This is an optimization exercise on Yosys and OpenROAD, whose aim is small area, not a production implementation.
At most, simulation tests tie the RTL to the original design; equivalence was not proved.
Some runs may be left out. An edit can pass the tests and still lose a function that they never use.
No functional check of the RTL was part of runs 4 and 5.
Power and IR-drop figures of this design are not reliable: the tool's default activity estimate is inflated in some of its runs.

**run.sh**
```bash
#!/bin/bash
# synth_recipe.tcl (not shown) runs the flow's synth.tcl, then flattens the netlist and writes it again
# the make line also repeats each setting of config.mk as NAME=value (left out here)
make -C /OpenROAD-flow-scripts/flow DESIGN_CONFIG=/design/flow/config.mk WORK_HOME=/design/flow/orfs CLKGATE_MAP_FILE= SYNTH_SCRIPT=/design/flow/synth_recipe.tcl finish
```
**config.mk**
```make
export PLATFORM = sky130hd
export DESIGN_NAME = manta_style
export DESIGN_NICKNAME = manta_style
export VERILOG_FILES = /design/flow/design.v
export SDC_FILE = /design/flow/constraint.sdc
export NUM_CORES = 4
export LEC_CHECK = 0
export CAP_MARGIN = 20
export CORE_MARGIN = 2
export CORE_UTILIZATION = 40
export PLACE_DENSITY = 0.6
export SLEW_MARGIN = 20
```
**constraint.sdc**
```tcl
create_clock -name core_clock -period 8.0 [get_ports {clk}]
set_input_delay 1.6000 -clock core_clock [delete_from_list [all_inputs] [get_ports {clk}]]
set_output_delay 1.6000 -clock core_clock [all_outputs]
set_load 0.01 [all_outputs]
```
**design.v**
```verilog
module manta_style (
    input clk,
    input rst,
    output [15:0] imem_addr,
    output        imem_re,
    input  [15:0] imem_rdata,
    output [15:0] dmem_addr,
    output        dmem_re,
    output        dmem_we,
    output [15:0] dmem_wdata,
    input  [15:0] dmem_rdata
);
    reg [15:0] id_instr;
    reg [15:0] id_pc;
    reg [15:0] ex_instr;
    reg [1:0]  mul_cnt;      
    reg [15:0] mem_res;      
    reg [15:0] mem_wd;       
    reg [3:0]  mem_dest;     
    reg        mem_ld;
    reg        mem_st;
    reg [15:0] gpr [1:15];
    wire [3:0] id_op = id_instr[15:12];
    wire [3:0] id_a  = id_instr[11:8];
    wire [3:0] id_b  = id_instr[7:4];
    wire [3:0] id_c  = id_instr[3:0];
    wire [3:0] ex_op = ex_instr[15:12];
    wire [3:0] ex_a  = ex_instr[11:8];
    wire [3:0] ex_b  = ex_instr[7:4];
    wire [3:0] ex_c  = ex_instr[3:0];
    wire ex_mul   = (ex_op == 4'h5);
    wire mul_busy = ex_mul & ~mul_cnt[1];           
    wire ex_cd    = (ex_op[3:1] == 3'b110);         
    wire [3:0] ex_dest = ex_cd ? 4'd0 : ex_c;
    wire ex_ld    = (ex_op == 4'hb);
    wire ex_stw   = (ex_op == 4'hc);
    wire [3:0] hz_rs1 = (id_op != 4'he) ? id_a : 4'd0;
    wire [3:0] hz_rs2 = (id_op < 4'h6) ? id_b : ((id_op[3:1] == 3'b110) ? id_c : 4'd0);
    wire hz1 = (hz_rs1 != 4'd0) &&
               ((hz_rs1 == ex_dest && ex_ld) || (hz_rs1 == mem_dest && mem_ld && hz_rs1 != ex_dest));
    wire hz2 = (hz_rs2 != 4'd0) &&
               ((hz_rs2 == ex_dest && ex_ld) || (hz_rs2 == mem_dest && mem_ld && hz_rs2 != ex_dest));
    wire id_ex_stall = mul_busy | hz1 | hz2;
    wire id_branch   = (id_op == 4'hd) | (id_op == 4'he) | (id_op == 4'hf);
    wire if_id_stall = id_ex_stall | id_branch;
    wire [3:0] rs1 = ex_a;
    wire [3:0] rs2 = ex_op[3] ? ex_c : ex_b;
    wire [15:0] rf1 = (rs1 == 4'd0) ? 16'd0 : gpr[rs1];
    wire [15:0] rf2 = (rs2 == 4'd0) ? 16'd0 : gpr[rs2];
    wire [15:0] A = (mem_dest != 4'd0 && rs1 == mem_dest) ? mem_res : rf1;
    wire [15:0] B = (mem_dest != 4'd0 && rs2 == mem_dest) ? mem_res : rf2;
    wire [15:0] imm = {12'd0, ex_b};
    wire        is_sub = (ex_op == 4'h1);
    wire        pc_rel = (ex_op == 4'hd) | (ex_op == 4'he);
    reg  [15:0] add_b;
    always @(*) begin
        case (ex_op)
            4'h0:    add_b = B;
            4'h1:    add_b = ~B;
            4'hd:    add_b = {{12{ex_b[3]}}, ex_b};
            4'he:    add_b = {{8{ex_a[3]}}, ex_a, ex_b};
            4'hf:    add_b = {{12{ex_b[3]}}, ex_b};
            default: add_b = imm;
        endcase
    end
    wire [15:0] add_a = pc_rel ? id_pc : A;
    wire [15:0] sum = add_a + add_b + {15'd0, is_sub};
    wire [15:0] pc_inc = id_pc + 16'd1;
    wire [15:0] L = (ex_op < 4'h6) ? B : imm;
    wire [16:0] prod_lo = A * B;
    wire [15:0] b_ge;
    genvar gi;
    generate
        for (gi = 0; gi < 16; gi = gi + 1) begin : g_bge
            assign b_ge[gi] = |B[15:gi];
        end
    endgenerate
    wire [15:1] ovf_terms;
    generate
        for (gi = 1; gi < 16; gi = gi + 1) begin : g_ovf
            assign ovf_terms[gi] = A[gi] & b_ge[16 - gi];
        end
    endgenerate
    wire ovf = (|ovf_terms) | prod_lo[16];
    wire [15:0] mul_res = ovf ? 16'hffff : prod_lo[15:0];
    reg [15:0] res;
    always @(*) begin
        case (ex_op)
            4'h0, 4'h1, 4'h6, 4'hb, 4'hc: res = sum;
            4'h2, 4'h7: res = A & L;
            4'h3, 4'h8: res = A | L;
            4'h4:       res = A ^ B;
            4'h5:       res = mul_res;
            4'h9:       res = A << ex_b;
            4'ha:       res = A >> ex_b;
            default:    res = pc_inc;         
        endcase
    end
    wire br_taken = ((ex_op == 4'hd) && (A != B)) | (ex_op == 4'he) | (ex_op == 4'hf);
    assign imem_re   = ~if_id_stall;
    assign imem_addr = br_taken ? sum : pc_inc;
    assign dmem_addr  = mem_res;
    assign dmem_re    = mem_ld;
    assign dmem_we    = mem_st;
    assign dmem_wdata = mem_wd;
    wire [15:0] wr_data = mem_ld ? dmem_rdata : mem_res;
    always @(posedge clk) begin
        if (rst) begin
            id_instr <= 16'd0;
            id_pc    <= 16'hffff;
        end else begin
            if (!if_id_stall) begin
                id_instr <= imem_rdata;
                id_pc    <= imem_addr;
            end else if (!id_ex_stall) begin
                id_instr <= 16'd0;
            end
        end
    end
    always @(posedge clk) begin
        if (rst) begin
            ex_instr <= 16'd0;
            mul_cnt  <= 2'd0;
        end else if (mul_busy) begin
            mul_cnt  <= mul_cnt + 2'd1;
        end else begin
            ex_instr <= id_ex_stall ? 16'd0 : id_instr;
            mul_cnt  <= 2'd0;
        end
    end
    always @(posedge clk) begin
        mem_res <= res;
        mem_wd  <= B;
        if (rst || mul_busy) begin
            mem_dest <= 4'd0;
            mem_ld   <= 1'b0;
            mem_st   <= 1'b0;
        end else begin
            mem_dest <= ex_dest;
            mem_ld   <= ex_ld;
            mem_st   <= ex_stw;
        end
    end
    integer i;
    always @(posedge clk) begin
        for (i = 1; i < 16; i = i + 1) begin
            if (rst)
                gpr[i] <= 16'd0;
            else if (mem_dest == i[3:0])
                gpr[i] <= wr_data;
        end
    end
endmodule
```
**Run 1: static IR drop**

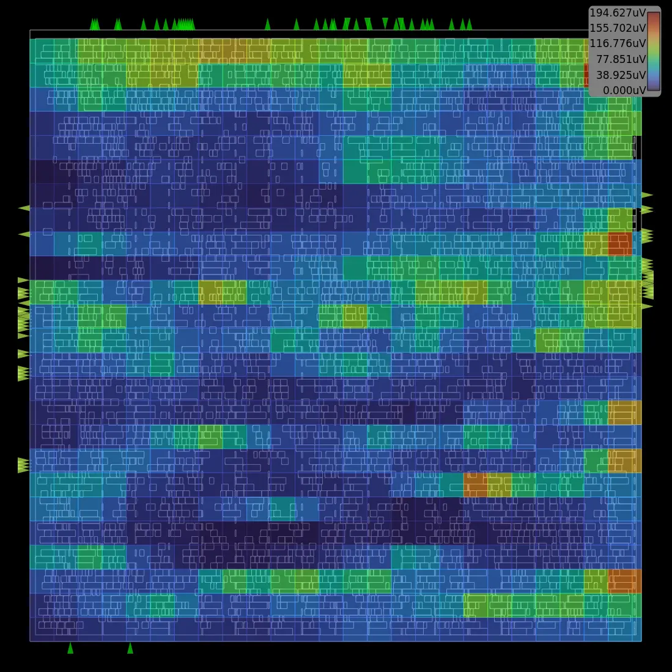

**Run 1: local utilization**

(1.5 px per micron) 25 x 25 tiles, from dark blue (low) to red (high), 0 to 100% covered.
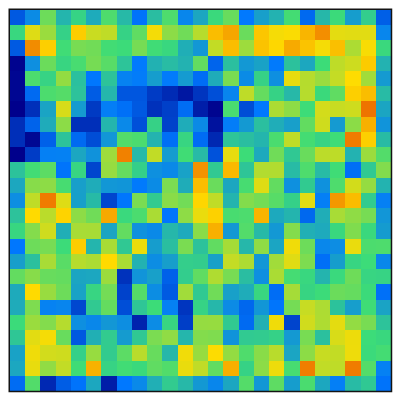
fullest tile: 87%
tiles over 75% full: 6.7%
densest ninth of the die: upper right
nearly empty tiles: 1.1%
post-layout util: 50.8%
Starting Density: 40.4%

==> summary.txt, run 1 <==
* Most common cell in the netlist: nor2_1
* Number of synthesized flops with an enable pin at 0
* Synth Area in Compound Gates at 26.0%
* Clock slew at reported path FFs at roughly 0.070 ns
* Tap cells at 837
* Worst Path Required at 8.44 ns
* Clock network area share at ~4.3%
* Number of global-route vias before repair at approximately 25,000
* Most flops, register: gpr
* Inst Count DP at 4,156
* Seq/Total Area, Yosys at 26.3%
* Hold Slack at 0.410 ns
* M1 GR Usage at between 50% and 60%
* 1st-pass router iterations at 6
* CP delay by family, top: adder cells
* # nets final at 3,581
* Non-clk bufs at 535
* Slowest CP cell: fa_1
* Drt via density at 6.27
* Crit path arrival time at 8.29 ns
* Rel. slew slack at 32.2%
* Initial antenna violation count at 2
* Max-slew violations at 0
* Cells after synthesis at 3,064
* First-pass GRT wire length at 180,000 microns
* Outcome: timing/DRC/antenna clean
* Synth unique cells at between 90 and 100
* Worst path bufs/invs at 5
* Global Route met2 Usage at 56.3%
* IO Port Bufs at 84
* Area of the multi-input gates at 17,100 sq um
* Rows at 91
* Largest family of logic cells by synthesized area: compound AO/OA/AOI/OAI gates
* CP endpoint kind: register
* Max cap viols at 0
* Root Driver: clkbuf_16
* Clock buffer cells at 54
* Worst slack at placement at -0.410 ns
* CTS Buf Count at 41
* DR WL met2 at 52,700 microns
* Worst min-delay path class: register to register
* Die area at between 60,000 and 70,000 sq um
* Seq Cell Count at 328
**Run 1: floorplan with the power grid**

(2 px per micron) Pins as bars on the die edge.
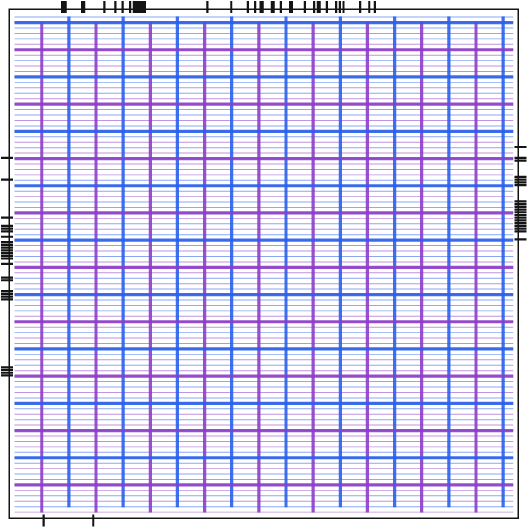
legend:
  VDD:
    colour: blue
  VSS:
    colour: purple
signal pins: 85
met1 rails: 92
met5 straps: 18
rows: 91
met4 straps: 18
Die Y: 254 microns
chip width: 254 microns
core box area: 61,700 sq um

**Run 1: metal layers overlaid**

(3 px per micron)
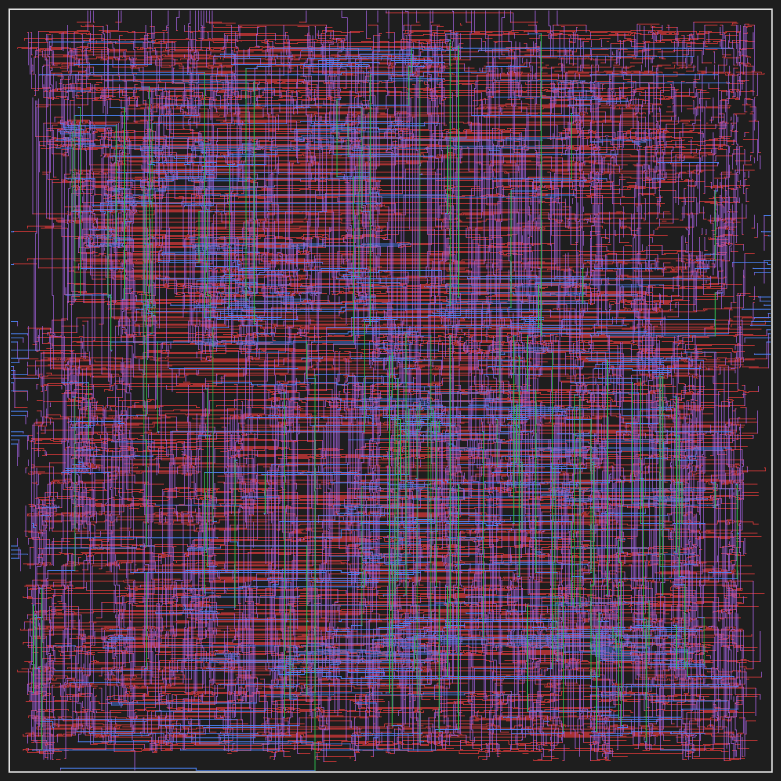
legend:
  M1:
    colour: red
    wire_length: 55.6 mm
  M2:
    colour: purple
    wire_length: 52.7 mm
  M4:
    colour: green
    wire_length: 5,380 microns
  M3:
    colour: blue
    wire_length: 13,400 microns
via count: 26,600
gr usage total: 38.6%
final wirelength: 127,000 microns
drt wl/cell: 30.0 microns

==> run 2: changes to the inputs <==
--- a/config.mk
+++ b/config.mk
@@ -5,6 +5,7 @@
 export SDC_FILE = /design/flow/constraint.sdc
 export NUM_CORES = 4
 export LEC_CHECK = 0
+export ABC_AREA = 1
 export CAP_MARGIN = 20
 export CORE_MARGIN = 2
 export CORE_UTILIZATION = 40
**Run 2: floorplan with the power grid**

(2 px per micron) Pins as bars on the die edge.
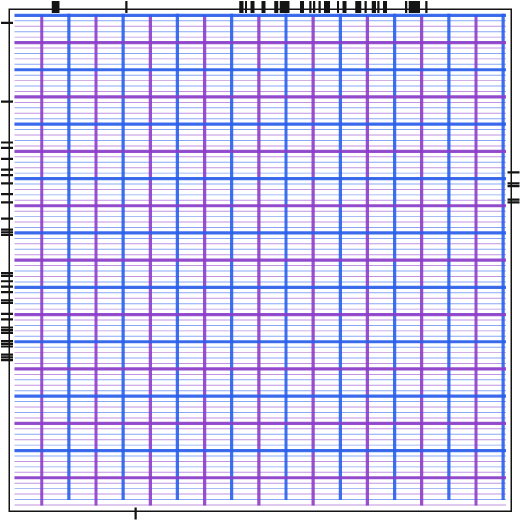
legend:
  VDD:
    colour: blue
  VSS:
    colour: purple
signal pins: 85
rows: 90
met1 rails: 91

**Run 2: static IR drop**

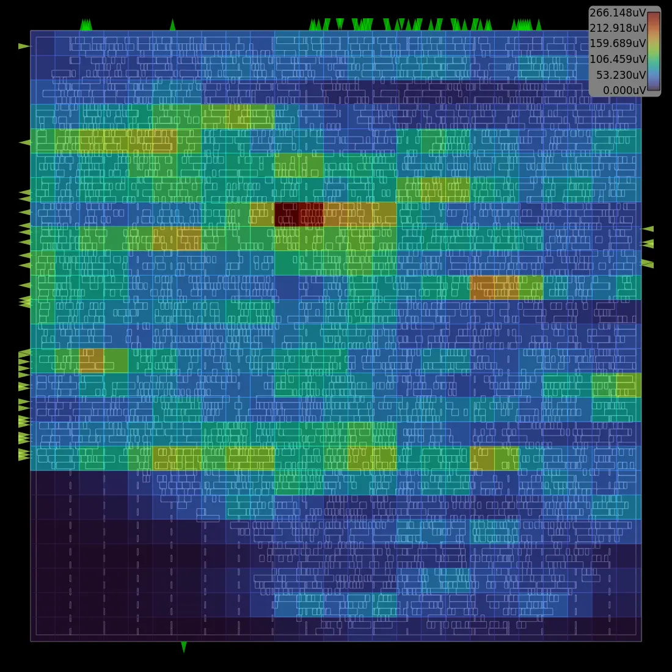

==> summary.txt, run 2 <==
* Outcome: timing/DRC/antenna clean
* Root Driver: clkbuf_16
* Clock buffer cells at 58
* CP delay by family, top: adder cells
* Initial antenna violation count at 0
* Worst slack at placement at between 0.08 and 0.09 ns
* Die area at 62,600 sq um
* ANT nets after route at 0
* Seq Cell Count at ~330
* Number of synthesized flops with an enable pin at 0
* Slowest CP cell: fa_1
* IO Port Bufs at 84
* Post-synthesis mux area share at 0.279%
* Clock network area share at 5.17%
* Crit path arrival time at 8.27 ns
* Final wirelength at 110,000 microns
* M1 GR Usage at 46.4%
* CTS Buf Count at 41
* Max-slew violations at 0
* Die Y at 250 microns
* NonClk Buf Share at 6.85%
* Rows at 90
* Cells after synthesis at 3,686
* Seq/Total Area, Yosys at 27.1%
* Inst Count DP at 4,490
* Multi-input gate count at approximately 2,600
* Syn_area_per_cell at approximately 6.6 sq um
* Max cap viols at 0
* Non-clk bufs at ~220
* Worst min-delay path class: register to register
* Worst path bufs/invs at 7
* Ys flop type: dfxtp_1
* Most flops, register: gpr
* Worst Path Required at 8.47 ns
* 1st-pass router iterations at 14
* # nets final at 3,959
* CP endpoint kind: register
* Post-synthesis xor/xnor area fraction at under 10%
* Clock slew at reported path FFs at 0.06 ns
* Tap cells at 782
* Drt via density at 5.73
* Chip width at 250 microns
* Rel. slew slack at 22.7%
* Global Route met2 Usage at a little over half
* Largest family of logic cells by synthesized area: simple AND/OR/NAND/NOR gates
* Area of the multi-input gates at 15,000 sq um
* Yosys warning count at 18
* DR WL met2 at 47,300 microns
* Remaining Overflow, GRT at 0
* Max reg flops at 240
* Non-CTS inverters at 525
* Number of global-route vias before repair at 24,400
**Run 2: metal layers overlaid**

(3 px per micron)
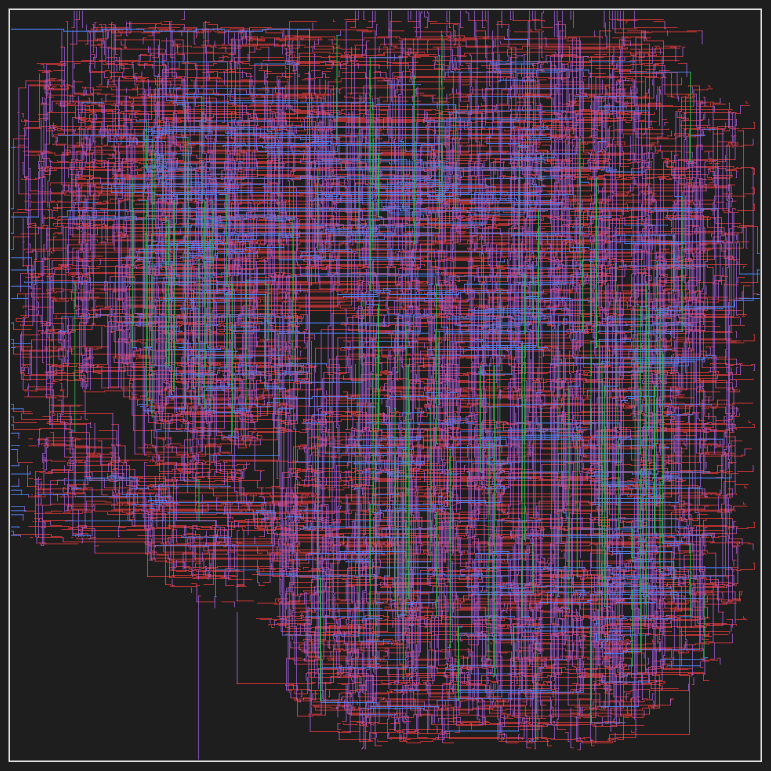
legend:
  M3:
    colour: blue
    wire_length: 10,500 microns
  M4:
    colour: green
    wire_length: 6,340 microns
  M1:
    colour: red
    wire_length: 45.6 mm
  M2:
    colour: purple
    wire_length: 47.3 mm
gr usage total: 34.5%
via count: 26,200

**Run 2: local utilization**

(1.5 px per micron) 25 x 25 tiles, from dark blue (low) to red (high), 0 to 100% covered.
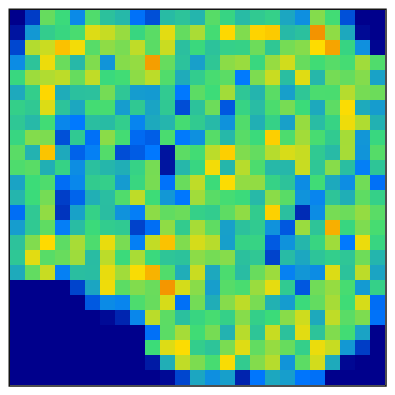
mean over tiles: 43%
tiles over 75% full: 2.7%
emptiest ninth of the die: lower left
post-layout util: 46.3%
core box area: 60,100 sq um
Starting Density: 40.3%

==> run 3: changes to the inputs <==
--- a/config.mk
+++ b/config.mk
@@ -8,6 +8,7 @@
 export ABC_AREA = 1
 export CAP_MARGIN = 20
 export CORE_MARGIN = 2
-export CORE_UTILIZATION = 40
-export PLACE_DENSITY = 0.6
+export CORE_UTILIZATION = 55
+export CTS_BUF_LIST = sky130_fd_sc_hd__clkbuf_4 sky130_fd_sc_hd__clkbuf_8
+export PLACE_DENSITY = 0.7
 export SLEW_MARGIN = 20
**Run 3: local utilization**

(2 px per micron) 21 x 21 tiles, from dark blue (low) to red (high), 0 to 100% covered.
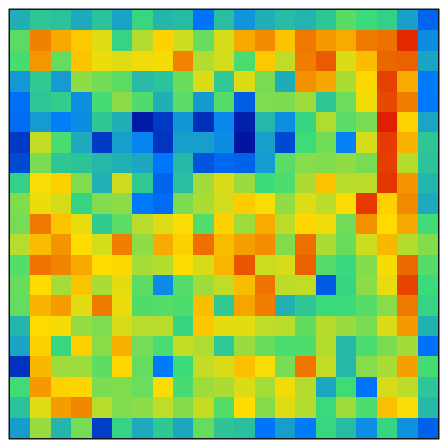
mean over tiles: 58%
fullest tile: 97%
tiles over 75% full: 22%
post-layout util: 63.3%
core box area: 43,300 sq um
Starting Density: 56.0%

**Run 3: floorplan with the power grid**

(2 px per micron) Pins as bars on the die edge.
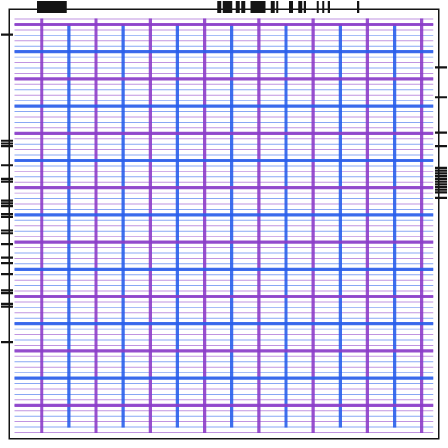
legend:
  VDD:
    colour: blue
  VSS:
    colour: purple
signal pins: 85
met5 straps: 15
rows: 76
met4 straps: 15

==> summary.txt, run 3 <==
* Gr usage total at 45.0%
* Drt wl/cell at 24.3 microns
* Worst Path Required at 6.40 ns
* Final wirelength at ~110,000 microns
* CP endpoint kind: primary output
* Synth Area in Compound Gates at 22.1%
* Non-CTS inverters at 525
* Chip width at 214 microns
* Max reg flops at 240
* DR WL met2 at 42,700 microns
* Initial antenna violation count at 0
* Clock buffer cells at 79
* Area of the multi-input gates at around 15,000 sq um
* Via count at 27,400
* Die Y at between 200 and 250 microns
* Largest family of logic cells by synthesized area: simple AND/OR/NAND/NOR gates
* 1st-pass router iterations at 6
* Worst path bufs/invs at 6
* IO Port Bufs at 84
* Yosys warning count at 18
* NonClk Buf Share at 6.50%
* Remaining Overflow, GRT at 0
* Hold Slack at 0.413 ns
* Syn_area_per_cell at 6.58 sq um
* M1 GR Usage at 62.8%
* Most common cell in the netlist: nand2_1
* Cells after synthesis at 3,686
* Worst min-delay path class: register to register
* Post-synthesis mux area share at 0.279%
* Outcome: timing/DRC/antenna clean
* ANT nets after route at 0
* Most flops, register: gpr
* Slowest CP cell: clkdlybuf4s50_1
* Seq Cell Count at 328
* Root Driver: clkbuf_8
* Seq/Total Area, Yosys at 27.1%
* CTS Buf Count at 55
* Clock slew at reported path FFs at 0.06 ns
* Rel. slew slack at around 24%
* Global Route met2 Usage at 64.8%
* Number of synthesized flops with an enable pin at 0
* CP delay by family, top: simple AND/OR/NAND/NOR gates
* Die area at 45,800 sq um
* Ys flop type: dfxtp_1
* Rows at 76
* Crit path arrival time at around 6 ns
* Max cap viols at 0
* # nets final at 3,956
* Worst slack at placement at ~0.22 ns
* Post-synthesis xor/xnor area fraction at 2.46%
**Run 3: metal layers overlaid**

(3 px per micron)
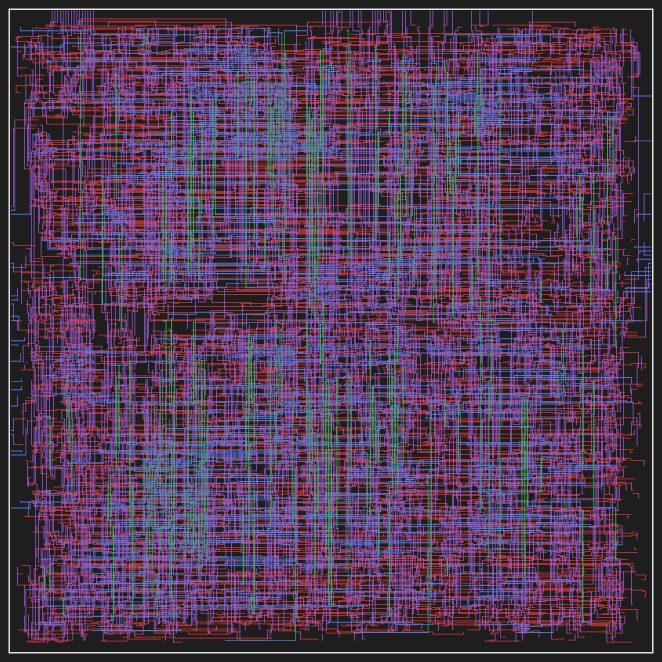
legend:
  M3:
    colour: blue
    wire_length: 16,000 microns
  M1:
    colour: red
    wire_length: 41.6 mm
  M4:
    colour: green
    wire_length: 6,010 microns
  M2:
    colour: purple
    wire_length: 42.7 mm

**Run 3: static IR drop**

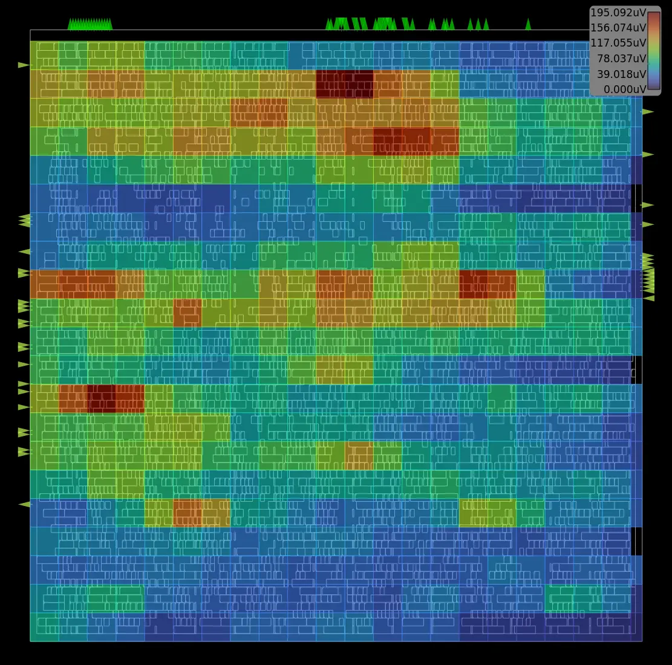

==> run 4: changes to the inputs <==
--- a/design.v
+++ b/design.v
@@ -141,13 +141,12 @@
             mem_st   <= ex_stw;
         end
     end
+    wire [15:0] wr_d = wr_data & {16{~rst}};
     integer i;
     always @(posedge clk) begin
         for (i = 1; i < 16; i = i + 1) begin
-            if (rst)
-                gpr[i] <= 16'd0;
-            else if (mem_dest == i[3:0])
-                gpr[i] <= wr_data;
+            if (rst || mem_dest == i[3:0])
+                gpr[i] <= wr_d;
         end
     end
 endmodule
--- a/config.mk
+++ b/config.mk
@@ -8,7 +8,6 @@
 export ABC_AREA = 1
 export CAP_MARGIN = 20
 export CORE_MARGIN = 2
-export CORE_UTILIZATION = 55
-export CTS_BUF_LIST = sky130_fd_sc_hd__clkbuf_4 sky130_fd_sc_hd__clkbuf_8
-export PLACE_DENSITY = 0.7
+export CORE_UTILIZATION = 40
+export PLACE_DENSITY = 0.6
 export SLEW_MARGIN = 20
**Run 4: floorplan with the power grid**

(2 px per micron) Pins as bars on the die edge.
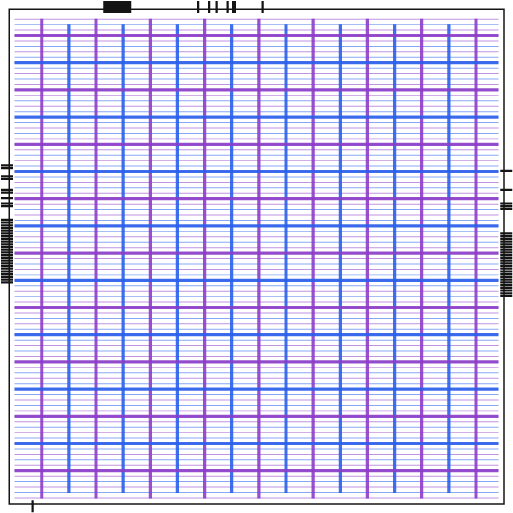
legend:
  VDD:
    colour: blue
  VSS:
    colour: purple
met4 straps: 17
rows: 88
signal pins: 85
met1 rails: 89
met5 straps: 17
Die Y: 247 microns
chip width: 247 microns
core box area: 57,900 sq um

**Run 4: static IR drop**

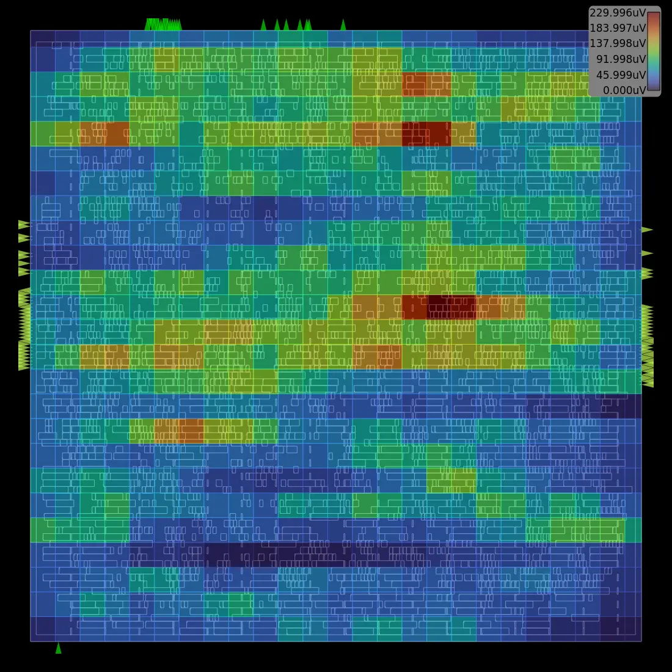

==> summary.txt, run 4 <==
* Outcome: timing/DRC/antenna clean
* Number of global-route vias before repair at 21,600
* Root Driver: clkbuf_16
* Post-synthesis xor/xnor area fraction at 2.42%
* IO Port Bufs at 84
* Max reg flops at between 200 and 250
* Die area at 60,900 sq um
* Non-clk bufs at 213
* Post-synthesis mux area share at less than 1%
* Yosys warning count at 18
* CTS Buf Count at 39
* Rel. slew slack at 25.0%
* Cells after synthesis at 3,000
* Max cap viols at 0
* Max-slew violations at 0
* Seq/Total Area, Yosys at 38.1%
* Tap cells at 765
* Rows at 88
* Remaining Overflow, GRT at 0
* Crit path arrival time at 6.17 ns
* 1st-pass router iterations at 6
* Non-CTS inverters at roughly 440
* Worst path bufs/invs at 4
* Most flops, register: gpr
* Synth unique cells at 61
* ANT nets after route at 0
* NonClk Buf Share at around 6.8%
* Starting Density at 40.7%
* Drt via density at 5.76
* Worst min-delay path class: register to register
* CP endpoint kind: primary output
* Worst slack at placement at 0.0857 ns
* Multi-input gate count at 2,134
**Run 4: metal layers overlaid**

(3 px per micron)
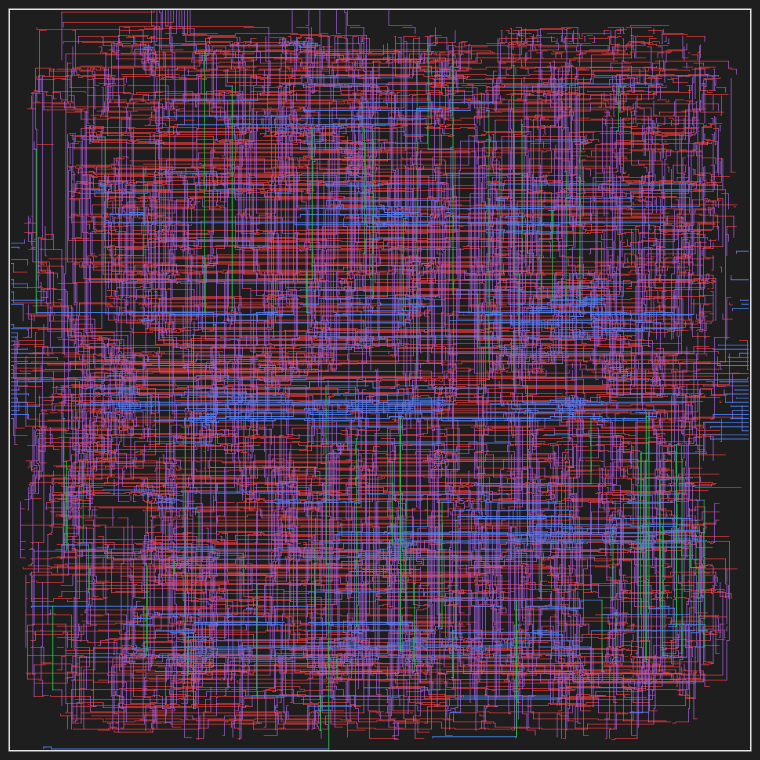
legend:
  M4:
    colour: green
    wire_length: 3,280 microns
  M1:
    colour: red
    wire_length: 47.7 mm
  M2:
    colour: purple
    wire_length: 43.4 mm
  M3:
    colour: blue
    wire_length: 12,000 microns
gr usage total: 34.8%
via count: 22,800
final wirelength: 106,000 microns
drt wl/cell: 26.9 microns

**Run 4: signal metal coverage by tile**

(1.5 px per micron) 25 x 25 tiles, from dark blue (low) to red (high), scaled to the fullest tile. Values are wire area over tile area, all layers added.
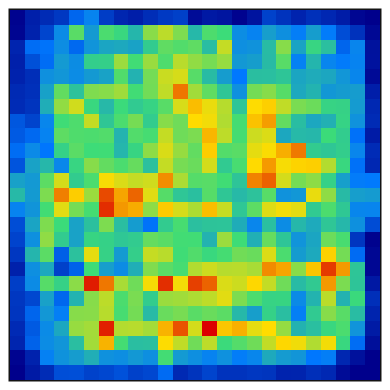
tiles over half the peak: 43%
mean over tiles: 0.29
nearly empty tiles: 2.2%
fullest tile: 0.67

==> run 5: a larger rewrite; changed files in full <==
==> design.v <==
module multiplier3 (
    input           clk,
    input           rst,
    input [15:0]    instr,
    input [15:0]    A,
    input [15:0]    B,
    output [15:0]   product,
    output [1:0]    mul_status,
    output [15:0]   ex_instr_out
);
    reg [15:0]      m2_instr;
    reg [20:0]      m2_pp [3:0];
    reg [15:0]      ex_instr;
    reg [31:0]      ex_sum;
    assign mul_status[1] = (m2_instr != 16'd0);
    assign mul_status[0] = (ex_instr != 16'd0);
    assign ex_instr_out = ex_instr;
    assign product = (ex_sum > 16'hffff ? 16'hffff : ex_sum[15:0]);
    always @(posedge clk) begin
        if (rst == 1'b1) begin
            m2_instr <= 16'd0;
            ex_instr <= 16'd0;
        end else begin
            m2_instr <= instr;
            ex_instr <= m2_instr;
        end
        m2_pp[3] <= (((A & {16{B[15]}}) << 3) 
                    + ((A & {16{B[14]}}) << 2)
                    + ((A & {16{B[13]}}) << 1)
                    + ((A & {16{B[12]}})));
        m2_pp[2] <= (((A & {16{B[11]}}) << 3) 
                    + ((A & {16{B[10]}}) << 2)
                    + ((A & {16{B[9]}}) << 1)
                    + ((A & {16{B[8]}})));
        m2_pp[1] <= (((A & {16{B[7]}}) << 3) 
                    + ((A & {16{B[6]}}) << 2)
                    + ((A & {16{B[5]}}) << 1)
                    + ((A & {16{B[4]}})));
        m2_pp[0] <= (((A & {16{B[3]}}) << 3) 
                    + ((A & {16{B[2]}}) << 2)
                    + ((A & {16{B[1]}}) << 1)
                    + ((A & {16{B[0]}})));
        ex_sum <= (m2_pp[3] << 12) + (m2_pp[2] << 8)
                   + (m2_pp[1] << 4) + m2_pp[0];
    end
endmodule
module alu (
    input           clk,
    input           rst,
    input [15:0]    rs1_data,
    input [15:0]    rs2_data,
    input [15:0]    instr,
    input [15:0]    pc,
    output reg [15:0]   out,
    output [1:0]    alu_status,
    output [15:0]   ex_instr_out,
    output reg      br_taken,
    output reg [15:0]   br_target
);
    reg [15:0] alu_instr;
    wire [15:0] mul_instr;
    reg [15:0] A;
    reg [15:0] B;
    reg [3:0] opcode;
    reg sel;
    wire [15:0] mul_out;
    wire [1:0] mul_status;
    multiplier3 mul(
        .clk (clk),
        .rst (rst),
        .instr (mul_instr),
        .A (rs1_data),
        .B (rs2_data),
        .product (mul_out),
        .mul_status (mul_status),
        .ex_instr_out (ex_instr_out)
    );
    assign alu_status = mul_status;
    assign mul_instr = (instr[15:12] == 4'h5 ? instr : 4'd0);
    always @(*) begin
        sel = (alu_status != 2'b00 || instr[15:12] == 4'h5);
        alu_instr = instr;
        A = rs1_data;
        B = rs2_data;
        if (sel == 1'b1)  begin
            alu_instr = ex_instr_out;
        end
        opcode = alu_instr[15:12];
        if (opcode > 4'h5) begin
            B = alu_instr[7:4];
        end
        br_taken = 1'b0;
        br_target = 16'd0;
        out = 16'd0;
        if (opcode == 4'h0 || opcode == 4'h6 || opcode == 4'hb || opcode == 4'hc) begin
            out = A + B;
        end else if (opcode == 4'h1) begin
            out = A - B;
        end else if (opcode == 4'h2 || opcode == 4'h7) begin
            out = A & B;
        end else if (opcode == 4'h3 || opcode == 4'h8) begin
            out = A | B;
        end else if (opcode == 4'h4) begin
            out = A ^ B;
        end else if (opcode == 4'h9) begin
            out = A << B;
        end else if (opcode == 4'ha) begin
            out = A >> B;
        end else if (opcode == 4'h5) begin
            out = mul_out;
        end else if (opcode == 4'hd) begin
            out = 16'd0;
            if (rs1_data != rs2_data)
                br_taken = 1'b1;
            br_target = pc + {{12{instr[7]}}, instr[7:4]};
        end else if (opcode == 4'he) begin
            out = pc + 16'd1;
            br_taken = 1'b1;
            br_target = pc + {{8{instr[11]}}, instr[11:4]};
        end else if (opcode == 4'hf) begin
            out = pc + 16'd1;
            br_taken = 1'b1;
            br_target = A + {{12{instr[7]}}, instr[7:4]};
        end
    end
endmodule
module register_file(
    input clk,
    input rst,
    input [3:0]    rd_1,
    input [3:0]    rd_2,
    input [3:0]    wr,
    input [15:0]    wr_data,
    input           wr_en,
    output reg [15:0] rd_1_data,
    output reg [15:0] rd_2_data
);
    reg [15:0] gpr [15:0];
    integer i;
    always @(posedge clk) begin
        if (rst == 1'b1) begin
            rd_1_data <= 16'd0;
            rd_2_data <= 16'd0;
            for (i = 0; i < 16; i = i + 1) begin
                gpr[i] <= 16'd0;
            end
        end else begin
            rd_1_data <= gpr[rd_1];
            rd_2_data <= gpr[rd_2];
            if (wr_en == 1'b1 && wr != 4'd0) begin
                gpr[wr] <= wr_data;
            end
            gpr[4'd0] <= 16'd0;
        end
    end
endmodule
module hazard_control(
    input [15:0]   id_instr,
    input [3:0]    ex_rd,
    input [3:0]    mem_rd,
    input [3:0]    wb_rd,
    input [1:0]    alu_status,
    input [3:0]    m1_opcode,    
    input          fwd_r1_en,
    input          fwd_r2_en,
    output reg if_id_stall,
    output reg id_ex_stall
);
    wire [3:0] id_rs1;
    wire [3:0] id_rs2;
    assign id_rs1 = (id_instr[15:12] != 4'he ? id_instr[11:8] : 4'd0);
    assign id_rs2 = (id_instr[15:12] < 4'h6 ? id_instr[7:4] : (id_instr[15:13] == 3'b110 ? id_instr[3:0] : 4'd0));
    assign rs1_hazard = (id_rs1 != 4'd0 && (id_rs1 == ex_rd || id_rs1 == mem_rd || id_rs1 == wb_rd));
    assign rs2_hazard = (id_rs2 != 4'd0 && (id_rs2 == ex_rd || id_rs2 == mem_rd || id_rs2 == wb_rd));
    always @(*) begin
        if_id_stall = 1'b0;
        id_ex_stall = 1'b0;
        if (alu_status > 2'b01 || m1_opcode == 4'h5) begin
            if_id_stall = 1'b1;
            id_ex_stall = 1'b1;
        end else if ((rs1_hazard && fwd_r1_en == 1'b0) || (rs2_hazard && fwd_r2_en == 1'b0)) begin
            if_id_stall = 1'b1;
            id_ex_stall = 1'b1;
        end
        if (id_instr[15:12] == 4'hd || id_instr[15:12] == 4'he ||id_instr[15:12] == 4'hf) begin
            if_id_stall = 1'b1;
        end
    end
endmodule
module forward_control(
    input [15:0]   id_instr,
    input [15:0]   ex_instr,
    input [15:0]   mem_instr,
    input [3:0]   wb_dest,
    input          wb_en,
    input [15:0]   ex_data,
    input [15:0]   mem_data,
    input [15:0]   wb_data,
    output reg [15:0]   fwd_r1_data,
    output reg          fwd_r1_en,
    output reg [15:0]   fwd_r2_data,
    output reg          fwd_r2_en
);
    wire [3:0] id_rs1;
    wire [3:0] id_rs2;
    assign id_rs1 = (id_instr[15:12] != 4'he ? id_instr[11:8] : 4'd0);
    assign id_rs2 = (id_instr[15:12] < 4'h6 ? id_instr[7:4] : (id_instr[15:13] == 3'b110 ? id_instr[3:0] : 4'd0));
    wire [3:0] ex_dest;
    wire       ex_rdy;
    wire [3:0] mem_dest;
    wire       mem_rdy;
    assign ex_dest = (ex_instr[15:13] != 3'b110 ? ex_instr[3:0] : 4'd0);
    assign ex_rdy = (ex_instr[15:12] != 4'hb);
    assign mem_dest = (mem_instr[15:13] != 3'b110 ? mem_instr[3:0] : 4'd0);
    assign mem_rdy = (mem_instr[15:12] != 4'hb);
    always @(*) begin
        fwd_r1_en = 1'b0;
        fwd_r1_data = 4'd0;
        if (id_rs1 != 4'd0) begin
            if (id_rs1 == wb_dest && wb_en == 1'b1 && id_rs1 != mem_dest && id_rs1 != ex_dest) begin
                fwd_r1_data = wb_data;
                fwd_r1_en = 1'b1;
            end else if (id_rs1 == mem_dest && mem_rdy == 1'b1 && id_rs1 != ex_dest) begin
                fwd_r1_data = mem_data;
                fwd_r1_en = 1'b1;
            end else if (id_rs1 == ex_dest && ex_rdy == 1'b1) begin
                fwd_r1_data = ex_data;
                fwd_r1_en = 1'b1;
            end
        end
        fwd_r2_en = 1'b0;
        fwd_r2_data = 4'd0;
        if (id_rs2 != 4'd0) begin
            if (id_rs2 == wb_dest && wb_en == 1'b1 && id_rs2 != mem_dest && id_rs2 != ex_dest) begin
                fwd_r2_data = wb_data;
                fwd_r2_en = 1'b1;
            end else if (id_rs2 == mem_dest && mem_rdy == 1'b1 && id_rs2 != ex_dest) begin
                fwd_r2_data = mem_data;
                fwd_r2_en = 1'b1;
            end else if (id_rs2 == ex_dest && ex_rdy == 1'b1) begin
                fwd_r2_data = ex_data;
                fwd_r2_en = 1'b1;
            end
        end
    end
endmodule
module i_cache (
    input clk,
    input rst,
    input [15:0] rd_dest,
    input rd_en,
    input nop,
    input [15:0] imem_rdata,
    output reg [15:0] rd_out,
    output reg [15:0] pc_out
);
    always @(posedge clk) begin
        if (rst == 1'b1) begin
            rd_out <= 16'd0;
            pc_out <= 16'hffff;
        end else begin
            if (rd_en == 1'b1) begin
                rd_out <= imem_rdata;
                pc_out <= rd_dest;
            end
            if (nop == 1'b1) begin
                rd_out <= 16'd0;
            end
        end
    end
endmodule
module d_cache (
    input clk,
    input rst,
    input           rd_en,
    input [15:0]    dmem_rdata,
    output reg [15:0] rd_out
);
    always @(posedge clk) begin
        if (rst == 1'b1) begin
            rd_out <= 16'd0;
        end else if (rd_en == 1'b1) begin
            rd_out <= dmem_rdata;
        end
    end
endmodule
module manta_style (
    input clk,
    input rst,
    output [15:0] imem_addr,
    output        imem_re,
    input  [15:0] imem_rdata,
    output [15:0] dmem_addr,
    output        dmem_re,
    output        dmem_we,
    output [15:0] dmem_wdata,
    input  [15:0] dmem_rdata
);
    reg [15:0] pc;
    reg [15:0] id_instr;
    reg [15:0] id_pc;
    reg [3:0] id_rs1;
    reg [3:0] id_rs2;
    reg [3:0] id_wr;
    reg [15:0] id_wr_data;
    reg        id_wr_en;
    reg [15:0] ex_instr;
    reg [15:0] ex_pc;
    reg [15:0] ex_fwd_r1_data;
    reg        ex_fwd_r1_en;
    reg [15:0] ex_fwd_r2_data;
    reg        ex_fwd_r2_en;
    reg [15:0] ex_rs1_data;
    reg [15:0] ex_rs2_data;
    reg [15:0] ex_alu_out;
    reg [1:0]  alu_status;
    reg [15:0] alu_ex_instr;
    reg        br_taken;
    reg [15:0] br_target;
    reg [15:0] mem_instr;
    reg [15:0] mem_pc;
    reg [15:0] mem_rd_dest;
    reg        mem_rd_en;
    reg [15:0] mem_wr_dest;
    reg [15:0] mem_wr_data;
    reg        mem_wr_en;
    reg  [15:0] mem_alu_out;
    reg [15:0] mem_r2_data;
    reg [15:0] wb_instr;
    reg [15:0] wb_pc;
    reg [15:0] wb_mem_out;
    reg [15:0] wb_alu_out;
    reg [3:0]    hc_ex_rd;
    reg [3:0]    hc_mem_rd;
    reg [3:0]    hc_wb_rd;
    reg [3:0]    hc_m1_opcode;
    reg        if_id_stall;
    reg        id_ex_stall;
    wire        if_id_stall_wire;
    wire        id_ex_stall_wire;
    wire [15:0] id_instr_wire;
    wire [15:0] id_pc_wire;
    wire [15:0] ex_rs1_data_wire;
    wire [15:0] ex_rs2_data_wire;
    wire [15:0] ex_alu_out_wire;
    wire [1:0] alu_status_wire;
    wire [15:0] alu_ex_instr_wire;
    wire        br_taken_wire;
    wire [15:0] br_target_wire;
    wire [15:0] wb_mem_out_wire;
    wire [15:0] fwd_r1_data_wire;
    wire        fwd_r1_en_wire;
    wire [15:0] fwd_r2_data_wire;
    wire        fwd_r2_en_wire;
    hazard_control hc(
        .id_instr (id_instr),
        .ex_rd (hc_ex_rd),
        .mem_rd (hc_mem_rd),
        .wb_rd (hc_wb_rd),
        .alu_status (alu_status),
        .m1_opcode (ex_instr[15:12]),        
        .fwd_r1_en (fwd_r1_en_wire),
        .fwd_r2_en (fwd_r2_en_wire),
        .if_id_stall (if_id_stall_wire),
        .id_ex_stall (id_ex_stall_wire)
    );
    forward_control fc(
        .id_instr (id_instr),
        .ex_instr ((alu_status == 2'b00 && ex_instr[15:12] != 4'h5) ? ex_instr : alu_ex_instr),
        .mem_instr (mem_instr),
        .wb_dest (id_wr),
        .wb_en (id_wr_en),
        .ex_data (ex_alu_out_wire),
        .mem_data (mem_alu_out),
        .wb_data (id_wr_data),
        .fwd_r1_data (fwd_r1_data_wire),
        .fwd_r1_en (fwd_r1_en_wire),
        .fwd_r2_data (fwd_r2_data_wire),
        .fwd_r2_en (fwd_r2_en_wire)
    );
    i_cache icache(
        .clk (clk),
        .rst (rst),
        .rd_dest (pc),
        .rd_en (~if_id_stall),
        .nop (if_id_stall == 1'b1 && id_ex_stall == 1'b0),
        .imem_rdata (imem_rdata),
        .rd_out (id_instr_wire),
        .pc_out (id_pc_wire)
    );
    register_file rf(
        .clk (clk),
        .rst (rst),
        .rd_1 (id_rs1),
        .rd_2 (id_rs2),
        .wr (id_wr),
        .wr_data (id_wr_data),
        .wr_en (id_wr_en),
        .rd_1_data (ex_rs1_data_wire),
        .rd_2_data (ex_rs2_data_wire)
    );
    alu alu(
        .clk (clk),
        .rst (rst),
        .rs1_data (ex_rs1_data),
        .rs2_data (ex_rs2_data),
        .instr (ex_instr),
        .pc (ex_pc),
        .out (ex_alu_out_wire),
        .alu_status (alu_status_wire),
        .ex_instr_out (alu_ex_instr_wire),
        .br_taken (br_taken_wire),
        .br_target (br_target_wire)
    );
    d_cache dcache(
        .clk (clk),
        .rst (rst),
        .rd_en (mem_rd_en),
        .dmem_rdata (dmem_rdata),
        .rd_out (wb_mem_out_wire)
    );
    assign imem_addr = pc;
    assign imem_re = ~if_id_stall;
    assign dmem_addr = mem_rd_dest;
    assign dmem_re = mem_rd_en;
    assign dmem_we = mem_wr_en;
    assign dmem_wdata = mem_wr_data;
    always @(*) begin
        if_id_stall = if_id_stall_wire;
        id_ex_stall = id_ex_stall_wire;
        id_instr = id_instr_wire;
        id_pc = id_pc_wire;
        ex_rs1_data = ex_rs1_data_wire;
        ex_rs2_data = ex_rs2_data_wire;
        ex_alu_out = ex_alu_out_wire;
        alu_status = alu_status_wire;
        alu_ex_instr = alu_ex_instr_wire;
        br_taken = br_taken_wire;
        br_target = br_target_wire;
        if (if_id_stall != 1'b1) begin
            pc = id_pc + 1;
            if (br_taken == 1'b1) begin
                pc = br_target;
            end
        end else begin
            pc = id_pc;
        end
        id_rs1 = id_instr[11:8];
        id_rs2 = (id_instr[15:12] < 4'h6 ? id_instr[7:4] : (id_instr[15:13] == 3'b110 ? id_instr[3:0] : 4'd0));
        id_wr = wb_instr[3:0];
        id_wr_data = (wb_instr[15:12] != 4'hb ? wb_alu_out : wb_mem_out_wire);
        id_wr_en = (wb_instr[15:12] != 4'hc && wb_instr[15:12] != 4'hd ? 1'b1 : 1'b0);
        if (ex_fwd_r1_en == 1'b1) begin
            ex_rs1_data = ex_fwd_r1_data;
        end
        if (ex_fwd_r2_en == 1'b1) begin
            ex_rs2_data = ex_fwd_r2_data;
        end
        mem_rd_dest = mem_alu_out;
        mem_wr_dest = mem_alu_out;
        mem_wr_data = mem_r2_data;
        mem_rd_en = 1'b0;
        mem_wr_en = 1'b0;
        if (mem_instr[15:12] == 4'hb) begin
            mem_rd_en = 1'b1;
        end else if (mem_instr[15:12] == 4'hc) begin
            mem_wr_en = 1'b1;
        end
        hc_mem_rd = (mem_instr[15:13] != 3'b110 ? mem_instr[3:0] : 4'd0);
        hc_wb_rd = (wb_instr[15:13] != 3'b110 ? wb_instr[3:0] : 4'd0);
        hc_ex_rd = (alu_ex_instr[15:13] != 3'b110 ? alu_ex_instr[3:0] : 4'd0);
        if (alu_status == 2'b00 && ex_instr[15:12] != 4'h5) begin
            hc_ex_rd = (ex_instr[15:13] != 3'b110 ? ex_instr[3:0] : 4'd0);
        end
    end
    always @(posedge clk) begin
        if (rst == 1'b1) begin
            ex_pc <= 16'd0;
            ex_instr <= 16'd0;
            ex_fwd_r1_data <= 16'd0;
            ex_fwd_r1_en <= 1'b0;
            ex_fwd_r2_data <= 16'd0;
            ex_fwd_r2_en <= 1'b0;
            mem_instr <= 16'd0;
            mem_alu_out <= 16'd0;
            mem_r2_data <= 16'd0;
            wb_instr <= 16'd0;
            wb_alu_out <= 16'd0;
        end else begin
            ex_pc <= id_pc_wire;
            if (id_ex_stall != 1'b1) begin
                ex_instr <= id_instr;
            end else begin
                ex_instr <= 4'h0;
            end
            ex_fwd_r1_data <= fwd_r1_data_wire;
            ex_fwd_r1_en <= fwd_r1_en_wire;
            ex_fwd_r2_data <= fwd_r2_data_wire;
            ex_fwd_r2_en <= fwd_r2_en_wire;
            if (alu_status == 2'b00 && ex_instr[15:12] != 4'h5) begin
                mem_instr <= ex_instr;
            end else begin
                mem_instr <= alu_ex_instr;
            end
            mem_alu_out <= ex_alu_out;
            mem_r2_data <= ex_rs2_data;
            wb_instr <= mem_instr;
            wb_alu_out <= mem_alu_out;
        end
    end
endmodule
==> config.mk <==
export PLATFORM = sky130hd
export DESIGN_NAME = manta_style
export DESIGN_NICKNAME = manta_style
export VERILOG_FILES = /design/flow/design.v
export SDC_FILE = /design/flow/constraint.sdc
export NUM_CORES = 4
export LEC_CHECK = 0
export CAP_MARGIN = 20
export CORE_MARGIN = 2
export CORE_UTILIZATION = 40
export PLACE_DENSITY = 0.6
export SLEW_MARGIN = 20
**Run 5: metal layers overlaid**

(2 px per micron)
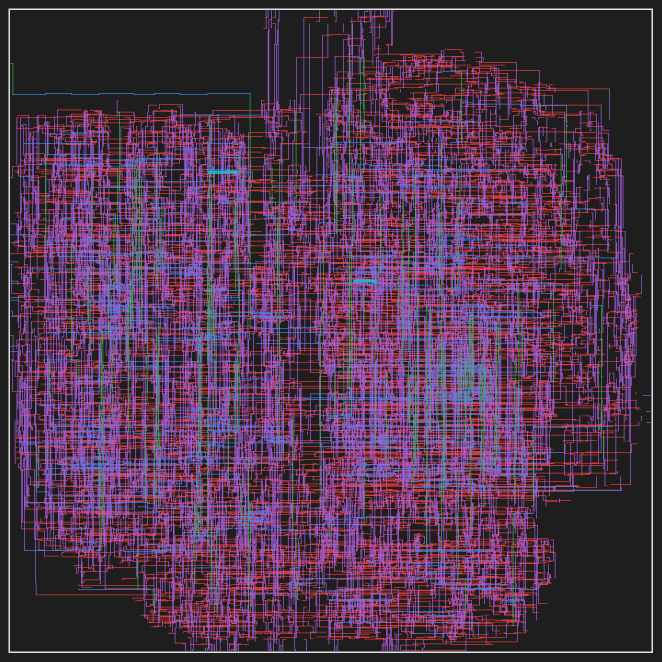
legend:
  M4:
    colour: green
    wire_length: 6,350 microns
  M3:
    colour: blue
    wire_length: 11,500 microns
  M5:
    colour: cyan
    wire_length: 23.0 microns
  M1:
    colour: red
    wire_length: 59.2 mm
  M2:
    colour: purple
    wire_length: 64.5 mm

**Run 5: floorplan with the power grid**

(1.5 px per micron) Pins as bars on the die edge.
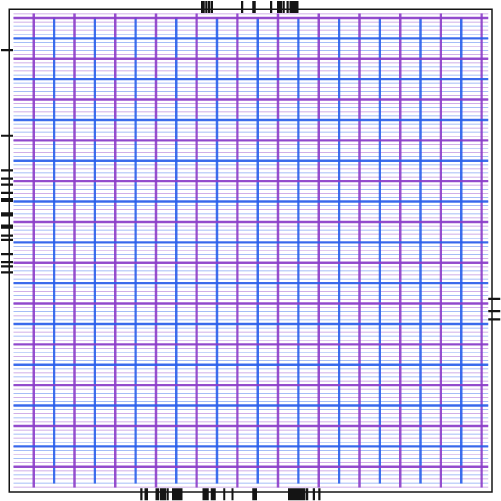
legend:
  VDD:
    colour: blue
  VSS:
    colour: purple
met1 rails: 117
signal pins: 85
rows: 116
met4 straps: 23
met5 straps: 23
core box area: 99,900 sq um

==> summary.txt, run 5 <==
* Crit path arrival time at between 5 and 6 ns
* Die area at 103,000 sq um
* Multi-input gate count at 3,280
* Root Driver: clkbuf_16
* ANT nets after route at 0
* Largest family of logic cells by synthesized area: simple AND/OR/NAND/NOR gates
* Die Y at around 320 microns
* Post-synthesis mux area share at 6.05%
* Rel. slew slack at 20.1%
* M1 GR Usage at 36.5%
* Synth unique cells at 116
* IO Port Bufs at 84
* Tap cells at 1,298
* Rows at ~120
* Post-synthesis xor/xnor area fraction at 3.19%
* Drt via density at 5.92
* Max-slew violations at 0
* Most common cell in the netlist: nand2_1
* Outcome: timing/DRC/antenna clean
* Yosys warning count at 11
* Clock network area share at 5.71%
* Non-CTS inverters at 247
* Global Route met2 Usage at 43.6%
* Post-layout util at a little under half
* Remaining Overflow, GRT at 0
* First-pass GRT wire length at 212,000 microns
* Max cap viols at 0
* Seq Cell Count at 613
* Initial antenna violation count at 2
* NonClk Buf Share at roughly 3.8%
* Synth Area in Compound Gates at 15.1%
* Slowest CP cell: mux2i_1
* Clock buffer cells at 99
* CTS Buf Count at ~70
* Syn_area_per_cell at 9.16 sq um
**Run 5: signal metal coverage by tile**

(1 px per micron) 32 x 32 tiles, from dark blue (low) to red (high), scaled to the fullest tile. Values are wire area over tile area, all layers added.
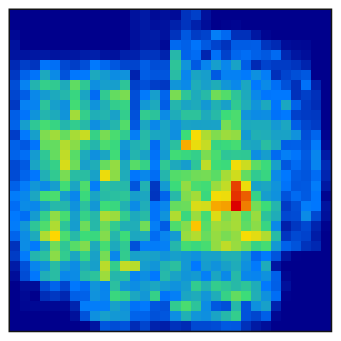
emptiest ninth of the die: upper right
mean over tiles: 0.23
nearly empty tiles: 16%
final wirelength: 142,000 microns
via count: 34,100
drt wl/cell: 24.5 microns

**Run 5: static IR drop**

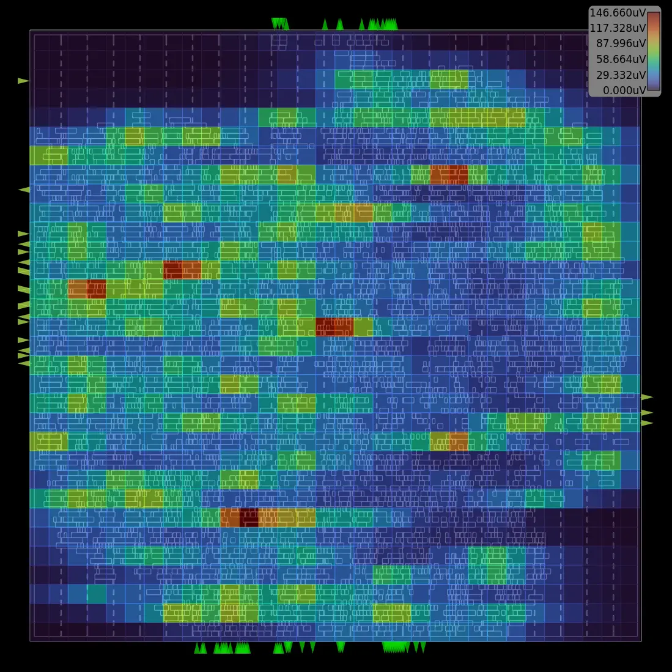

## Run 6: files that changed since run 5, shown whole
==> design.v <==
module manta_style (
    input clk,
    input rst,
    output [15:0] imem_addr,
    output        imem_re,
    input  [15:0] imem_rdata,
    output [15:0] dmem_addr,
    output        dmem_re,
    output        dmem_we,
    output [15:0] dmem_wdata,
    input  [15:0] dmem_rdata
);
    reg [15:0] id_instr;
    reg [15:0] id_pc;
    reg [15:0] ex_instr;
    reg [1:0]  mul_cnt;      
    reg [15:0] mem_res;      
    reg [15:0] mem_wd;       
    reg [3:0]  mem_dest;     
    reg        mem_ld;
    reg        mem_st;
    reg [15:0] gpr [1:15];
    wire [3:0] id_op = id_instr[15:12];
    wire [3:0] id_a  = id_instr[11:8];
    wire [3:0] id_b  = id_instr[7:4];
    wire [3:0] id_c  = id_instr[3:0];
    wire [3:0] ex_op = ex_instr[15:12];
    wire [3:0] ex_a  = ex_instr[11:8];
    wire [3:0] ex_b  = ex_instr[7:4];
    wire [3:0] ex_c  = ex_instr[3:0];
    wire ex_mul   = (ex_op == 4'h5);
    wire mul_busy = ex_mul & ~mul_cnt[1];           
    wire ex_cd    = (ex_op[3:1] == 3'b110);         
    wire [3:0] ex_dest = ex_cd ? 4'd0 : ex_c;
    wire ex_ld    = (ex_op == 4'hb);
    wire ex_stw   = (ex_op == 4'hc);
    wire [3:0] hz_rs1 = (id_op != 4'he) ? id_a : 4'd0;
    wire [3:0] hz_rs2 = (id_op < 4'h6) ? id_b : ((id_op[3:1] == 3'b110) ? id_c : 4'd0);
    wire hz1 = (hz_rs1 != 4'd0) &&
               ((hz_rs1 == ex_dest && ex_ld) || (hz_rs1 == mem_dest && mem_ld && hz_rs1 != ex_dest));
    wire hz2 = (hz_rs2 != 4'd0) &&
               ((hz_rs2 == ex_dest && ex_ld) || (hz_rs2 == mem_dest && mem_ld && hz_rs2 != ex_dest));
    wire id_ex_stall = mul_busy | hz1 | hz2;
    wire id_branch   = (id_op == 4'hd) | (id_op == 4'he) | (id_op == 4'hf);
    wire if_id_stall = id_ex_stall | id_branch;
    wire [3:0] rs1 = ex_a;
    wire [3:0] rs2 = ex_op[3] ? ex_c : ex_b;
    wire [15:0] rf1 = (rs1 == 4'd0) ? 16'd0 : gpr[rs1[3:0]];
    wire [15:0] rf2 = (rs2 == 4'd0) ? 16'd0 : gpr[rs2[3:0]];
    wire [15:0] A = (mem_dest != 4'd0 && rs1 == mem_dest) ? mem_res : rf1;
    wire [15:0] B = (mem_dest != 4'd0 && rs2 == mem_dest) ? mem_res : rf2;
    wire [15:0] imm = {12'd0, ex_b};
    wire        is_sub = (ex_op == 4'h1);
    wire        pc_rel = (ex_op == 4'hd) | (ex_op == 4'he);
    reg  [15:0] add_b;
    always @(*) begin
        case (ex_op)
            4'h0:    add_b = B;
            4'h1:    add_b = ~B;
            4'hd:    add_b = {{12{ex_b[3]}}, ex_b};
            4'he:    add_b = {{8{ex_a[3]}}, ex_a, ex_b};
            4'hf:    add_b = {{12{ex_b[3]}}, ex_b};
            default: add_b = imm;
        endcase
    end
    wire [15:0] add_a = pc_rel ? id_pc : A;
    wire [15:0] sum = add_a + add_b + {15'd0, is_sub};
    wire [15:0] pc_inc = id_pc + 16'd1;
    wire [15:0] L = (ex_op < 4'h6) ? B : imm;
    wire pp1;
    assign pp1 = (A[0] & B[13]) ^ (A[1] & B[12]);
    wire pp2;
    assign pp2 = (A[0] & B[13]) & (A[1] & B[12]);
    wire pp3;
    wire pp4;
    assign pp3 = (A[0] & B[14]) ^ (A[1] & B[13]) ^ (A[2] & B[12]);
    assign pp4 = ((A[0] & B[14]) & (A[1] & B[13])) | ((A[0] & B[14]) & (A[2] & B[12])) | ((A[1] & B[13]) & (A[2] & B[12]));
    wire pp5;
    assign pp5 = (A[3] & B[11]) ^ (A[4] & B[10]);
    wire pp6;
    assign pp6 = (A[3] & B[11]) & (A[4] & B[10]);
    wire pp7;
    wire pp8;
    assign pp7 = (A[0] & B[15]) ^ (A[1] & B[14]) ^ (A[2] & B[13]);
    assign pp8 = ((A[0] & B[15]) & (A[1] & B[14])) | ((A[0] & B[15]) & (A[2] & B[13])) | ((A[1] & B[14]) & (A[2] & B[13]));
    wire pp9;
    wire pp10;
    assign pp9 = (A[3] & B[12]) ^ (A[4] & B[11]) ^ (A[5] & B[10]);
    assign pp10 = ((A[3] & B[12]) & (A[4] & B[11])) | ((A[3] & B[12]) & (A[5] & B[10])) | ((A[4] & B[11]) & (A[5] & B[10]));
    wire pp11;
    assign pp11 = (A[6] & B[9]) ^ (A[7] & B[8]);
    wire pp12;
    assign pp12 = (A[6] & B[9]) & (A[7] & B[8]);
    wire pp13;
    assign pp13 = (A[1] & B[15]) ^ (A[2] & B[14]) ^ (A[3] & B[13]);
    wire pp14;
    assign pp14 = (A[4] & B[12]) ^ (A[5] & B[11]) ^ (A[6] & B[10]);
    wire pp15;
    assign pp15 = (A[7] & B[9]) ^ (A[8] & B[8]);
    wire pp16;
    assign pp16 = (A[0] & B[9]) ^ (A[1] & B[8]);
    wire pp17;
    assign pp17 = (A[0] & B[9]) & (A[1] & B[8]);
    wire pp18;
    wire pp19;
    assign pp18 = (A[0] & B[10]) ^ (A[1] & B[9]) ^ (A[2] & B[8]);
    assign pp19 = ((A[0] & B[10]) & (A[1] & B[9])) | ((A[0] & B[10]) & (A[2] & B[8])) | ((A[1] & B[9]) & (A[2] & B[8]));
    wire pp20;
    assign pp20 = (A[3] & B[7]) ^ (A[4] & B[6]);
    wire pp21;
    assign pp21 = (A[3] & B[7]) & (A[4] & B[6]);
    wire pp22;
    wire pp23;
    assign pp22 = (A[0] & B[11]) ^ (A[1] & B[10]) ^ (A[2] & B[9]);
    assign pp23 = ((A[0] & B[11]) & (A[1] & B[10])) | ((A[0] & B[11]) & (A[2] & B[9])) | ((A[1] & B[10]) & (A[2] & B[9]));
    wire pp24;
    wire pp25;
    assign pp24 = (A[3] & B[8]) ^ (A[4] & B[7]) ^ (A[5] & B[6]);
    assign pp25 = ((A[3] & B[8]) & (A[4] & B[7])) | ((A[3] & B[8]) & (A[5] & B[6])) | ((A[4] & B[7]) & (A[5] & B[6]));
    wire pp26;
    assign pp26 = (A[6] & B[5]) ^ (A[7] & B[4]);
    wire pp27;
    assign pp27 = (A[6] & B[5]) & (A[7] & B[4]);
    wire pp28;
    wire pp29;
    assign pp28 = (A[0] & B[12]) ^ (A[1] & B[11]) ^ (A[2] & B[10]);
    assign pp29 = ((A[0] & B[12]) & (A[1] & B[11])) | ((A[0] & B[12]) & (A[2] & B[10])) | ((A[1] & B[11]) & (A[2] & B[10]));
    wire pp30;
    wire pp31;
    assign pp30 = (A[3] & B[9]) ^ (A[4] & B[8]) ^ (A[5] & B[7]);
    assign pp31 = ((A[3] & B[9]) & (A[4] & B[8])) | ((A[3] & B[9]) & (A[5] & B[7])) | ((A[4] & B[8]) & (A[5] & B[7]));
    wire pp32;
    wire pp33;
    assign pp32 = (A[6] & B[6]) ^ (A[7] & B[5]) ^ (A[8] & B[4]);
    assign pp33 = ((A[6] & B[6]) & (A[7] & B[5])) | ((A[6] & B[6]) & (A[8] & B[4])) | ((A[7] & B[5]) & (A[8] & B[4]));
    wire pp34;
    assign pp34 = (A[9] & B[3]) ^ (A[10] & B[2]);
    wire pp35;
    assign pp35 = (A[9] & B[3]) & (A[10] & B[2]);
    wire pp36;
    wire pp37;
    assign pp36 = pp1 ^ (A[2] & B[11]) ^ (A[3] & B[10]);
    assign pp37 = (pp1 & (A[2] & B[11])) | (pp1 & (A[3] & B[10])) | ((A[2] & B[11]) & (A[3] & B[10]));
    wire pp38;
    wire pp39;
    assign pp38 = (A[4] & B[9]) ^ (A[5] & B[8]) ^ (A[6] & B[7]);
    assign pp39 = ((A[4] & B[9]) & (A[5] & B[8])) | ((A[4] & B[9]) & (A[6] & B[7])) | ((A[5] & B[8]) & (A[6] & B[7]));
    wire pp40;
    wire pp41;
    assign pp40 = (A[7] & B[6]) ^ (A[8] & B[5]) ^ (A[9] & B[4]);
    assign pp41 = ((A[7] & B[6]) & (A[8] & B[5])) | ((A[7] & B[6]) & (A[9] & B[4])) | ((A[8] & B[5]) & (A[9] & B[4]));
    wire pp42;
    wire pp43;
    assign pp42 = (A[10] & B[3]) ^ (A[11] & B[2]) ^ (A[12] & B[1]);
    assign pp43 = ((A[10] & B[3]) & (A[11] & B[2])) | ((A[10] & B[3]) & (A[12] & B[1])) | ((A[11] & B[2]) & (A[12] & B[1]));
    wire pp44;
    wire pp45;
    assign pp44 = pp2 ^ pp3 ^ pp5;
    assign pp45 = (pp2 & pp3) | (pp2 & pp5) | (pp3 & pp5);
    wire pp46;
    wire pp47;
    assign pp46 = (A[5] & B[9]) ^ (A[6] & B[8]) ^ (A[7] & B[7]);
    assign pp47 = ((A[5] & B[9]) & (A[6] & B[8])) | ((A[5] & B[9]) & (A[7] & B[7])) | ((A[6] & B[8]) & (A[7] & B[7]));
    wire pp48;
    wire pp49;
    assign pp48 = (A[8] & B[6]) ^ (A[9] & B[5]) ^ (A[10] & B[4]);
    assign pp49 = ((A[8] & B[6]) & (A[9] & B[5])) | ((A[8] & B[6]) & (A[10] & B[4])) | ((A[9] & B[5]) & (A[10] & B[4]));
    wire pp50;
    wire pp51;
    assign pp50 = (A[11] & B[3]) ^ (A[12] & B[2]) ^ (A[13] & B[1]);
    assign pp51 = ((A[11] & B[3]) & (A[12] & B[2])) | ((A[11] & B[3]) & (A[13] & B[1])) | ((A[12] & B[2]) & (A[13] & B[1]));
    wire pp52;
    wire pp53;
    assign pp52 = pp4 ^ pp6 ^ pp7;
    assign pp53 = (pp4 & pp6) | (pp4 & pp7) | (pp6 & pp7);
    wire pp54;
    wire pp55;
    assign pp54 = pp9 ^ pp11 ^ (A[8] & B[7]);
    assign pp55 = (pp9 & pp11) | (pp9 & (A[8] & B[7])) | (pp11 & (A[8] & B[7]));
    wire pp56;
    wire pp57;
    assign pp56 = (A[9] & B[6]) ^ (A[10] & B[5]) ^ (A[11] & B[4]);
    assign pp57 = ((A[9] & B[6]) & (A[10] & B[5])) | ((A[9] & B[6]) & (A[11] & B[4])) | ((A[10] & B[5]) & (A[11] & B[4]));
    wire pp58;
    wire pp59;
    assign pp58 = (A[12] & B[3]) ^ (A[13] & B[2]) ^ (A[14] & B[1]);
    assign pp59 = ((A[12] & B[3]) & (A[13] & B[2])) | ((A[12] & B[3]) & (A[14] & B[1])) | ((A[13] & B[2]) & (A[14] & B[1]));
    wire pp60;
    assign pp60 = pp8 ^ pp10 ^ pp12;
    wire pp61;
    assign pp61 = pp13 ^ pp14 ^ pp15;
    wire pp62;
    assign pp62 = (A[9] & B[7]) ^ (A[10] & B[6]) ^ (A[11] & B[5]);
    wire pp63;
    assign pp63 = (A[12] & B[4]) ^ (A[13] & B[3]) ^ (A[14] & B[2]);
    wire pp64;
    assign pp64 = (A[0] & B[6]) ^ (A[1] & B[5]);
    wire pp65;
    assign pp65 = (A[0] & B[6]) & (A[1] & B[5]);
    wire pp66;
    wire pp67;
    assign pp66 = (A[0] & B[7]) ^ (A[1] & B[6]) ^ (A[2] & B[5]);
    assign pp67 = ((A[0] & B[7]) & (A[1] & B[6])) | ((A[0] & B[7]) & (A[2] & B[5])) | ((A[1] & B[6]) & (A[2] & B[5]));
    wire pp68;
    assign pp68 = (A[3] & B[4]) ^ (A[4] & B[3]);
    wire pp69;
    assign pp69 = (A[3] & B[4]) & (A[4] & B[3]);
    wire pp70;
    wire pp71;
    assign pp70 = (A[0] & B[8]) ^ (A[1] & B[7]) ^ (A[2] & B[6]);
    assign pp71 = ((A[0] & B[8]) & (A[1] & B[7])) | ((A[0] & B[8]) & (A[2] & B[6])) | ((A[1] & B[7]) & (A[2] & B[6]));
    wire pp72;
    wire pp73;
    assign pp72 = (A[3] & B[5]) ^ (A[4] & B[4]) ^ (A[5] & B[3]);
    assign pp73 = ((A[3] & B[5]) & (A[4] & B[4])) | ((A[3] & B[5]) & (A[5] & B[3])) | ((A[4] & B[4]) & (A[5] & B[3]));
    wire pp74;
    assign pp74 = (A[6] & B[2]) ^ (A[7] & B[1]);
    wire pp75;
    assign pp75 = (A[6] & B[2]) & (A[7] & B[1]);
    wire pp76;
    wire pp77;
    assign pp76 = pp16 ^ (A[2] & B[7]) ^ (A[3] & B[6]);
    assign pp77 = (pp16 & (A[2] & B[7])) | (pp16 & (A[3] & B[6])) | ((A[2] & B[7]) & (A[3] & B[6]));
    wire pp78;
    wire pp79;
    assign pp78 = (A[4] & B[5]) ^ (A[5] & B[4]) ^ (A[6] & B[3]);
    assign pp79 = ((A[4] & B[5]) & (A[5] & B[4])) | ((A[4] & B[5]) & (A[6] & B[3])) | ((A[5] & B[4]) & (A[6] & B[3]));
    wire pp80;
    wire pp81;
    assign pp80 = (A[7] & B[2]) ^ (A[8] & B[1]) ^ (A[9] & B[0]);
    assign pp81 = ((A[7] & B[2]) & (A[8] & B[1])) | ((A[7] & B[2]) & (A[9] & B[0])) | ((A[8] & B[1]) & (A[9] & B[0]));
    wire pp82;
    wire pp83;
    assign pp82 = pp17 ^ pp18 ^ pp20;
    assign pp83 = (pp17 & pp18) | (pp17 & pp20) | (pp18 & pp20);
    wire pp84;
    wire pp85;
    assign pp84 = (A[5] & B[5]) ^ (A[6] & B[4]) ^ (A[7] & B[3]);
    assign pp85 = ((A[5] & B[5]) & (A[6] & B[4])) | ((A[5] & B[5]) & (A[7] & B[3])) | ((A[6] & B[4]) & (A[7] & B[3]));
    wire pp86;
    wire pp87;
    assign pp86 = (A[8] & B[2]) ^ (A[9] & B[1]) ^ (A[10] & B[0]);
    assign pp87 = ((A[8] & B[2]) & (A[9] & B[1])) | ((A[8] & B[2]) & (A[10] & B[0])) | ((A[9] & B[1]) & (A[10] & B[0]));
    wire pp88;
    wire pp89;
    assign pp88 = pp19 ^ pp21 ^ pp22;
    assign pp89 = (pp19 & pp21) | (pp19 & pp22) | (pp21 & pp22);
    wire pp90;
    wire pp91;
    assign pp90 = pp24 ^ pp26 ^ (A[8] & B[3]);
    assign pp91 = (pp24 & pp26) | (pp24 & (A[8] & B[3])) | (pp26 & (A[8] & B[3]));
    wire pp92;
    wire pp93;
    assign pp92 = (A[9] & B[2]) ^ (A[10] & B[1]) ^ (A[11] & B[0]);
    assign pp93 = ((A[9] & B[2]) & (A[10] & B[1])) | ((A[9] & B[2]) & (A[11] & B[0])) | ((A[10] & B[1]) & (A[11] & B[0]));
    wire pp94;
    wire pp95;
    assign pp94 = pp23 ^ pp25 ^ pp27;
    assign pp95 = (pp23 & pp25) | (pp23 & pp27) | (pp25 & pp27);
    wire pp96;
    wire pp97;
    assign pp96 = pp28 ^ pp30 ^ pp32;
    assign pp97 = (pp28 & pp30) | (pp28 & pp32) | (pp30 & pp32);
    wire pp98;
    wire pp99;
    assign pp98 = pp34 ^ (A[11] & B[1]) ^ (A[12] & B[0]);
    assign pp99 = (pp34 & (A[11] & B[1])) | (pp34 & (A[12] & B[0])) | ((A[11] & B[1]) & (A[12] & B[0]));
    wire pp100;
    wire pp101;
    assign pp100 = pp29 ^ pp31 ^ pp33;
    assign pp101 = (pp29 & pp31) | (pp29 & pp33) | (pp31 & pp33);
    wire pp102;
    wire pp103;
    assign pp102 = pp35 ^ pp36 ^ pp38;
    assign pp103 = (pp35 & pp36) | (pp35 & pp38) | (pp36 & pp38);
    wire pp104;
    wire pp105;
    assign pp104 = pp40 ^ pp42 ^ (A[13] & B[0]);
    assign pp105 = (pp40 & pp42) | (pp40 & (A[13] & B[0])) | (pp42 & (A[13] & B[0]));
    wire pp106;
    wire pp107;
    assign pp106 = pp37 ^ pp39 ^ pp41;
    assign pp107 = (pp37 & pp39) | (pp37 & pp41) | (pp39 & pp41);
    wire pp108;
    wire pp109;
    assign pp108 = pp43 ^ pp44 ^ pp46;
    assign pp109 = (pp43 & pp44) | (pp43 & pp46) | (pp44 & pp46);
    wire pp110;
    wire pp111;
    assign pp110 = pp48 ^ pp50 ^ (A[14] & B[0]);
    assign pp111 = (pp48 & pp50) | (pp48 & (A[14] & B[0])) | (pp50 & (A[14] & B[0]));
    wire pp112;
    wire pp113;
    assign pp112 = pp45 ^ pp47 ^ pp49;
    assign pp113 = (pp45 & pp47) | (pp45 & pp49) | (pp47 & pp49);
    wire pp114;
    wire pp115;
    assign pp114 = pp51 ^ pp52 ^ pp54;
    assign pp115 = (pp51 & pp52) | (pp51 & pp54) | (pp52 & pp54);
    wire pp116;
    wire pp117;
    assign pp116 = pp56 ^ pp58 ^ (A[15] & B[0]);
    assign pp117 = (pp56 & pp58) | (pp56 & (A[15] & B[0])) | (pp58 & (A[15] & B[0]));
    wire pp118;
    assign pp118 = pp53 ^ pp55 ^ pp57;
    wire pp119;
    assign pp119 = pp59 ^ pp60 ^ pp61;
    wire pp120;
    assign pp120 = pp62 ^ pp63 ^ (A[15] & B[1]);
    wire pp121;
    assign pp121 = (A[0] & B[4]) ^ (A[1] & B[3]);
    wire pp122;
    assign pp122 = (A[0] & B[4]) & (A[1] & B[3]);
    wire pp123;
    wire pp124;
    assign pp123 = (A[0] & B[5]) ^ (A[1] & B[4]) ^ (A[2] & B[3]);
    assign pp124 = ((A[0] & B[5]) & (A[1] & B[4])) | ((A[0] & B[5]) & (A[2] & B[3])) | ((A[1] & B[4]) & (A[2] & B[3]));
    wire pp125;
    assign pp125 = (A[3] & B[2]) ^ (A[4] & B[1]);
    wire pp126;
    assign pp126 = (A[3] & B[2]) & (A[4] & B[1]);
    wire pp127;
    wire pp128;
    assign pp127 = pp64 ^ (A[2] & B[4]) ^ (A[3] & B[3]);
    assign pp128 = (pp64 & (A[2] & B[4])) | (pp64 & (A[3] & B[3])) | ((A[2] & B[4]) & (A[3] & B[3]));
    wire pp129;
    wire pp130;
    assign pp129 = (A[4] & B[2]) ^ (A[5] & B[1]) ^ (A[6] & B[0]);
    assign pp130 = ((A[4] & B[2]) & (A[5] & B[1])) | ((A[4] & B[2]) & (A[6] & B[0])) | ((A[5] & B[1]) & (A[6] & B[0]));
    wire pp131;
    wire pp132;
    assign pp131 = pp65 ^ pp66 ^ pp68;
    assign pp132 = (pp65 & pp66) | (pp65 & pp68) | (pp66 & pp68);
    wire pp133;
    wire pp134;
    assign pp133 = (A[5] & B[2]) ^ (A[6] & B[1]) ^ (A[7] & B[0]);
    assign pp134 = ((A[5] & B[2]) & (A[6] & B[1])) | ((A[5] & B[2]) & (A[7] & B[0])) | ((A[6] & B[1]) & (A[7] & B[0]));
    wire pp135;
    wire pp136;
    assign pp135 = pp67 ^ pp69 ^ pp70;
    assign pp136 = (pp67 & pp69) | (pp67 & pp70) | (pp69 & pp70);
    wire pp137;
    wire pp138;
    assign pp137 = pp72 ^ pp74 ^ (A[8] & B[0]);
    assign pp138 = (pp72 & pp74) | (pp72 & (A[8] & B[0])) | (pp74 & (A[8] & B[0]));
    wire pp139;
    wire pp140;
    assign pp139 = pp71 ^ pp73 ^ pp75;
    assign pp140 = (pp71 & pp73) | (pp71 & pp75) | (pp73 & pp75);
    wire pp141;
    wire pp142;
    assign pp141 = pp76 ^ pp78 ^ pp80;
    assign pp142 = (pp76 & pp78) | (pp76 & pp80) | (pp78 & pp80);
    wire pp143;
    wire pp144;
    assign pp143 = pp77 ^ pp79 ^ pp81;
    assign pp144 = (pp77 & pp79) | (pp77 & pp81) | (pp79 & pp81);
    wire pp145;
    wire pp146;
    assign pp145 = pp82 ^ pp84 ^ pp86;
    assign pp146 = (pp82 & pp84) | (pp82 & pp86) | (pp84 & pp86);
    wire pp147;
    wire pp148;
    assign pp147 = pp83 ^ pp85 ^ pp87;
    assign pp148 = (pp83 & pp85) | (pp83 & pp87) | (pp85 & pp87);
    wire pp149;
    wire pp150;
    assign pp149 = pp88 ^ pp90 ^ pp92;
    assign pp150 = (pp88 & pp90) | (pp88 & pp92) | (pp90 & pp92);
    wire pp151;
    wire pp152;
    assign pp151 = pp89 ^ pp91 ^ pp93;
    assign pp152 = (pp89 & pp91) | (pp89 & pp93) | (pp91 & pp93);
    wire pp153;
    wire pp154;
    assign pp153 = pp94 ^ pp96 ^ pp98;
    assign pp154 = (pp94 & pp96) | (pp94 & pp98) | (pp96 & pp98);
    wire pp155;
    wire pp156;
    assign pp155 = pp95 ^ pp97 ^ pp99;
    assign pp156 = (pp95 & pp97) | (pp95 & pp99) | (pp97 & pp99);
    wire pp157;
    wire pp158;
    assign pp157 = pp100 ^ pp102 ^ pp104;
    assign pp158 = (pp100 & pp102) | (pp100 & pp104) | (pp102 & pp104);
    wire pp159;
    wire pp160;
    assign pp159 = pp101 ^ pp103 ^ pp105;
    assign pp160 = (pp101 & pp103) | (pp101 & pp105) | (pp103 & pp105);
    wire pp161;
    wire pp162;
    assign pp161 = pp106 ^ pp108 ^ pp110;
    assign pp162 = (pp106 & pp108) | (pp106 & pp110) | (pp108 & pp110);
    wire pp163;
    wire pp164;
    assign pp163 = pp107 ^ pp109 ^ pp111;
    assign pp164 = (pp107 & pp109) | (pp107 & pp111) | (pp109 & pp111);
    wire pp165;
    wire pp166;
    assign pp165 = pp112 ^ pp114 ^ pp116;
    assign pp166 = (pp112 & pp114) | (pp112 & pp116) | (pp114 & pp116);
    wire pp167;
    assign pp167 = pp113 ^ pp115 ^ pp117;
    wire pp168;
    assign pp168 = pp118 ^ pp119 ^ pp120;
    wire pp169;
    assign pp169 = (A[0] & B[3]) ^ (A[1] & B[2]);
    wire pp170;
    assign pp170 = (A[0] & B[3]) & (A[1] & B[2]);
    wire pp171;
    wire pp172;
    assign pp171 = pp121 ^ (A[2] & B[2]) ^ (A[3] & B[1]);
    assign pp172 = (pp121 & (A[2] & B[2])) | (pp121 & (A[3] & B[1])) | ((A[2] & B[2]) & (A[3] & B[1]));
    wire pp173;
    wire pp174;
    assign pp173 = pp122 ^ pp123 ^ pp125;
    assign pp174 = (pp122 & pp123) | (pp122 & pp125) | (pp123 & pp125);
    wire pp175;
    wire pp176;
    assign pp175 = pp124 ^ pp126 ^ pp127;
    assign pp176 = (pp124 & pp126) | (pp124 & pp127) | (pp126 & pp127);
    wire pp177;
    wire pp178;
    assign pp177 = pp128 ^ pp130 ^ pp131;
    assign pp178 = (pp128 & pp130) | (pp128 & pp131) | (pp130 & pp131);
    wire pp179;
    wire pp180;
    assign pp179 = pp132 ^ pp134 ^ pp135;
    assign pp180 = (pp132 & pp134) | (pp132 & pp135) | (pp134 & pp135);
    wire pp181;
    wire pp182;
    assign pp181 = pp136 ^ pp138 ^ pp139;
    assign pp182 = (pp136 & pp138) | (pp136 & pp139) | (pp138 & pp139);
    wire pp183;
    wire pp184;
    assign pp183 = pp140 ^ pp142 ^ pp143;
    assign pp184 = (pp140 & pp142) | (pp140 & pp143) | (pp142 & pp143);
    wire pp185;
    wire pp186;
    assign pp185 = pp144 ^ pp146 ^ pp147;
    assign pp186 = (pp144 & pp146) | (pp144 & pp147) | (pp146 & pp147);
    wire pp187;
    wire pp188;
    assign pp187 = pp148 ^ pp150 ^ pp151;
    assign pp188 = (pp148 & pp150) | (pp148 & pp151) | (pp150 & pp151);
    wire pp189;
    wire pp190;
    assign pp189 = pp152 ^ pp154 ^ pp155;
    assign pp190 = (pp152 & pp154) | (pp152 & pp155) | (pp154 & pp155);
    wire pp191;
    wire pp192;
    assign pp191 = pp156 ^ pp158 ^ pp159;
    assign pp192 = (pp156 & pp158) | (pp156 & pp159) | (pp158 & pp159);
    wire pp193;
    wire pp194;
    assign pp193 = pp160 ^ pp162 ^ pp163;
    assign pp194 = (pp160 & pp162) | (pp160 & pp163) | (pp162 & pp163);
    wire pp195;
    assign pp195 = pp164 ^ pp166 ^ pp167;
    wire pp196;
    assign pp196 = (A[0] & B[2]) ^ (A[1] & B[1]);
    wire pp197;
    assign pp197 = (A[0] & B[2]) & (A[1] & B[1]);
    wire pp198;
    wire pp199;
    assign pp198 = pp169 ^ (A[2] & B[1]) ^ (A[3] & B[0]);
    assign pp199 = (pp169 & (A[2] & B[1])) | (pp169 & (A[3] & B[0])) | ((A[2] & B[1]) & (A[3] & B[0]));
    wire pp200;
    wire pp201;
    assign pp200 = pp170 ^ pp171 ^ (A[4] & B[0]);
    assign pp201 = (pp170 & pp171) | (pp170 & (A[4] & B[0])) | (pp171 & (A[4] & B[0]));
    wire pp202;
    wire pp203;
    assign pp202 = pp172 ^ pp173 ^ (A[5] & B[0]);
    assign pp203 = (pp172 & pp173) | (pp172 & (A[5] & B[0])) | (pp173 & (A[5] & B[0]));
    wire pp204;
    wire pp205;
    assign pp204 = pp174 ^ pp175 ^ pp129;
    assign pp205 = (pp174 & pp175) | (pp174 & pp129) | (pp175 & pp129);
    wire pp206;
    wire pp207;
    assign pp206 = pp176 ^ pp177 ^ pp133;
    assign pp207 = (pp176 & pp177) | (pp176 & pp133) | (pp177 & pp133);
    wire pp208;
    wire pp209;
    assign pp208 = pp178 ^ pp179 ^ pp137;
    assign pp209 = (pp178 & pp179) | (pp178 & pp137) | (pp179 & pp137);
    wire pp210;
    wire pp211;
    assign pp210 = pp180 ^ pp181 ^ pp141;
    assign pp211 = (pp180 & pp181) | (pp180 & pp141) | (pp181 & pp141);
    wire pp212;
    wire pp213;
    assign pp212 = pp182 ^ pp183 ^ pp145;
    assign pp213 = (pp182 & pp183) | (pp182 & pp145) | (pp183 & pp145);
    wire pp214;
    wire pp215;
    assign pp214 = pp184 ^ pp185 ^ pp149;
    assign pp215 = (pp184 & pp185) | (pp184 & pp149) | (pp185 & pp149);
    wire pp216;
    wire pp217;
    assign pp216 = pp186 ^ pp187 ^ pp153;
    assign pp217 = (pp186 & pp187) | (pp186 & pp153) | (pp187 & pp153);
    wire pp218;
    wire pp219;
    assign pp218 = pp188 ^ pp189 ^ pp157;
    assign pp219 = (pp188 & pp189) | (pp188 & pp157) | (pp189 & pp157);
    wire pp220;
    wire pp221;
    assign pp220 = pp190 ^ pp191 ^ pp161;
    assign pp221 = (pp190 & pp191) | (pp190 & pp161) | (pp191 & pp161);
    wire pp222;
    wire pp223;
    assign pp222 = pp192 ^ pp193 ^ pp165;
    assign pp223 = (pp192 & pp193) | (pp192 & pp165) | (pp193 & pp165);
    wire pp224;
    assign pp224 = pp194 ^ pp195 ^ pp168;
    wire [16:0] pp_r0 = {pp223, pp221, pp219, pp217, pp215, pp213, pp211, pp209, pp207, pp205, pp203, pp201, pp199, pp197, pp196, (A[0] & B[1]), (A[0] & B[0])};
    wire [16:0] pp_r1 = {pp224, pp222, pp220, pp218, pp216, pp214, pp212, pp210, pp208, pp206, pp204, pp202, pp200, pp198, (A[2] & B[0]), (A[1] & B[0]), 1'b0};
    wire [16:0] prod_lo = pp_r0 + pp_r1;
    wire [15:0] b_ge;
    genvar gi;
    generate
        for (gi = 0; gi < 16; gi = gi + 1) begin : g_bge
            assign b_ge[gi] = |B[15:gi];
        end
    endgenerate
    wire [15:1] ovf_terms;
    generate
        for (gi = 1; gi < 16; gi = gi + 1) begin : g_ovf
            assign ovf_terms[gi] = A[gi] & b_ge[16 - gi];
        end
    endgenerate
    wire ovf = (|ovf_terms) | prod_lo[16];
    wire [15:0] mul_res = ovf ? 16'hffff : prod_lo[15:0];
    wire        shr = ex_op[1];
    wire [15:0] A_rev, shl_rev, shl_raw;
    generate
        for (gi = 0; gi < 16; gi = gi + 1) begin : g_rev
            assign A_rev[gi] = A[15 - gi];
            assign shl_rev[gi] = shl_raw[15 - gi];
        end
    endgenerate
    wire [15:0] shl_in = shr ? A_rev : A;
    assign shl_raw = shl_in << ex_b;
    wire [15:0] shl_out = shr ? shl_rev : shl_raw;
    reg [15:0] res;
    always @(*) begin
        case (ex_op)
            4'h0, 4'h1, 4'h6, 4'hb, 4'hc: res = sum;
            4'h2, 4'h7: res = A & L;
            4'h3, 4'h8: res = A | L;
            4'h4:       res = A ^ B;
            4'h5:       res = mul_res;
            4'h9, 4'ha: res = shl_out;
            default:    res = pc_inc;         
        endcase
    end
    wire br_taken = ((ex_op == 4'hd) && (A != B)) | (ex_op == 4'he) | (ex_op == 4'hf);
    assign imem_re   = ~if_id_stall;
    assign imem_addr = br_taken ? sum : pc_inc;
    assign dmem_addr  = mem_res;
    assign dmem_re    = mem_ld;
    assign dmem_we    = mem_st;
    assign dmem_wdata = mem_wd;
    wire [15:0] wr_data = mem_ld ? dmem_rdata : mem_res;
    always @(posedge clk) begin
        if (rst) begin
            id_instr <= 16'd0;
            id_pc    <= 16'hffff;
        end else begin
            if (!if_id_stall) begin
                id_instr <= imem_rdata;
                id_pc    <= imem_addr;
            end else if (!id_ex_stall) begin
                id_instr <= 16'd0;
            end
        end
    end
    always @(posedge clk) begin
        if (rst) begin
            ex_instr <= 16'd0;
            mul_cnt  <= 2'd0;
        end else if (mul_busy) begin
            mul_cnt  <= mul_cnt + 2'd1;
        end else begin
            ex_instr <= id_ex_stall ? 16'd0 : id_instr;
            mul_cnt  <= 2'd0;
        end
    end
    always @(posedge clk) begin
        mem_res <= res;
        mem_wd  <= B;
        if (rst || mul_busy) begin
            mem_dest <= 4'd0;
            mem_ld   <= 1'b0;
            mem_st   <= 1'b0;
        end else begin
            mem_dest <= ex_dest;
            mem_ld   <= ex_ld;
            mem_st   <= ex_stw;
        end
    end
    wire [15:0] wr_d = wr_data & {16{~rst}};
    integer i;
    always @(posedge clk) begin
        for (i = 1; i < 16; i = i + 1) begin
            if (rst || mem_dest == i[3:0])
                gpr[i] <= wr_d;
        end
    end
endmodule
==> config.mk <==
export PLATFORM = sky130hd
export DESIGN_NAME = manta_style
export DESIGN_NICKNAME = manta_style
export VERILOG_FILES = /design/flow/design.v
export SDC_FILE = /design/flow/constraint.sdc
export NUM_CORES = 4
export LEC_CHECK = 0
export ABC_AREA = 1
export CAP_MARGIN = 10
export CORE_MARGIN = 2
export CORE_UTILIZATION = 40
export GPL_TIMING_DRIVEN = 0
export PLACE_DENSITY = 0.6
export SLEW_MARGIN = 10
**Run 6: static IR drop**

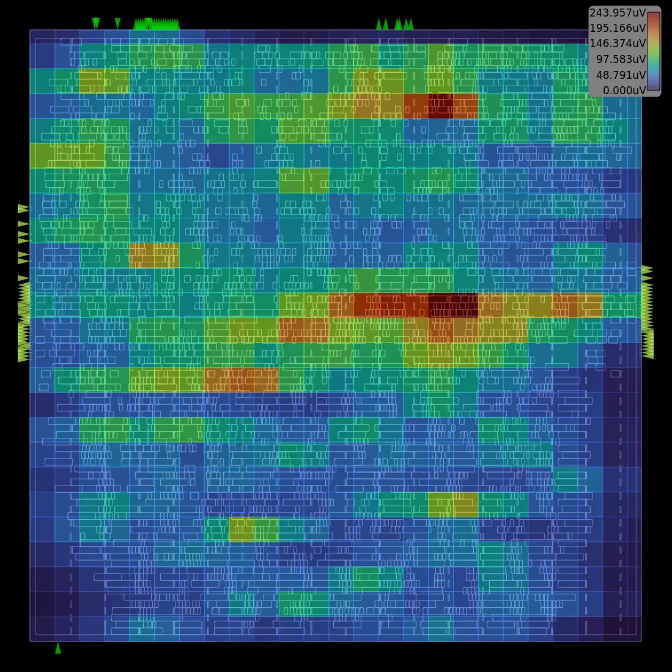

**Run 6: signal metal coverage by tile**

(1.5 px per micron) 25 x 25 tiles, from dark blue (low) to red (high), scaled to the fullest tile. Values are wire area over tile area, all layers added.
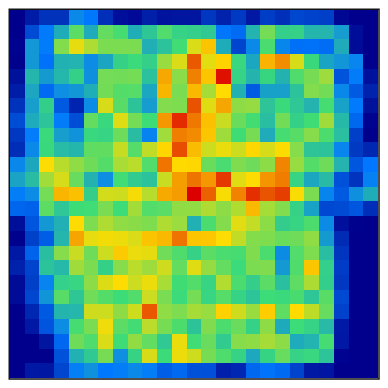
fullest tile: 0.62
mean over tiles: 0.28
nearly empty tiles: 7.2%
densest ninth of the die: centre

==> summary.txt, run 6 <==
* Outcome: timing/DRC/antenna clean
* Non-clk bufs at 245
* Tap cells at approximately 770
* Final wirelength at 99,600 microns
* Hold Slack at 0.416 ns
* DR WL met2 at 42,200 microns
* Syn_area_per_cell at around 7.6 sq um
* Post-layout util at 47.7%
* Drt via density at 5.71
* Chip width at 245 microns
* Worst slack at placement at -1.78 ns
* Crit path arrival time at 6.14 ns
* Remaining Overflow, GRT at 0
* Seq Cell Count at 328
* Drt wl/cell at 24.6 microns
* CP delay by family, top: simple AND/OR/NAND/NOR gates
* Inst Count DP at around 4,000
* CP endpoint kind: primary output
* Rows at 88
* Most flops, register: gpr
* Post-synthesis xor/xnor area fraction at 2.70%
* Yosys warning count at 18
* Starting Density at 40.4%
* Cells after synthesis at between 3,000 and 4,000
* Core box area at 57,700 sq um
* First-pass GRT wire length at 143,000 microns
* NonClk Buf Share at about 7.4%
* Worst min-delay path class: register to register
* CTS Buf Count at 40
* Slowest CP cell: clkdlybuf4s50_1
* Global Route met2 Usage at 48.3%
* Rel. slew slack at 18.4%
* Area of the multi-input gates at 13,000 sq um
* Root Driver: clkbuf_16
* Non-CTS inverters at approximately 320
* Max-slew violations at 0
* Largest family of logic cells by synthesized area: simple AND/OR/NAND/NOR gates
* Seq/Total Area, Yosys at 38.4%
* IO Port Bufs at 84
* Ys flop type: edfxtp_1
* Clock slew at reported path FFs at around 0.060 ns
* Clock buffer cells at 52
* Worst Path Required at 6.40 ns
* 1st-pass router iterations at 6
* Via count at 23,100
* Number of global-route vias before repair at 21,500
* Most common cell in the netlist: nand2_1
* Initial antenna violation count at 0
**Run 6: floorplan with the power grid**

(2 px per micron) Pins as bars on the die edge.
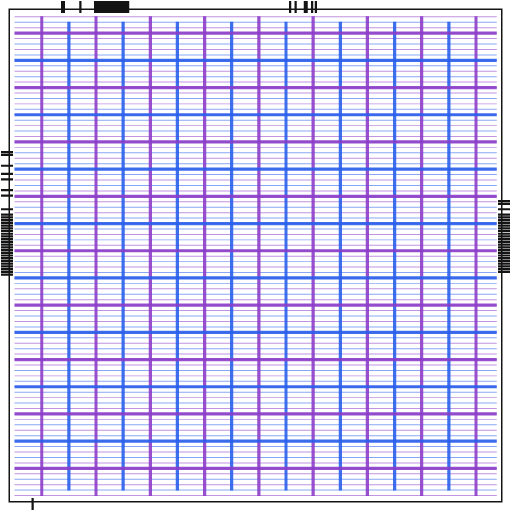
legend:
  VDD:
    colour: blue
  VSS:
    colour: purple
met4 straps: 17
met5 straps: 17
signal pins: 85

**Run 6: local utilization**

(1.5 px per micron) 25 x 25 tiles, from dark blue (low) to red (high), 0 to 100% covered.
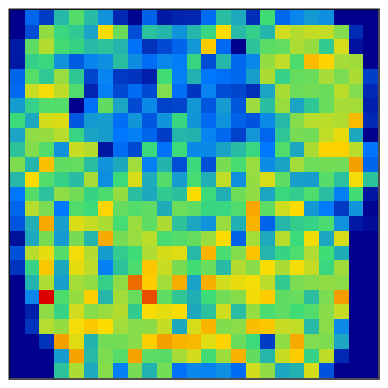
densest ninth of the die: bottom centre
nearly empty tiles: 7.4%
emptiest ninth of the die: top centre
fullest tile: 100%

==> run 7: changes to the inputs <==
--- a/config.mk
+++ b/config.mk
@@ -6,9 +6,10 @@
 export NUM_CORES = 4
 export LEC_CHECK = 0
 export ABC_AREA = 1
-export CAP_MARGIN = 10
+export CAP_MARGIN = 20
 export CORE_MARGIN = 2
 export CORE_UTILIZATION = 40
-export GPL_TIMING_DRIVEN = 0
+export CTS_CLUSTER_DIAMETER = 100
+export CTS_CLUSTER_SIZE = 30
 export PLACE_DENSITY = 0.6
-export SLEW_MARGIN = 10
+export SLEW_MARGIN = 20
**Run 7: local utilization**

(1.5 px per micron) 25 x 25 tiles, from dark blue (low) to red (high), 0 to 100% covered.
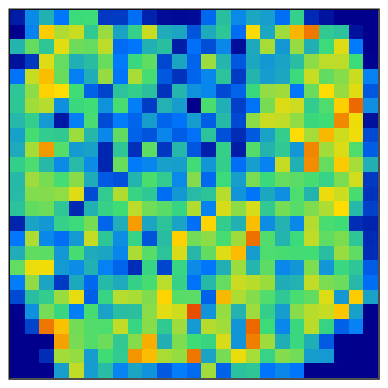
nearly empty tiles: 5.1%
tiles over 75% full: 5.4%
emptiest ninth of the die: top centre
mean over tiles: 42%
fullest tile: 91%
Starting Density: 40.4%
core box area: 57,700 sq um
post-layout util: 45.9%

**Run 7: metal layers overlaid**

(3 px per micron)
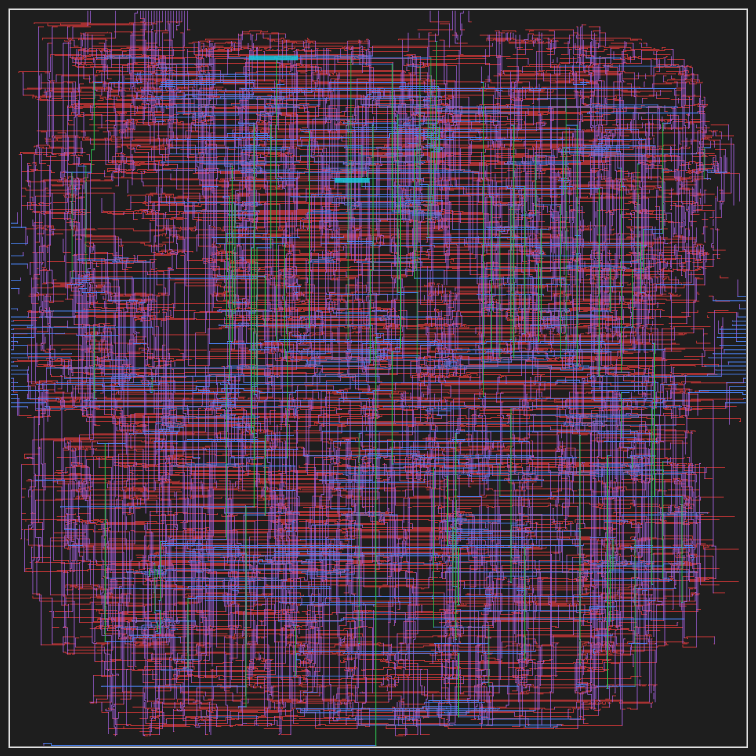
legend:
  M2:
    colour: purple
    wire_length: 41.5 mm
  M5:
    colour: cyan
    wire_length: 24.8 microns
  M1:
    colour: red
    wire_length: 44.4 mm
  M4:
    colour: green
    wire_length: 3,780 microns
  M3:
    colour: blue
    wire_length: 11,200 microns
gr usage total: 33.3%
final wirelength: 101,000 microns

==> summary.txt, run 7 <==
* Clock slew at reported path FFs at 0.11 ns
* Rel. slew slack at 33.2%
* NonClk Buf Share at 7.18%
* Worst path bufs/invs at 4
* Worst Path Required at 6.40 ns
* Global Route met2 Usage at 48.2%
* CP endpoint kind: primary output
* Seq Cell Count at 328
* Multi-input gate count at 2,320
* M1 GR Usage at ~49%
* Most flops, register: gpr
* Syn_area_per_cell at approximately 7.6 sq um
* Seq/Total Area, Yosys at 38.4%
* Outcome: timing/DRC/antenna clean
* Clock buffer cells at 22
* Max cap viols at 0
* Cells after synthesis at around 3,100
* Post-synthesis mux area share at 0%
* Worst slack at placement at between 0.4 and 0.5 ns
* Yosys warning count at 18
* Slowest CP cell: nor2_4
* Synth Area in Compound Gates at 10.9%
* CP delay by family, top: simple AND/OR/NAND/NOR gates
* Die area at 60,300 sq um
* Most common cell in the netlist: nand2_1
* Drt via density at 5.66
* Number of global-route vias before repair at between 20,000 and 25,000
* Max-slew violations at 0
* 1st-pass router iterations at 6
* CTS Buf Count at 20
* Non-clk bufs at 221
* Clock network area share at around 2.9%
* Largest family of logic cells by synthesized area: simple AND/OR/NAND/NOR gates
* Synth unique cells at 60
* Area of the multi-input gates at 12,700 sq um
**Run 7: signal metal coverage by tile**

(1.5 px per micron) 25 x 25 tiles, from dark blue (low) to red (high), scaled to the fullest tile. Values are wire area over tile area, all layers added.
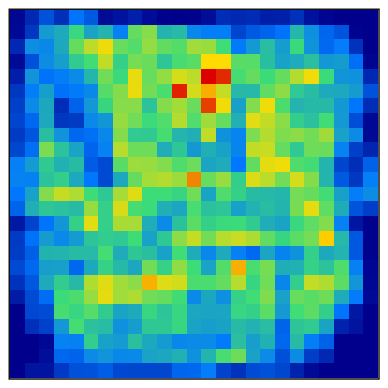
fullest tile: 0.75
tiles over half the peak: 31%
nearly empty tiles: 6.4%
mean over tiles: 0.28
via count: 22,600
drt wl/cell: 25.3 microns

**Run 7: static IR drop**

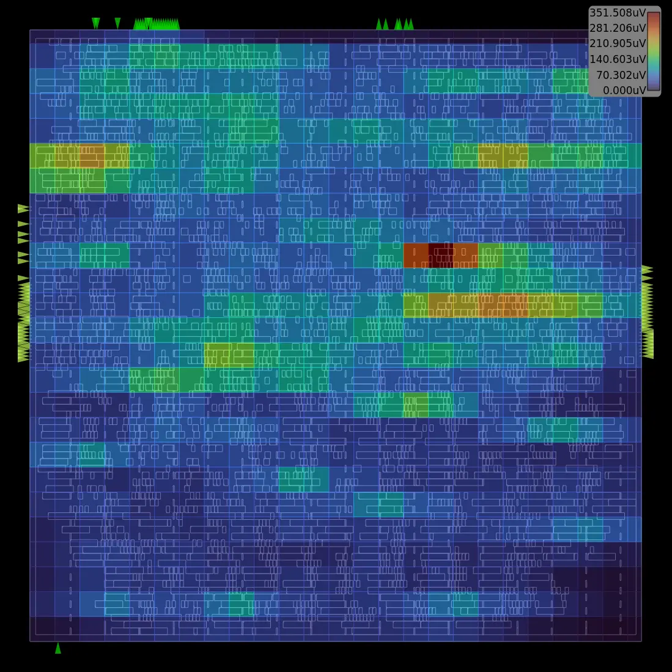

==> run 8: changes to the inputs <==
==> flow/run.sh (new file) <==
#!/bin/bash
# Layout flow: the standard flow (standard.sh) unchanged except that the
# ports are buffered with buf_1 cells instead of the flow's default buffer.
# ORFS's own logs stay in orfs/logs; make's output goes to standard.log.
set -euo pipefail
bash standard.sh "BUFFER_PORTS_ARGS=-buffer_cell sky130_fd_sc_hd__buf_1" finish > standard.log 2>&1
==> standard.sh (new file) <==
#!/bin/bash
# synth_recipe.tcl (not shown) runs the flow's synth.tcl, then flattens the netlist and writes it again
# the make line also repeats each setting of config.mk as NAME=value (left out here)
make -C /OpenROAD-flow-scripts/flow DESIGN_CONFIG=/design/flow/config.mk WORK_HOME=/design/flow/orfs CLKGATE_MAP_FILE= SYNTH_SCRIPT=/design/flow/synth_recipe.tcl "${@:-finish}"
--- a/config.mk
+++ b/config.mk
@@ -9,7 +9,5 @@
 export CAP_MARGIN = 20
 export CORE_MARGIN = 2
 export CORE_UTILIZATION = 40
-export CTS_CLUSTER_DIAMETER = 100
-export CTS_CLUSTER_SIZE = 30
 export PLACE_DENSITY = 0.6
 export SLEW_MARGIN = 20
removed: run.sh
**Run 8: static IR drop**

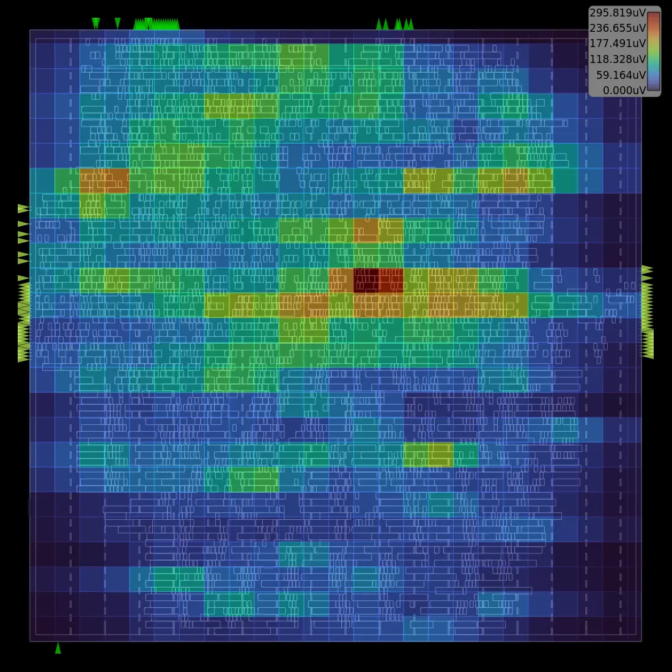

**Run 8: local utilization**

(1.5 px per micron) 25 x 25 tiles, from dark blue (low) to red (high), 0 to 100% covered.
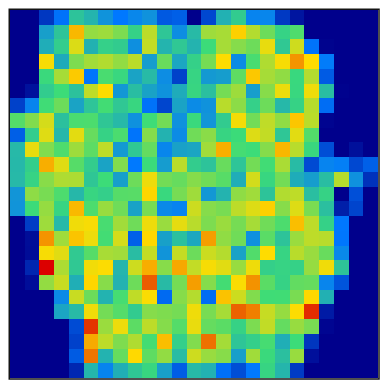
tiles over 75% full: 5.8%
nearly empty tiles: 18%
mean over tiles: 42%
densest ninth of the die: bottom centre

==> summary.txt, run 8 <==
* Outcome: timing/DRC/antenna clean
* Ys flop type: edfxtp_1
* Synth Area in Compound Gates at 10.9%
* Most flops, register: gpr
* Yosys warning count at 18
* Seq Cell Count at 328
* Die Y at ~250 microns
* NonClk Buf Share at 4.52%
* Crit path arrival time at 8.15 ns
* Largest family of logic cells by synthesized area: simple AND/OR/NAND/NOR gates
* Root Driver: clkbuf_16
* Number of global-route vias before repair at 20,900
* Most common cell in the netlist: nand2_1
* Worst path bufs/invs at 6
* CTS Buf Count at 39
* Max cap viols at 0
* Worst Path Required at 8.50 ns
* Synth unique cells at 60
* Die area at 60,300 sq um
* DR WL met2 at 37,400 microns
* Clock network area share at between 4 and 5%
* Max reg flops at 240
* # nets final at 3,389
* Remaining Overflow, GRT at 0
* M1 GR Usage at 43.8%
**Run 8: signal metal coverage by tile**

(1.5 px per micron) 25 x 25 tiles, from dark blue (low) to red (high), scaled to the fullest tile. Values are wire area over tile area, all layers added.
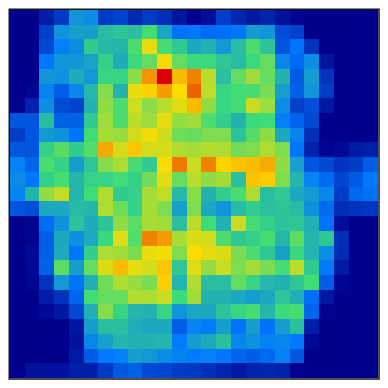
mean over tiles: 0.27
densest ninth of the die: centre
nearly empty tiles: 19%
emptiest ninth of the die: upper right
final wirelength: 93,000 microns
via count: 22,300

**Run 8: metal layers overlaid**

(3 px per micron)
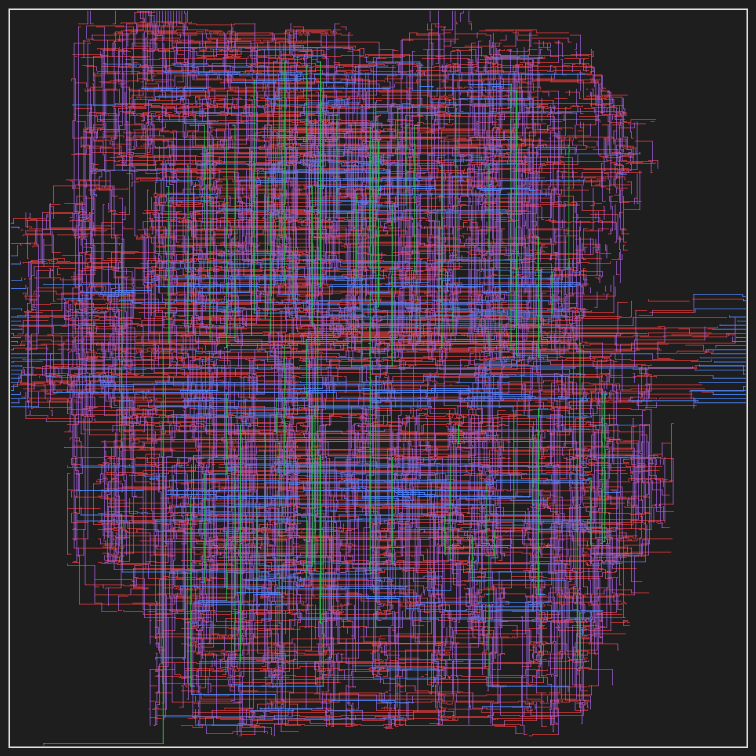
legend:
  M4:
    colour: green
    wire_length: 4,750 microns
  M2:
    colour: purple
    wire_length: 37.4 mm
  M1:
    colour: red
    wire_length: 39.4 mm
  M3:
    colour: blue
    wire_length: 11,400 microns
drt wl/cell: 23.2 microns
gr usage total: 30.6%

## Run 9: large edit since run 8, in outline
design.v: 612 -> 449 lines; modules unchanged: 0
  multiplier3: new, 283 lines
  manta_style: edited, 612 -> 166 lines
==> module manta_style as of run 9 <==
module manta_style (
    input clk,
    input rst,
    output [15:0] imem_addr,
    output        imem_re,
    input  [15:0] imem_rdata,
    output [15:0] dmem_addr,
    output        dmem_re,
    output        dmem_we,
    output [15:0] dmem_wdata,
    input  [15:0] dmem_rdata
);
    reg [15:0] id_instr;
    reg [15:0] id_pc;
    reg [15:0] ex_instr;
    reg [1:0]  mul_cnt;      
    reg [15:0] mem_res;      
    reg [15:0] mem_wd;       
    reg [3:0]  mem_dest;     
    reg        mem_ld;
    reg        mem_st;
    reg [15:0] gpr [1:15];
    wire [3:0] id_op = id_instr[15:12];
    wire [3:0] id_a  = id_instr[11:8];
    wire [3:0] id_b  = id_instr[7:4];
    wire [3:0] id_c  = id_instr[3:0];
    wire [3:0] ex_op = ex_instr[15:12];
    wire [3:0] ex_a  = ex_instr[11:8];
    wire [3:0] ex_b  = ex_instr[7:4];
    wire [3:0] ex_c  = ex_instr[3:0];
    wire ex_mul   = (ex_op == 4'h5);
    wire mul_busy = ex_mul & ~mul_cnt[1];           
    wire ex_cd    = (ex_op[3:1] == 3'b110);         
    wire [3:0] ex_dest = ex_cd ? 4'd0 : ex_c;
    wire ex_ld    = (ex_op == 4'hb);
    wire ex_stw   = (ex_op == 4'hc);
    wire [3:0] hz_rs1 = (id_op != 4'he) ? id_a : 4'd0;
    wire [3:0] hz_rs2 = (id_op < 4'h6) ? id_b : ((id_op[3:1] == 3'b110) ? id_c : 4'd0);
    wire hz1 = (hz_rs1 != 4'd0) &&
               ((hz_rs1 == ex_dest && ex_ld) || (hz_rs1 == mem_dest && mem_ld && hz_rs1 != ex_dest));
    wire hz2 = (hz_rs2 != 4'd0) &&
               ((hz_rs2 == ex_dest && ex_ld) || (hz_rs2 == mem_dest && mem_ld && hz_rs2 != ex_dest));
    wire id_ex_stall = mul_busy | hz1 | hz2;
    wire id_branch   = (id_op == 4'hd) | (id_op == 4'he) | (id_op == 4'hf);
    wire if_id_stall = id_ex_stall | id_branch;
    wire [3:0] rs1 = ex_a;
    wire [3:0] rs2 = ex_op[3] ? ex_c : ex_b;
    wire [15:0] rf1 = (rs1 == 4'd0) ? 16'd0 : gpr[rs1[3:0]];
    wire [15:0] rf2 = (rs2 == 4'd0) ? 16'd0 : gpr[rs2[3:0]];
    wire [15:0] A = (mem_dest != 4'd0 && rs1 == mem_dest) ? mem_res : rf1;
    wire [15:0] B = (mem_dest != 4'd0 && rs2 == mem_dest) ? mem_res : rf2;
    wire [15:0] imm = {12'd0, ex_b};
    wire        is_sub = (ex_op == 4'h1);
    wire        pc_rel = (ex_op == 4'hd) | (ex_op == 4'he);
    reg  [15:0] add_b;
    always @(*) begin
        case (ex_op)
            4'h0:    add_b = B;
            4'h1:    add_b = ~B;
            4'hd:    add_b = {{12{ex_b[3]}}, ex_b};
            4'he:    add_b = {{8{ex_a[3]}}, ex_a, ex_b};
            4'hf:    add_b = {{12{ex_b[3]}}, ex_b};
            default: add_b = imm;
        endcase
    end
    wire [15:0] add_a = pc_rel ? id_pc : A;
    wire [15:0] sum = add_a + add_b + {15'd0, is_sub};
    wire [15:0] pc_inc = id_pc + 16'd1;
    wire [15:0] L = (ex_op < 4'h6) ? B : imm;
    reg         mul_acc16;
    wire [16:0] acc_in = (mul_cnt == 2'd0) ? 17'd0 : {mul_acc16, mem_res};
    wire [16:0] acc_out;
    multiplier3 mul (.A(A), .B(B), .step(mul_cnt), .acc_in(acc_in), .acc_out(acc_out));
    wire [15:0] b_ge;
    genvar gi;
    generate
        for (gi = 0; gi < 16; gi = gi + 1) begin : g_bge
            assign b_ge[gi] = |B[15:gi];
        end
    endgenerate
    wire [15:1] ovf_terms;
    generate
        for (gi = 1; gi < 16; gi = gi + 1) begin : g_ovf
            assign ovf_terms[gi] = A[gi] & b_ge[16 - gi];
        end
    endgenerate
    wire ovf = (|ovf_terms) | acc_out[16];
    wire [15:0] mul_res = (mul_cnt[1] & ovf) ? 16'hffff : acc_out[15:0];
    wire        shr = ex_op[1];
    wire [15:0] A_rev, shl_rev, shl_raw;
    generate
        for (gi = 0; gi < 16; gi = gi + 1) begin : g_rev
            assign A_rev[gi] = A[15 - gi];
            assign shl_rev[gi] = shl_raw[15 - gi];
        end
    endgenerate
    wire [15:0] shl_in = shr ? A_rev : A;
    assign shl_raw = shl_in << ex_b;
    wire [15:0] shl_out = shr ? shl_rev : shl_raw;
    reg [15:0] res;
    always @(*) begin
        case (ex_op)
            4'h0, 4'h1, 4'h6, 4'hb, 4'hc: res = sum;
            4'h2, 4'h7: res = A & L;
            4'h3, 4'h8: res = A | L;
            4'h4:       res = A ^ B;
            4'h5:       res = mul_res;
            4'h9, 4'ha: res = shl_out;
            default:    res = pc_inc;         
        endcase
    end
    wire br_taken = ((ex_op == 4'hd) && (A != B)) | (ex_op == 4'he) | (ex_op == 4'hf);
    assign imem_re   = ~if_id_stall;
    assign imem_addr = br_taken ? sum : pc_inc;
    assign dmem_addr  = mem_res;
    assign dmem_re    = mem_ld;
    assign dmem_we    = mem_st;
    assign dmem_wdata = mem_wd;
    wire [15:0] wr_data = mem_ld ? dmem_rdata : mem_res;
    always @(posedge clk) begin
        if (rst) begin
            id_instr <= 16'd0;
            id_pc    <= 16'hffff;
        end else begin
            if (!if_id_stall) begin
                id_instr <= imem_rdata;
                id_pc    <= imem_addr;
            end else if (!id_ex_stall) begin
                id_instr <= 16'd0;
            end
        end
    end
    always @(posedge clk) begin
        if (rst) begin
            ex_instr <= 16'd0;
            mul_cnt  <= 2'd0;
        end else if (mul_busy) begin
            mul_cnt  <= mul_cnt + 2'd1;
        end else begin
            ex_instr <= id_ex_stall ? 16'd0 : id_instr;
            mul_cnt  <= 2'd0;
        end
    end
    always @(posedge clk) begin
        mem_res   <= res;
        mul_acc16 <= acc_out[16];
        mem_wd  <= B;
        if (rst || mul_busy) begin
            mem_dest <= 4'd0;
            mem_ld   <= 1'b0;
            mem_st   <= 1'b0;
        end else begin
            mem_dest <= ex_dest;
            mem_ld   <= ex_ld;
            mem_st   <= ex_stw;
        end
    end
    wire [15:0] wr_d = wr_data & {16{~rst}};
    integer i;
    always @(posedge clk) begin
        for (i = 1; i < 16; i = i + 1) begin
            if (rst || mem_dest == i[3:0])
                gpr[i] <= wr_d;
        end
    end
endmodule
--- a/config.mk
+++ b/config.mk
@@ -9,5 +9,7 @@
 export CAP_MARGIN = 20
 export CORE_MARGIN = 2
-export CORE_UTILIZATION = 40
-export PLACE_DENSITY = 0.6
+export CORE_UTILIZATION = 60
+export CTS_CLUSTER_DIAMETER = 100
+export CTS_CLUSTER_SIZE = 24
+export PLACE_DENSITY = 0.75
 export SLEW_MARGIN = 20
**Run 9: metal layers overlaid**

(3 px per micron)
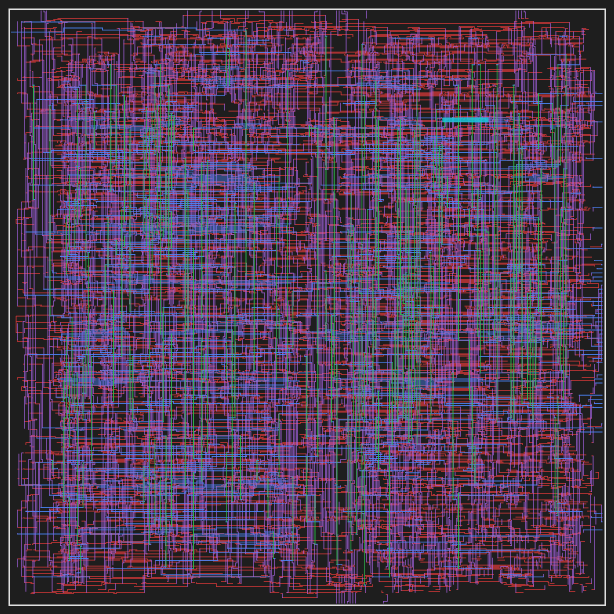
legend:
  M1:
    colour: red
    wire_length: 30.8 mm
  M3:
    colour: blue
    wire_length: 10,800 microns
  M4:
    colour: green
    wire_length: 6,990 microns
  M5:
    colour: cyan
    wire_length: 13.8 microns
  M2:
    colour: purple
    wire_length: 37.9 mm

**Run 9: signal metal coverage by tile**

(2 px per micron) 40 x 40 tiles, from dark blue (low) to red (high), scaled to the fullest tile. Values are wire area over tile area, all layers added.
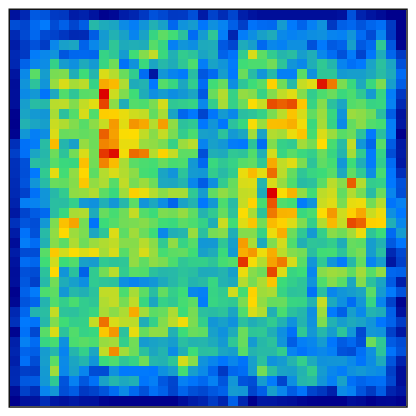
fullest tile: 0.97
mean over tiles: 0.40
emptiest ninth of the die: lower right
nearly empty tiles: 2.2%
final wirelength: 86,500 microns
via count: 22,600
gr usage total: 44.3%
drt wl/cell: 23.7 microns

==> summary.txt, run 9 <==
* Post-synthesis mux area share at 0.0885%
* Cells after synthesis at 3,027
* Outcome: timing/DRC/antenna clean
* Rows at a little over 70
* Tap cells at 511
* Max reg flops at between 200 and 250
* Clock network area share at 2.43%
* IO Port Bufs at 84
* First-pass GRT wire length at 129,000 microns
* Synth Area in Compound Gates at 10.9%
* Starting Density at 60.5%
* DR WL met2 at ~38,000 microns
* Max cap viols at 0
* Syn_area_per_cell at 7.47 sq um
* Hold Slack at 0.465 ns
* 1st-pass router iterations at 6
* Non-clk bufs at about 180
* Seq Cell Count at 329
* Drt via density at just over 6
* Initial antenna violation count at 2
* Die Y at 198 microns
* Slowest CP cell: fa_1
* Area of the multi-input gates at 12,000 sq um
* Max-slew violations at 0
* Crit path arrival time at 6.13 ns
* Seq/Total Area, Yosys at 39.8%
* Inst Count DP at 3,617
* Number of synthesized flops with an enable pin at 240
**Run 9: local utilization**

(2 px per micron) 20 x 20 tiles, from dark blue (low) to red (high), 0 to 100% covered.
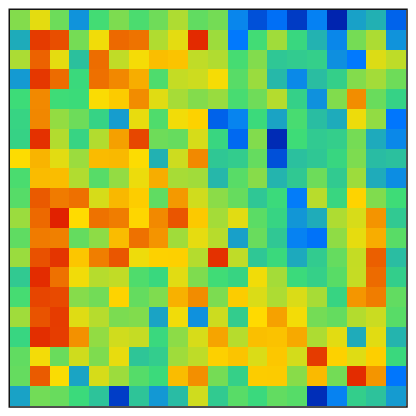
mean over tiles: 61%
tiles over 75% full: 25%
emptiest ninth of the die: upper right
densest ninth of the die: middle left

**Run 9: static IR drop**

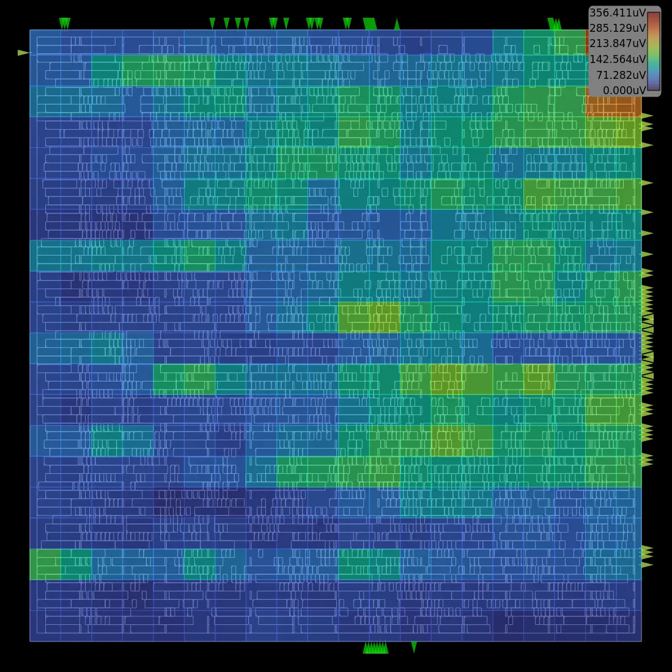

==> run 10: changes to the inputs <==
--- a/config.mk
+++ b/config.mk
@@ -8,8 +8,8 @@
 export ABC_AREA = 1
 export CAP_MARGIN = 20
 export CORE_MARGIN = 2
-export CORE_UTILIZATION = 60
+export CORE_UTILIZATION = 40
 export CTS_CLUSTER_DIAMETER = 100
 export CTS_CLUSTER_SIZE = 24
-export PLACE_DENSITY = 0.75
+export PLACE_DENSITY = 0.6
 export SLEW_MARGIN = 20
**Run 10: local utilization**

(1.5 px per micron) 24 x 24 tiles, from dark blue (low) to red (high), 0 to 100% covered.
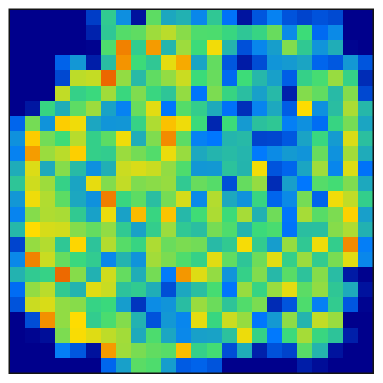
emptiest ninth of the die: upper left
tiles over 75% full: 4.2%
nearly empty tiles: 10%
mean over tiles: 41%
fullest tile: 88%

**Run 10: signal metal coverage by tile**

(1.5 px per micron) 24 x 24 tiles, from dark blue (low) to red (high), scaled to the fullest tile. Values are wire area over tile area, all layers added.
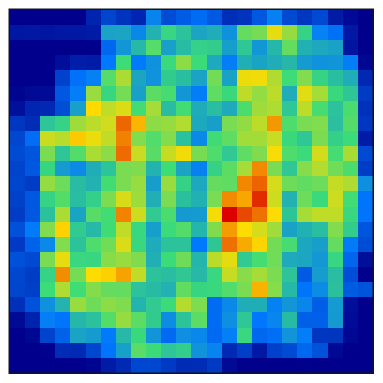
tiles over half the peak: 35%
mean over tiles: 0.26
fullest tile: 0.68
via count: 21,600
drt wl/cell: 23.4 microns
final wirelength: 91,900 microns

==> summary.txt, run 10 <==
* DR WL met2 at 41,800 microns
* Rel. slew slack at 27.4%
* Clock slew at reported path FFs at 0.09 ns
* Yosys warning count at 18
* Drt via density at 5.49
* CP endpoint kind: register
* Starting Density at 40.3%
* Synth Area in Compound Gates at a little over a tenth
* Root Driver: clkbuf_16
* Clock network area share at 2.72%
* Crit path arrival time at 8.06 ns
* # nets final at approximately 3,300
* Tap cells at roughly 760
* Max cap viols at 0
* Die area at 58,400 sq um
* Global Route met2 Usage at roughly half
* Number of synthesized flops with an enable pin at 240
* Most flops, register: gpr
* IO Port Bufs at 84
* Seq/Total Area, Yosys at 39.8%
* Post-synthesis xor/xnor area fraction at 2.75%
* Non-clk bufs at between 200 and 250
* NonClk Buf Share at 5.23%
* First-pass GRT wire length at 134,000 microns
* Outcome: timing/DRC/antenna clean
* Worst Path Required at approximately 8.5 ns
* Number of global-route vias before repair at around 21,000
* CP delay by family, top: adder cells
* Post-layout util at 44.7%
* 1st-pass router iterations at 6
* Seq Cell Count at 329
**Run 10: metal layers overlaid**

(3 px per micron)
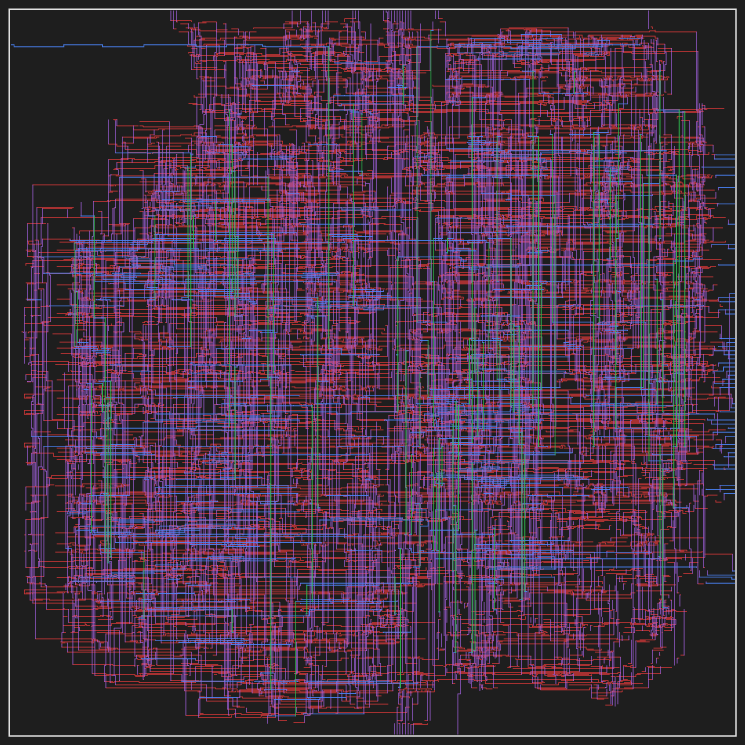
legend:
  M2:
    colour: purple
    wire_length: 41.8 mm
  M1:
    colour: red
    wire_length: 37.8 mm
  M4:
    colour: green
    wire_length: 4,450 microns
  M3:
    colour: blue
    wire_length: 7,860 microns
gr usage total: 30.6%

**Run 10: floorplan with the power grid**

(2 px per micron) Pins as bars on the die edge.
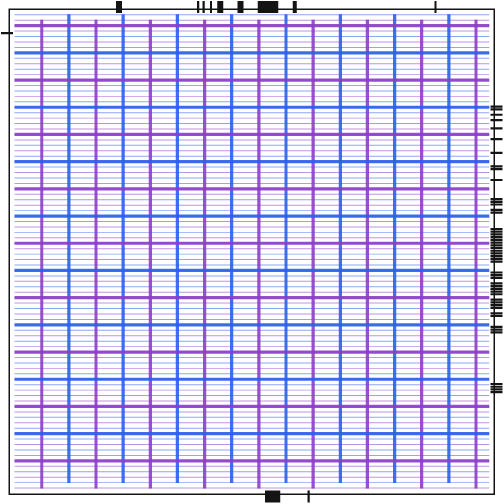
legend:
  VSS:
    colour: purple
  VDD:
    colour: blue
met5 straps: 17
signal pins: 85
met1 rails: 88
met4 straps: 17
rows: 87
core box area: 56,200 sq um
chip width: 242 microns
Die Y: 242 microns

-- port drivers added, routing unchanged --
In the flow no input, the clock included, has a driving cell. The finished layouts below were timed again as built, in two steps.
Step 1 assumes that a clkbuf_16 drives the clock port and a buf_2 every other input.
Step 2 also shifts input and output timing later by t, the mid clock arrival at the registers, as if the neighbouring blocks saw the same clock.
Slacks: ideal ports / drivers / drivers and shift; pairs: ideal ports / drivers.
run | shift t [ns] | slack for setup (ns) | worst setup path after step 2
run 1 | 0.653 | 0.152 / 0.114 / 0.152 | register to register
run 2 | 0.658 | 0.201 / 0.201 / 0.201 | register to register
run 3 | 0.724 | 0.246 / 0.190 / 0.351 | register to register
run 4 | 0.627 | 0.232 / 0.175 / 0.334 | register to register
run 5 | 0.722 | 0.674 / 0.610 / 1.180 | register to register
run 6 | 0.643 | 0.263 / 0.204 / 0.363 | register to register
run 7 | 0.633 | 0.325 / 0.269 / 0.510 | register to register
run 8 | 0.647 | 0.347 / 0.343 / 0.347 | register to register
run 9 | 0.617 | 0.270 / 0.213 / 0.386 | register to register
run 10 | 0.633 | 0.391 / 0.363 / 0.391 | register to register
After both steps every run listed still meets setup and hold.
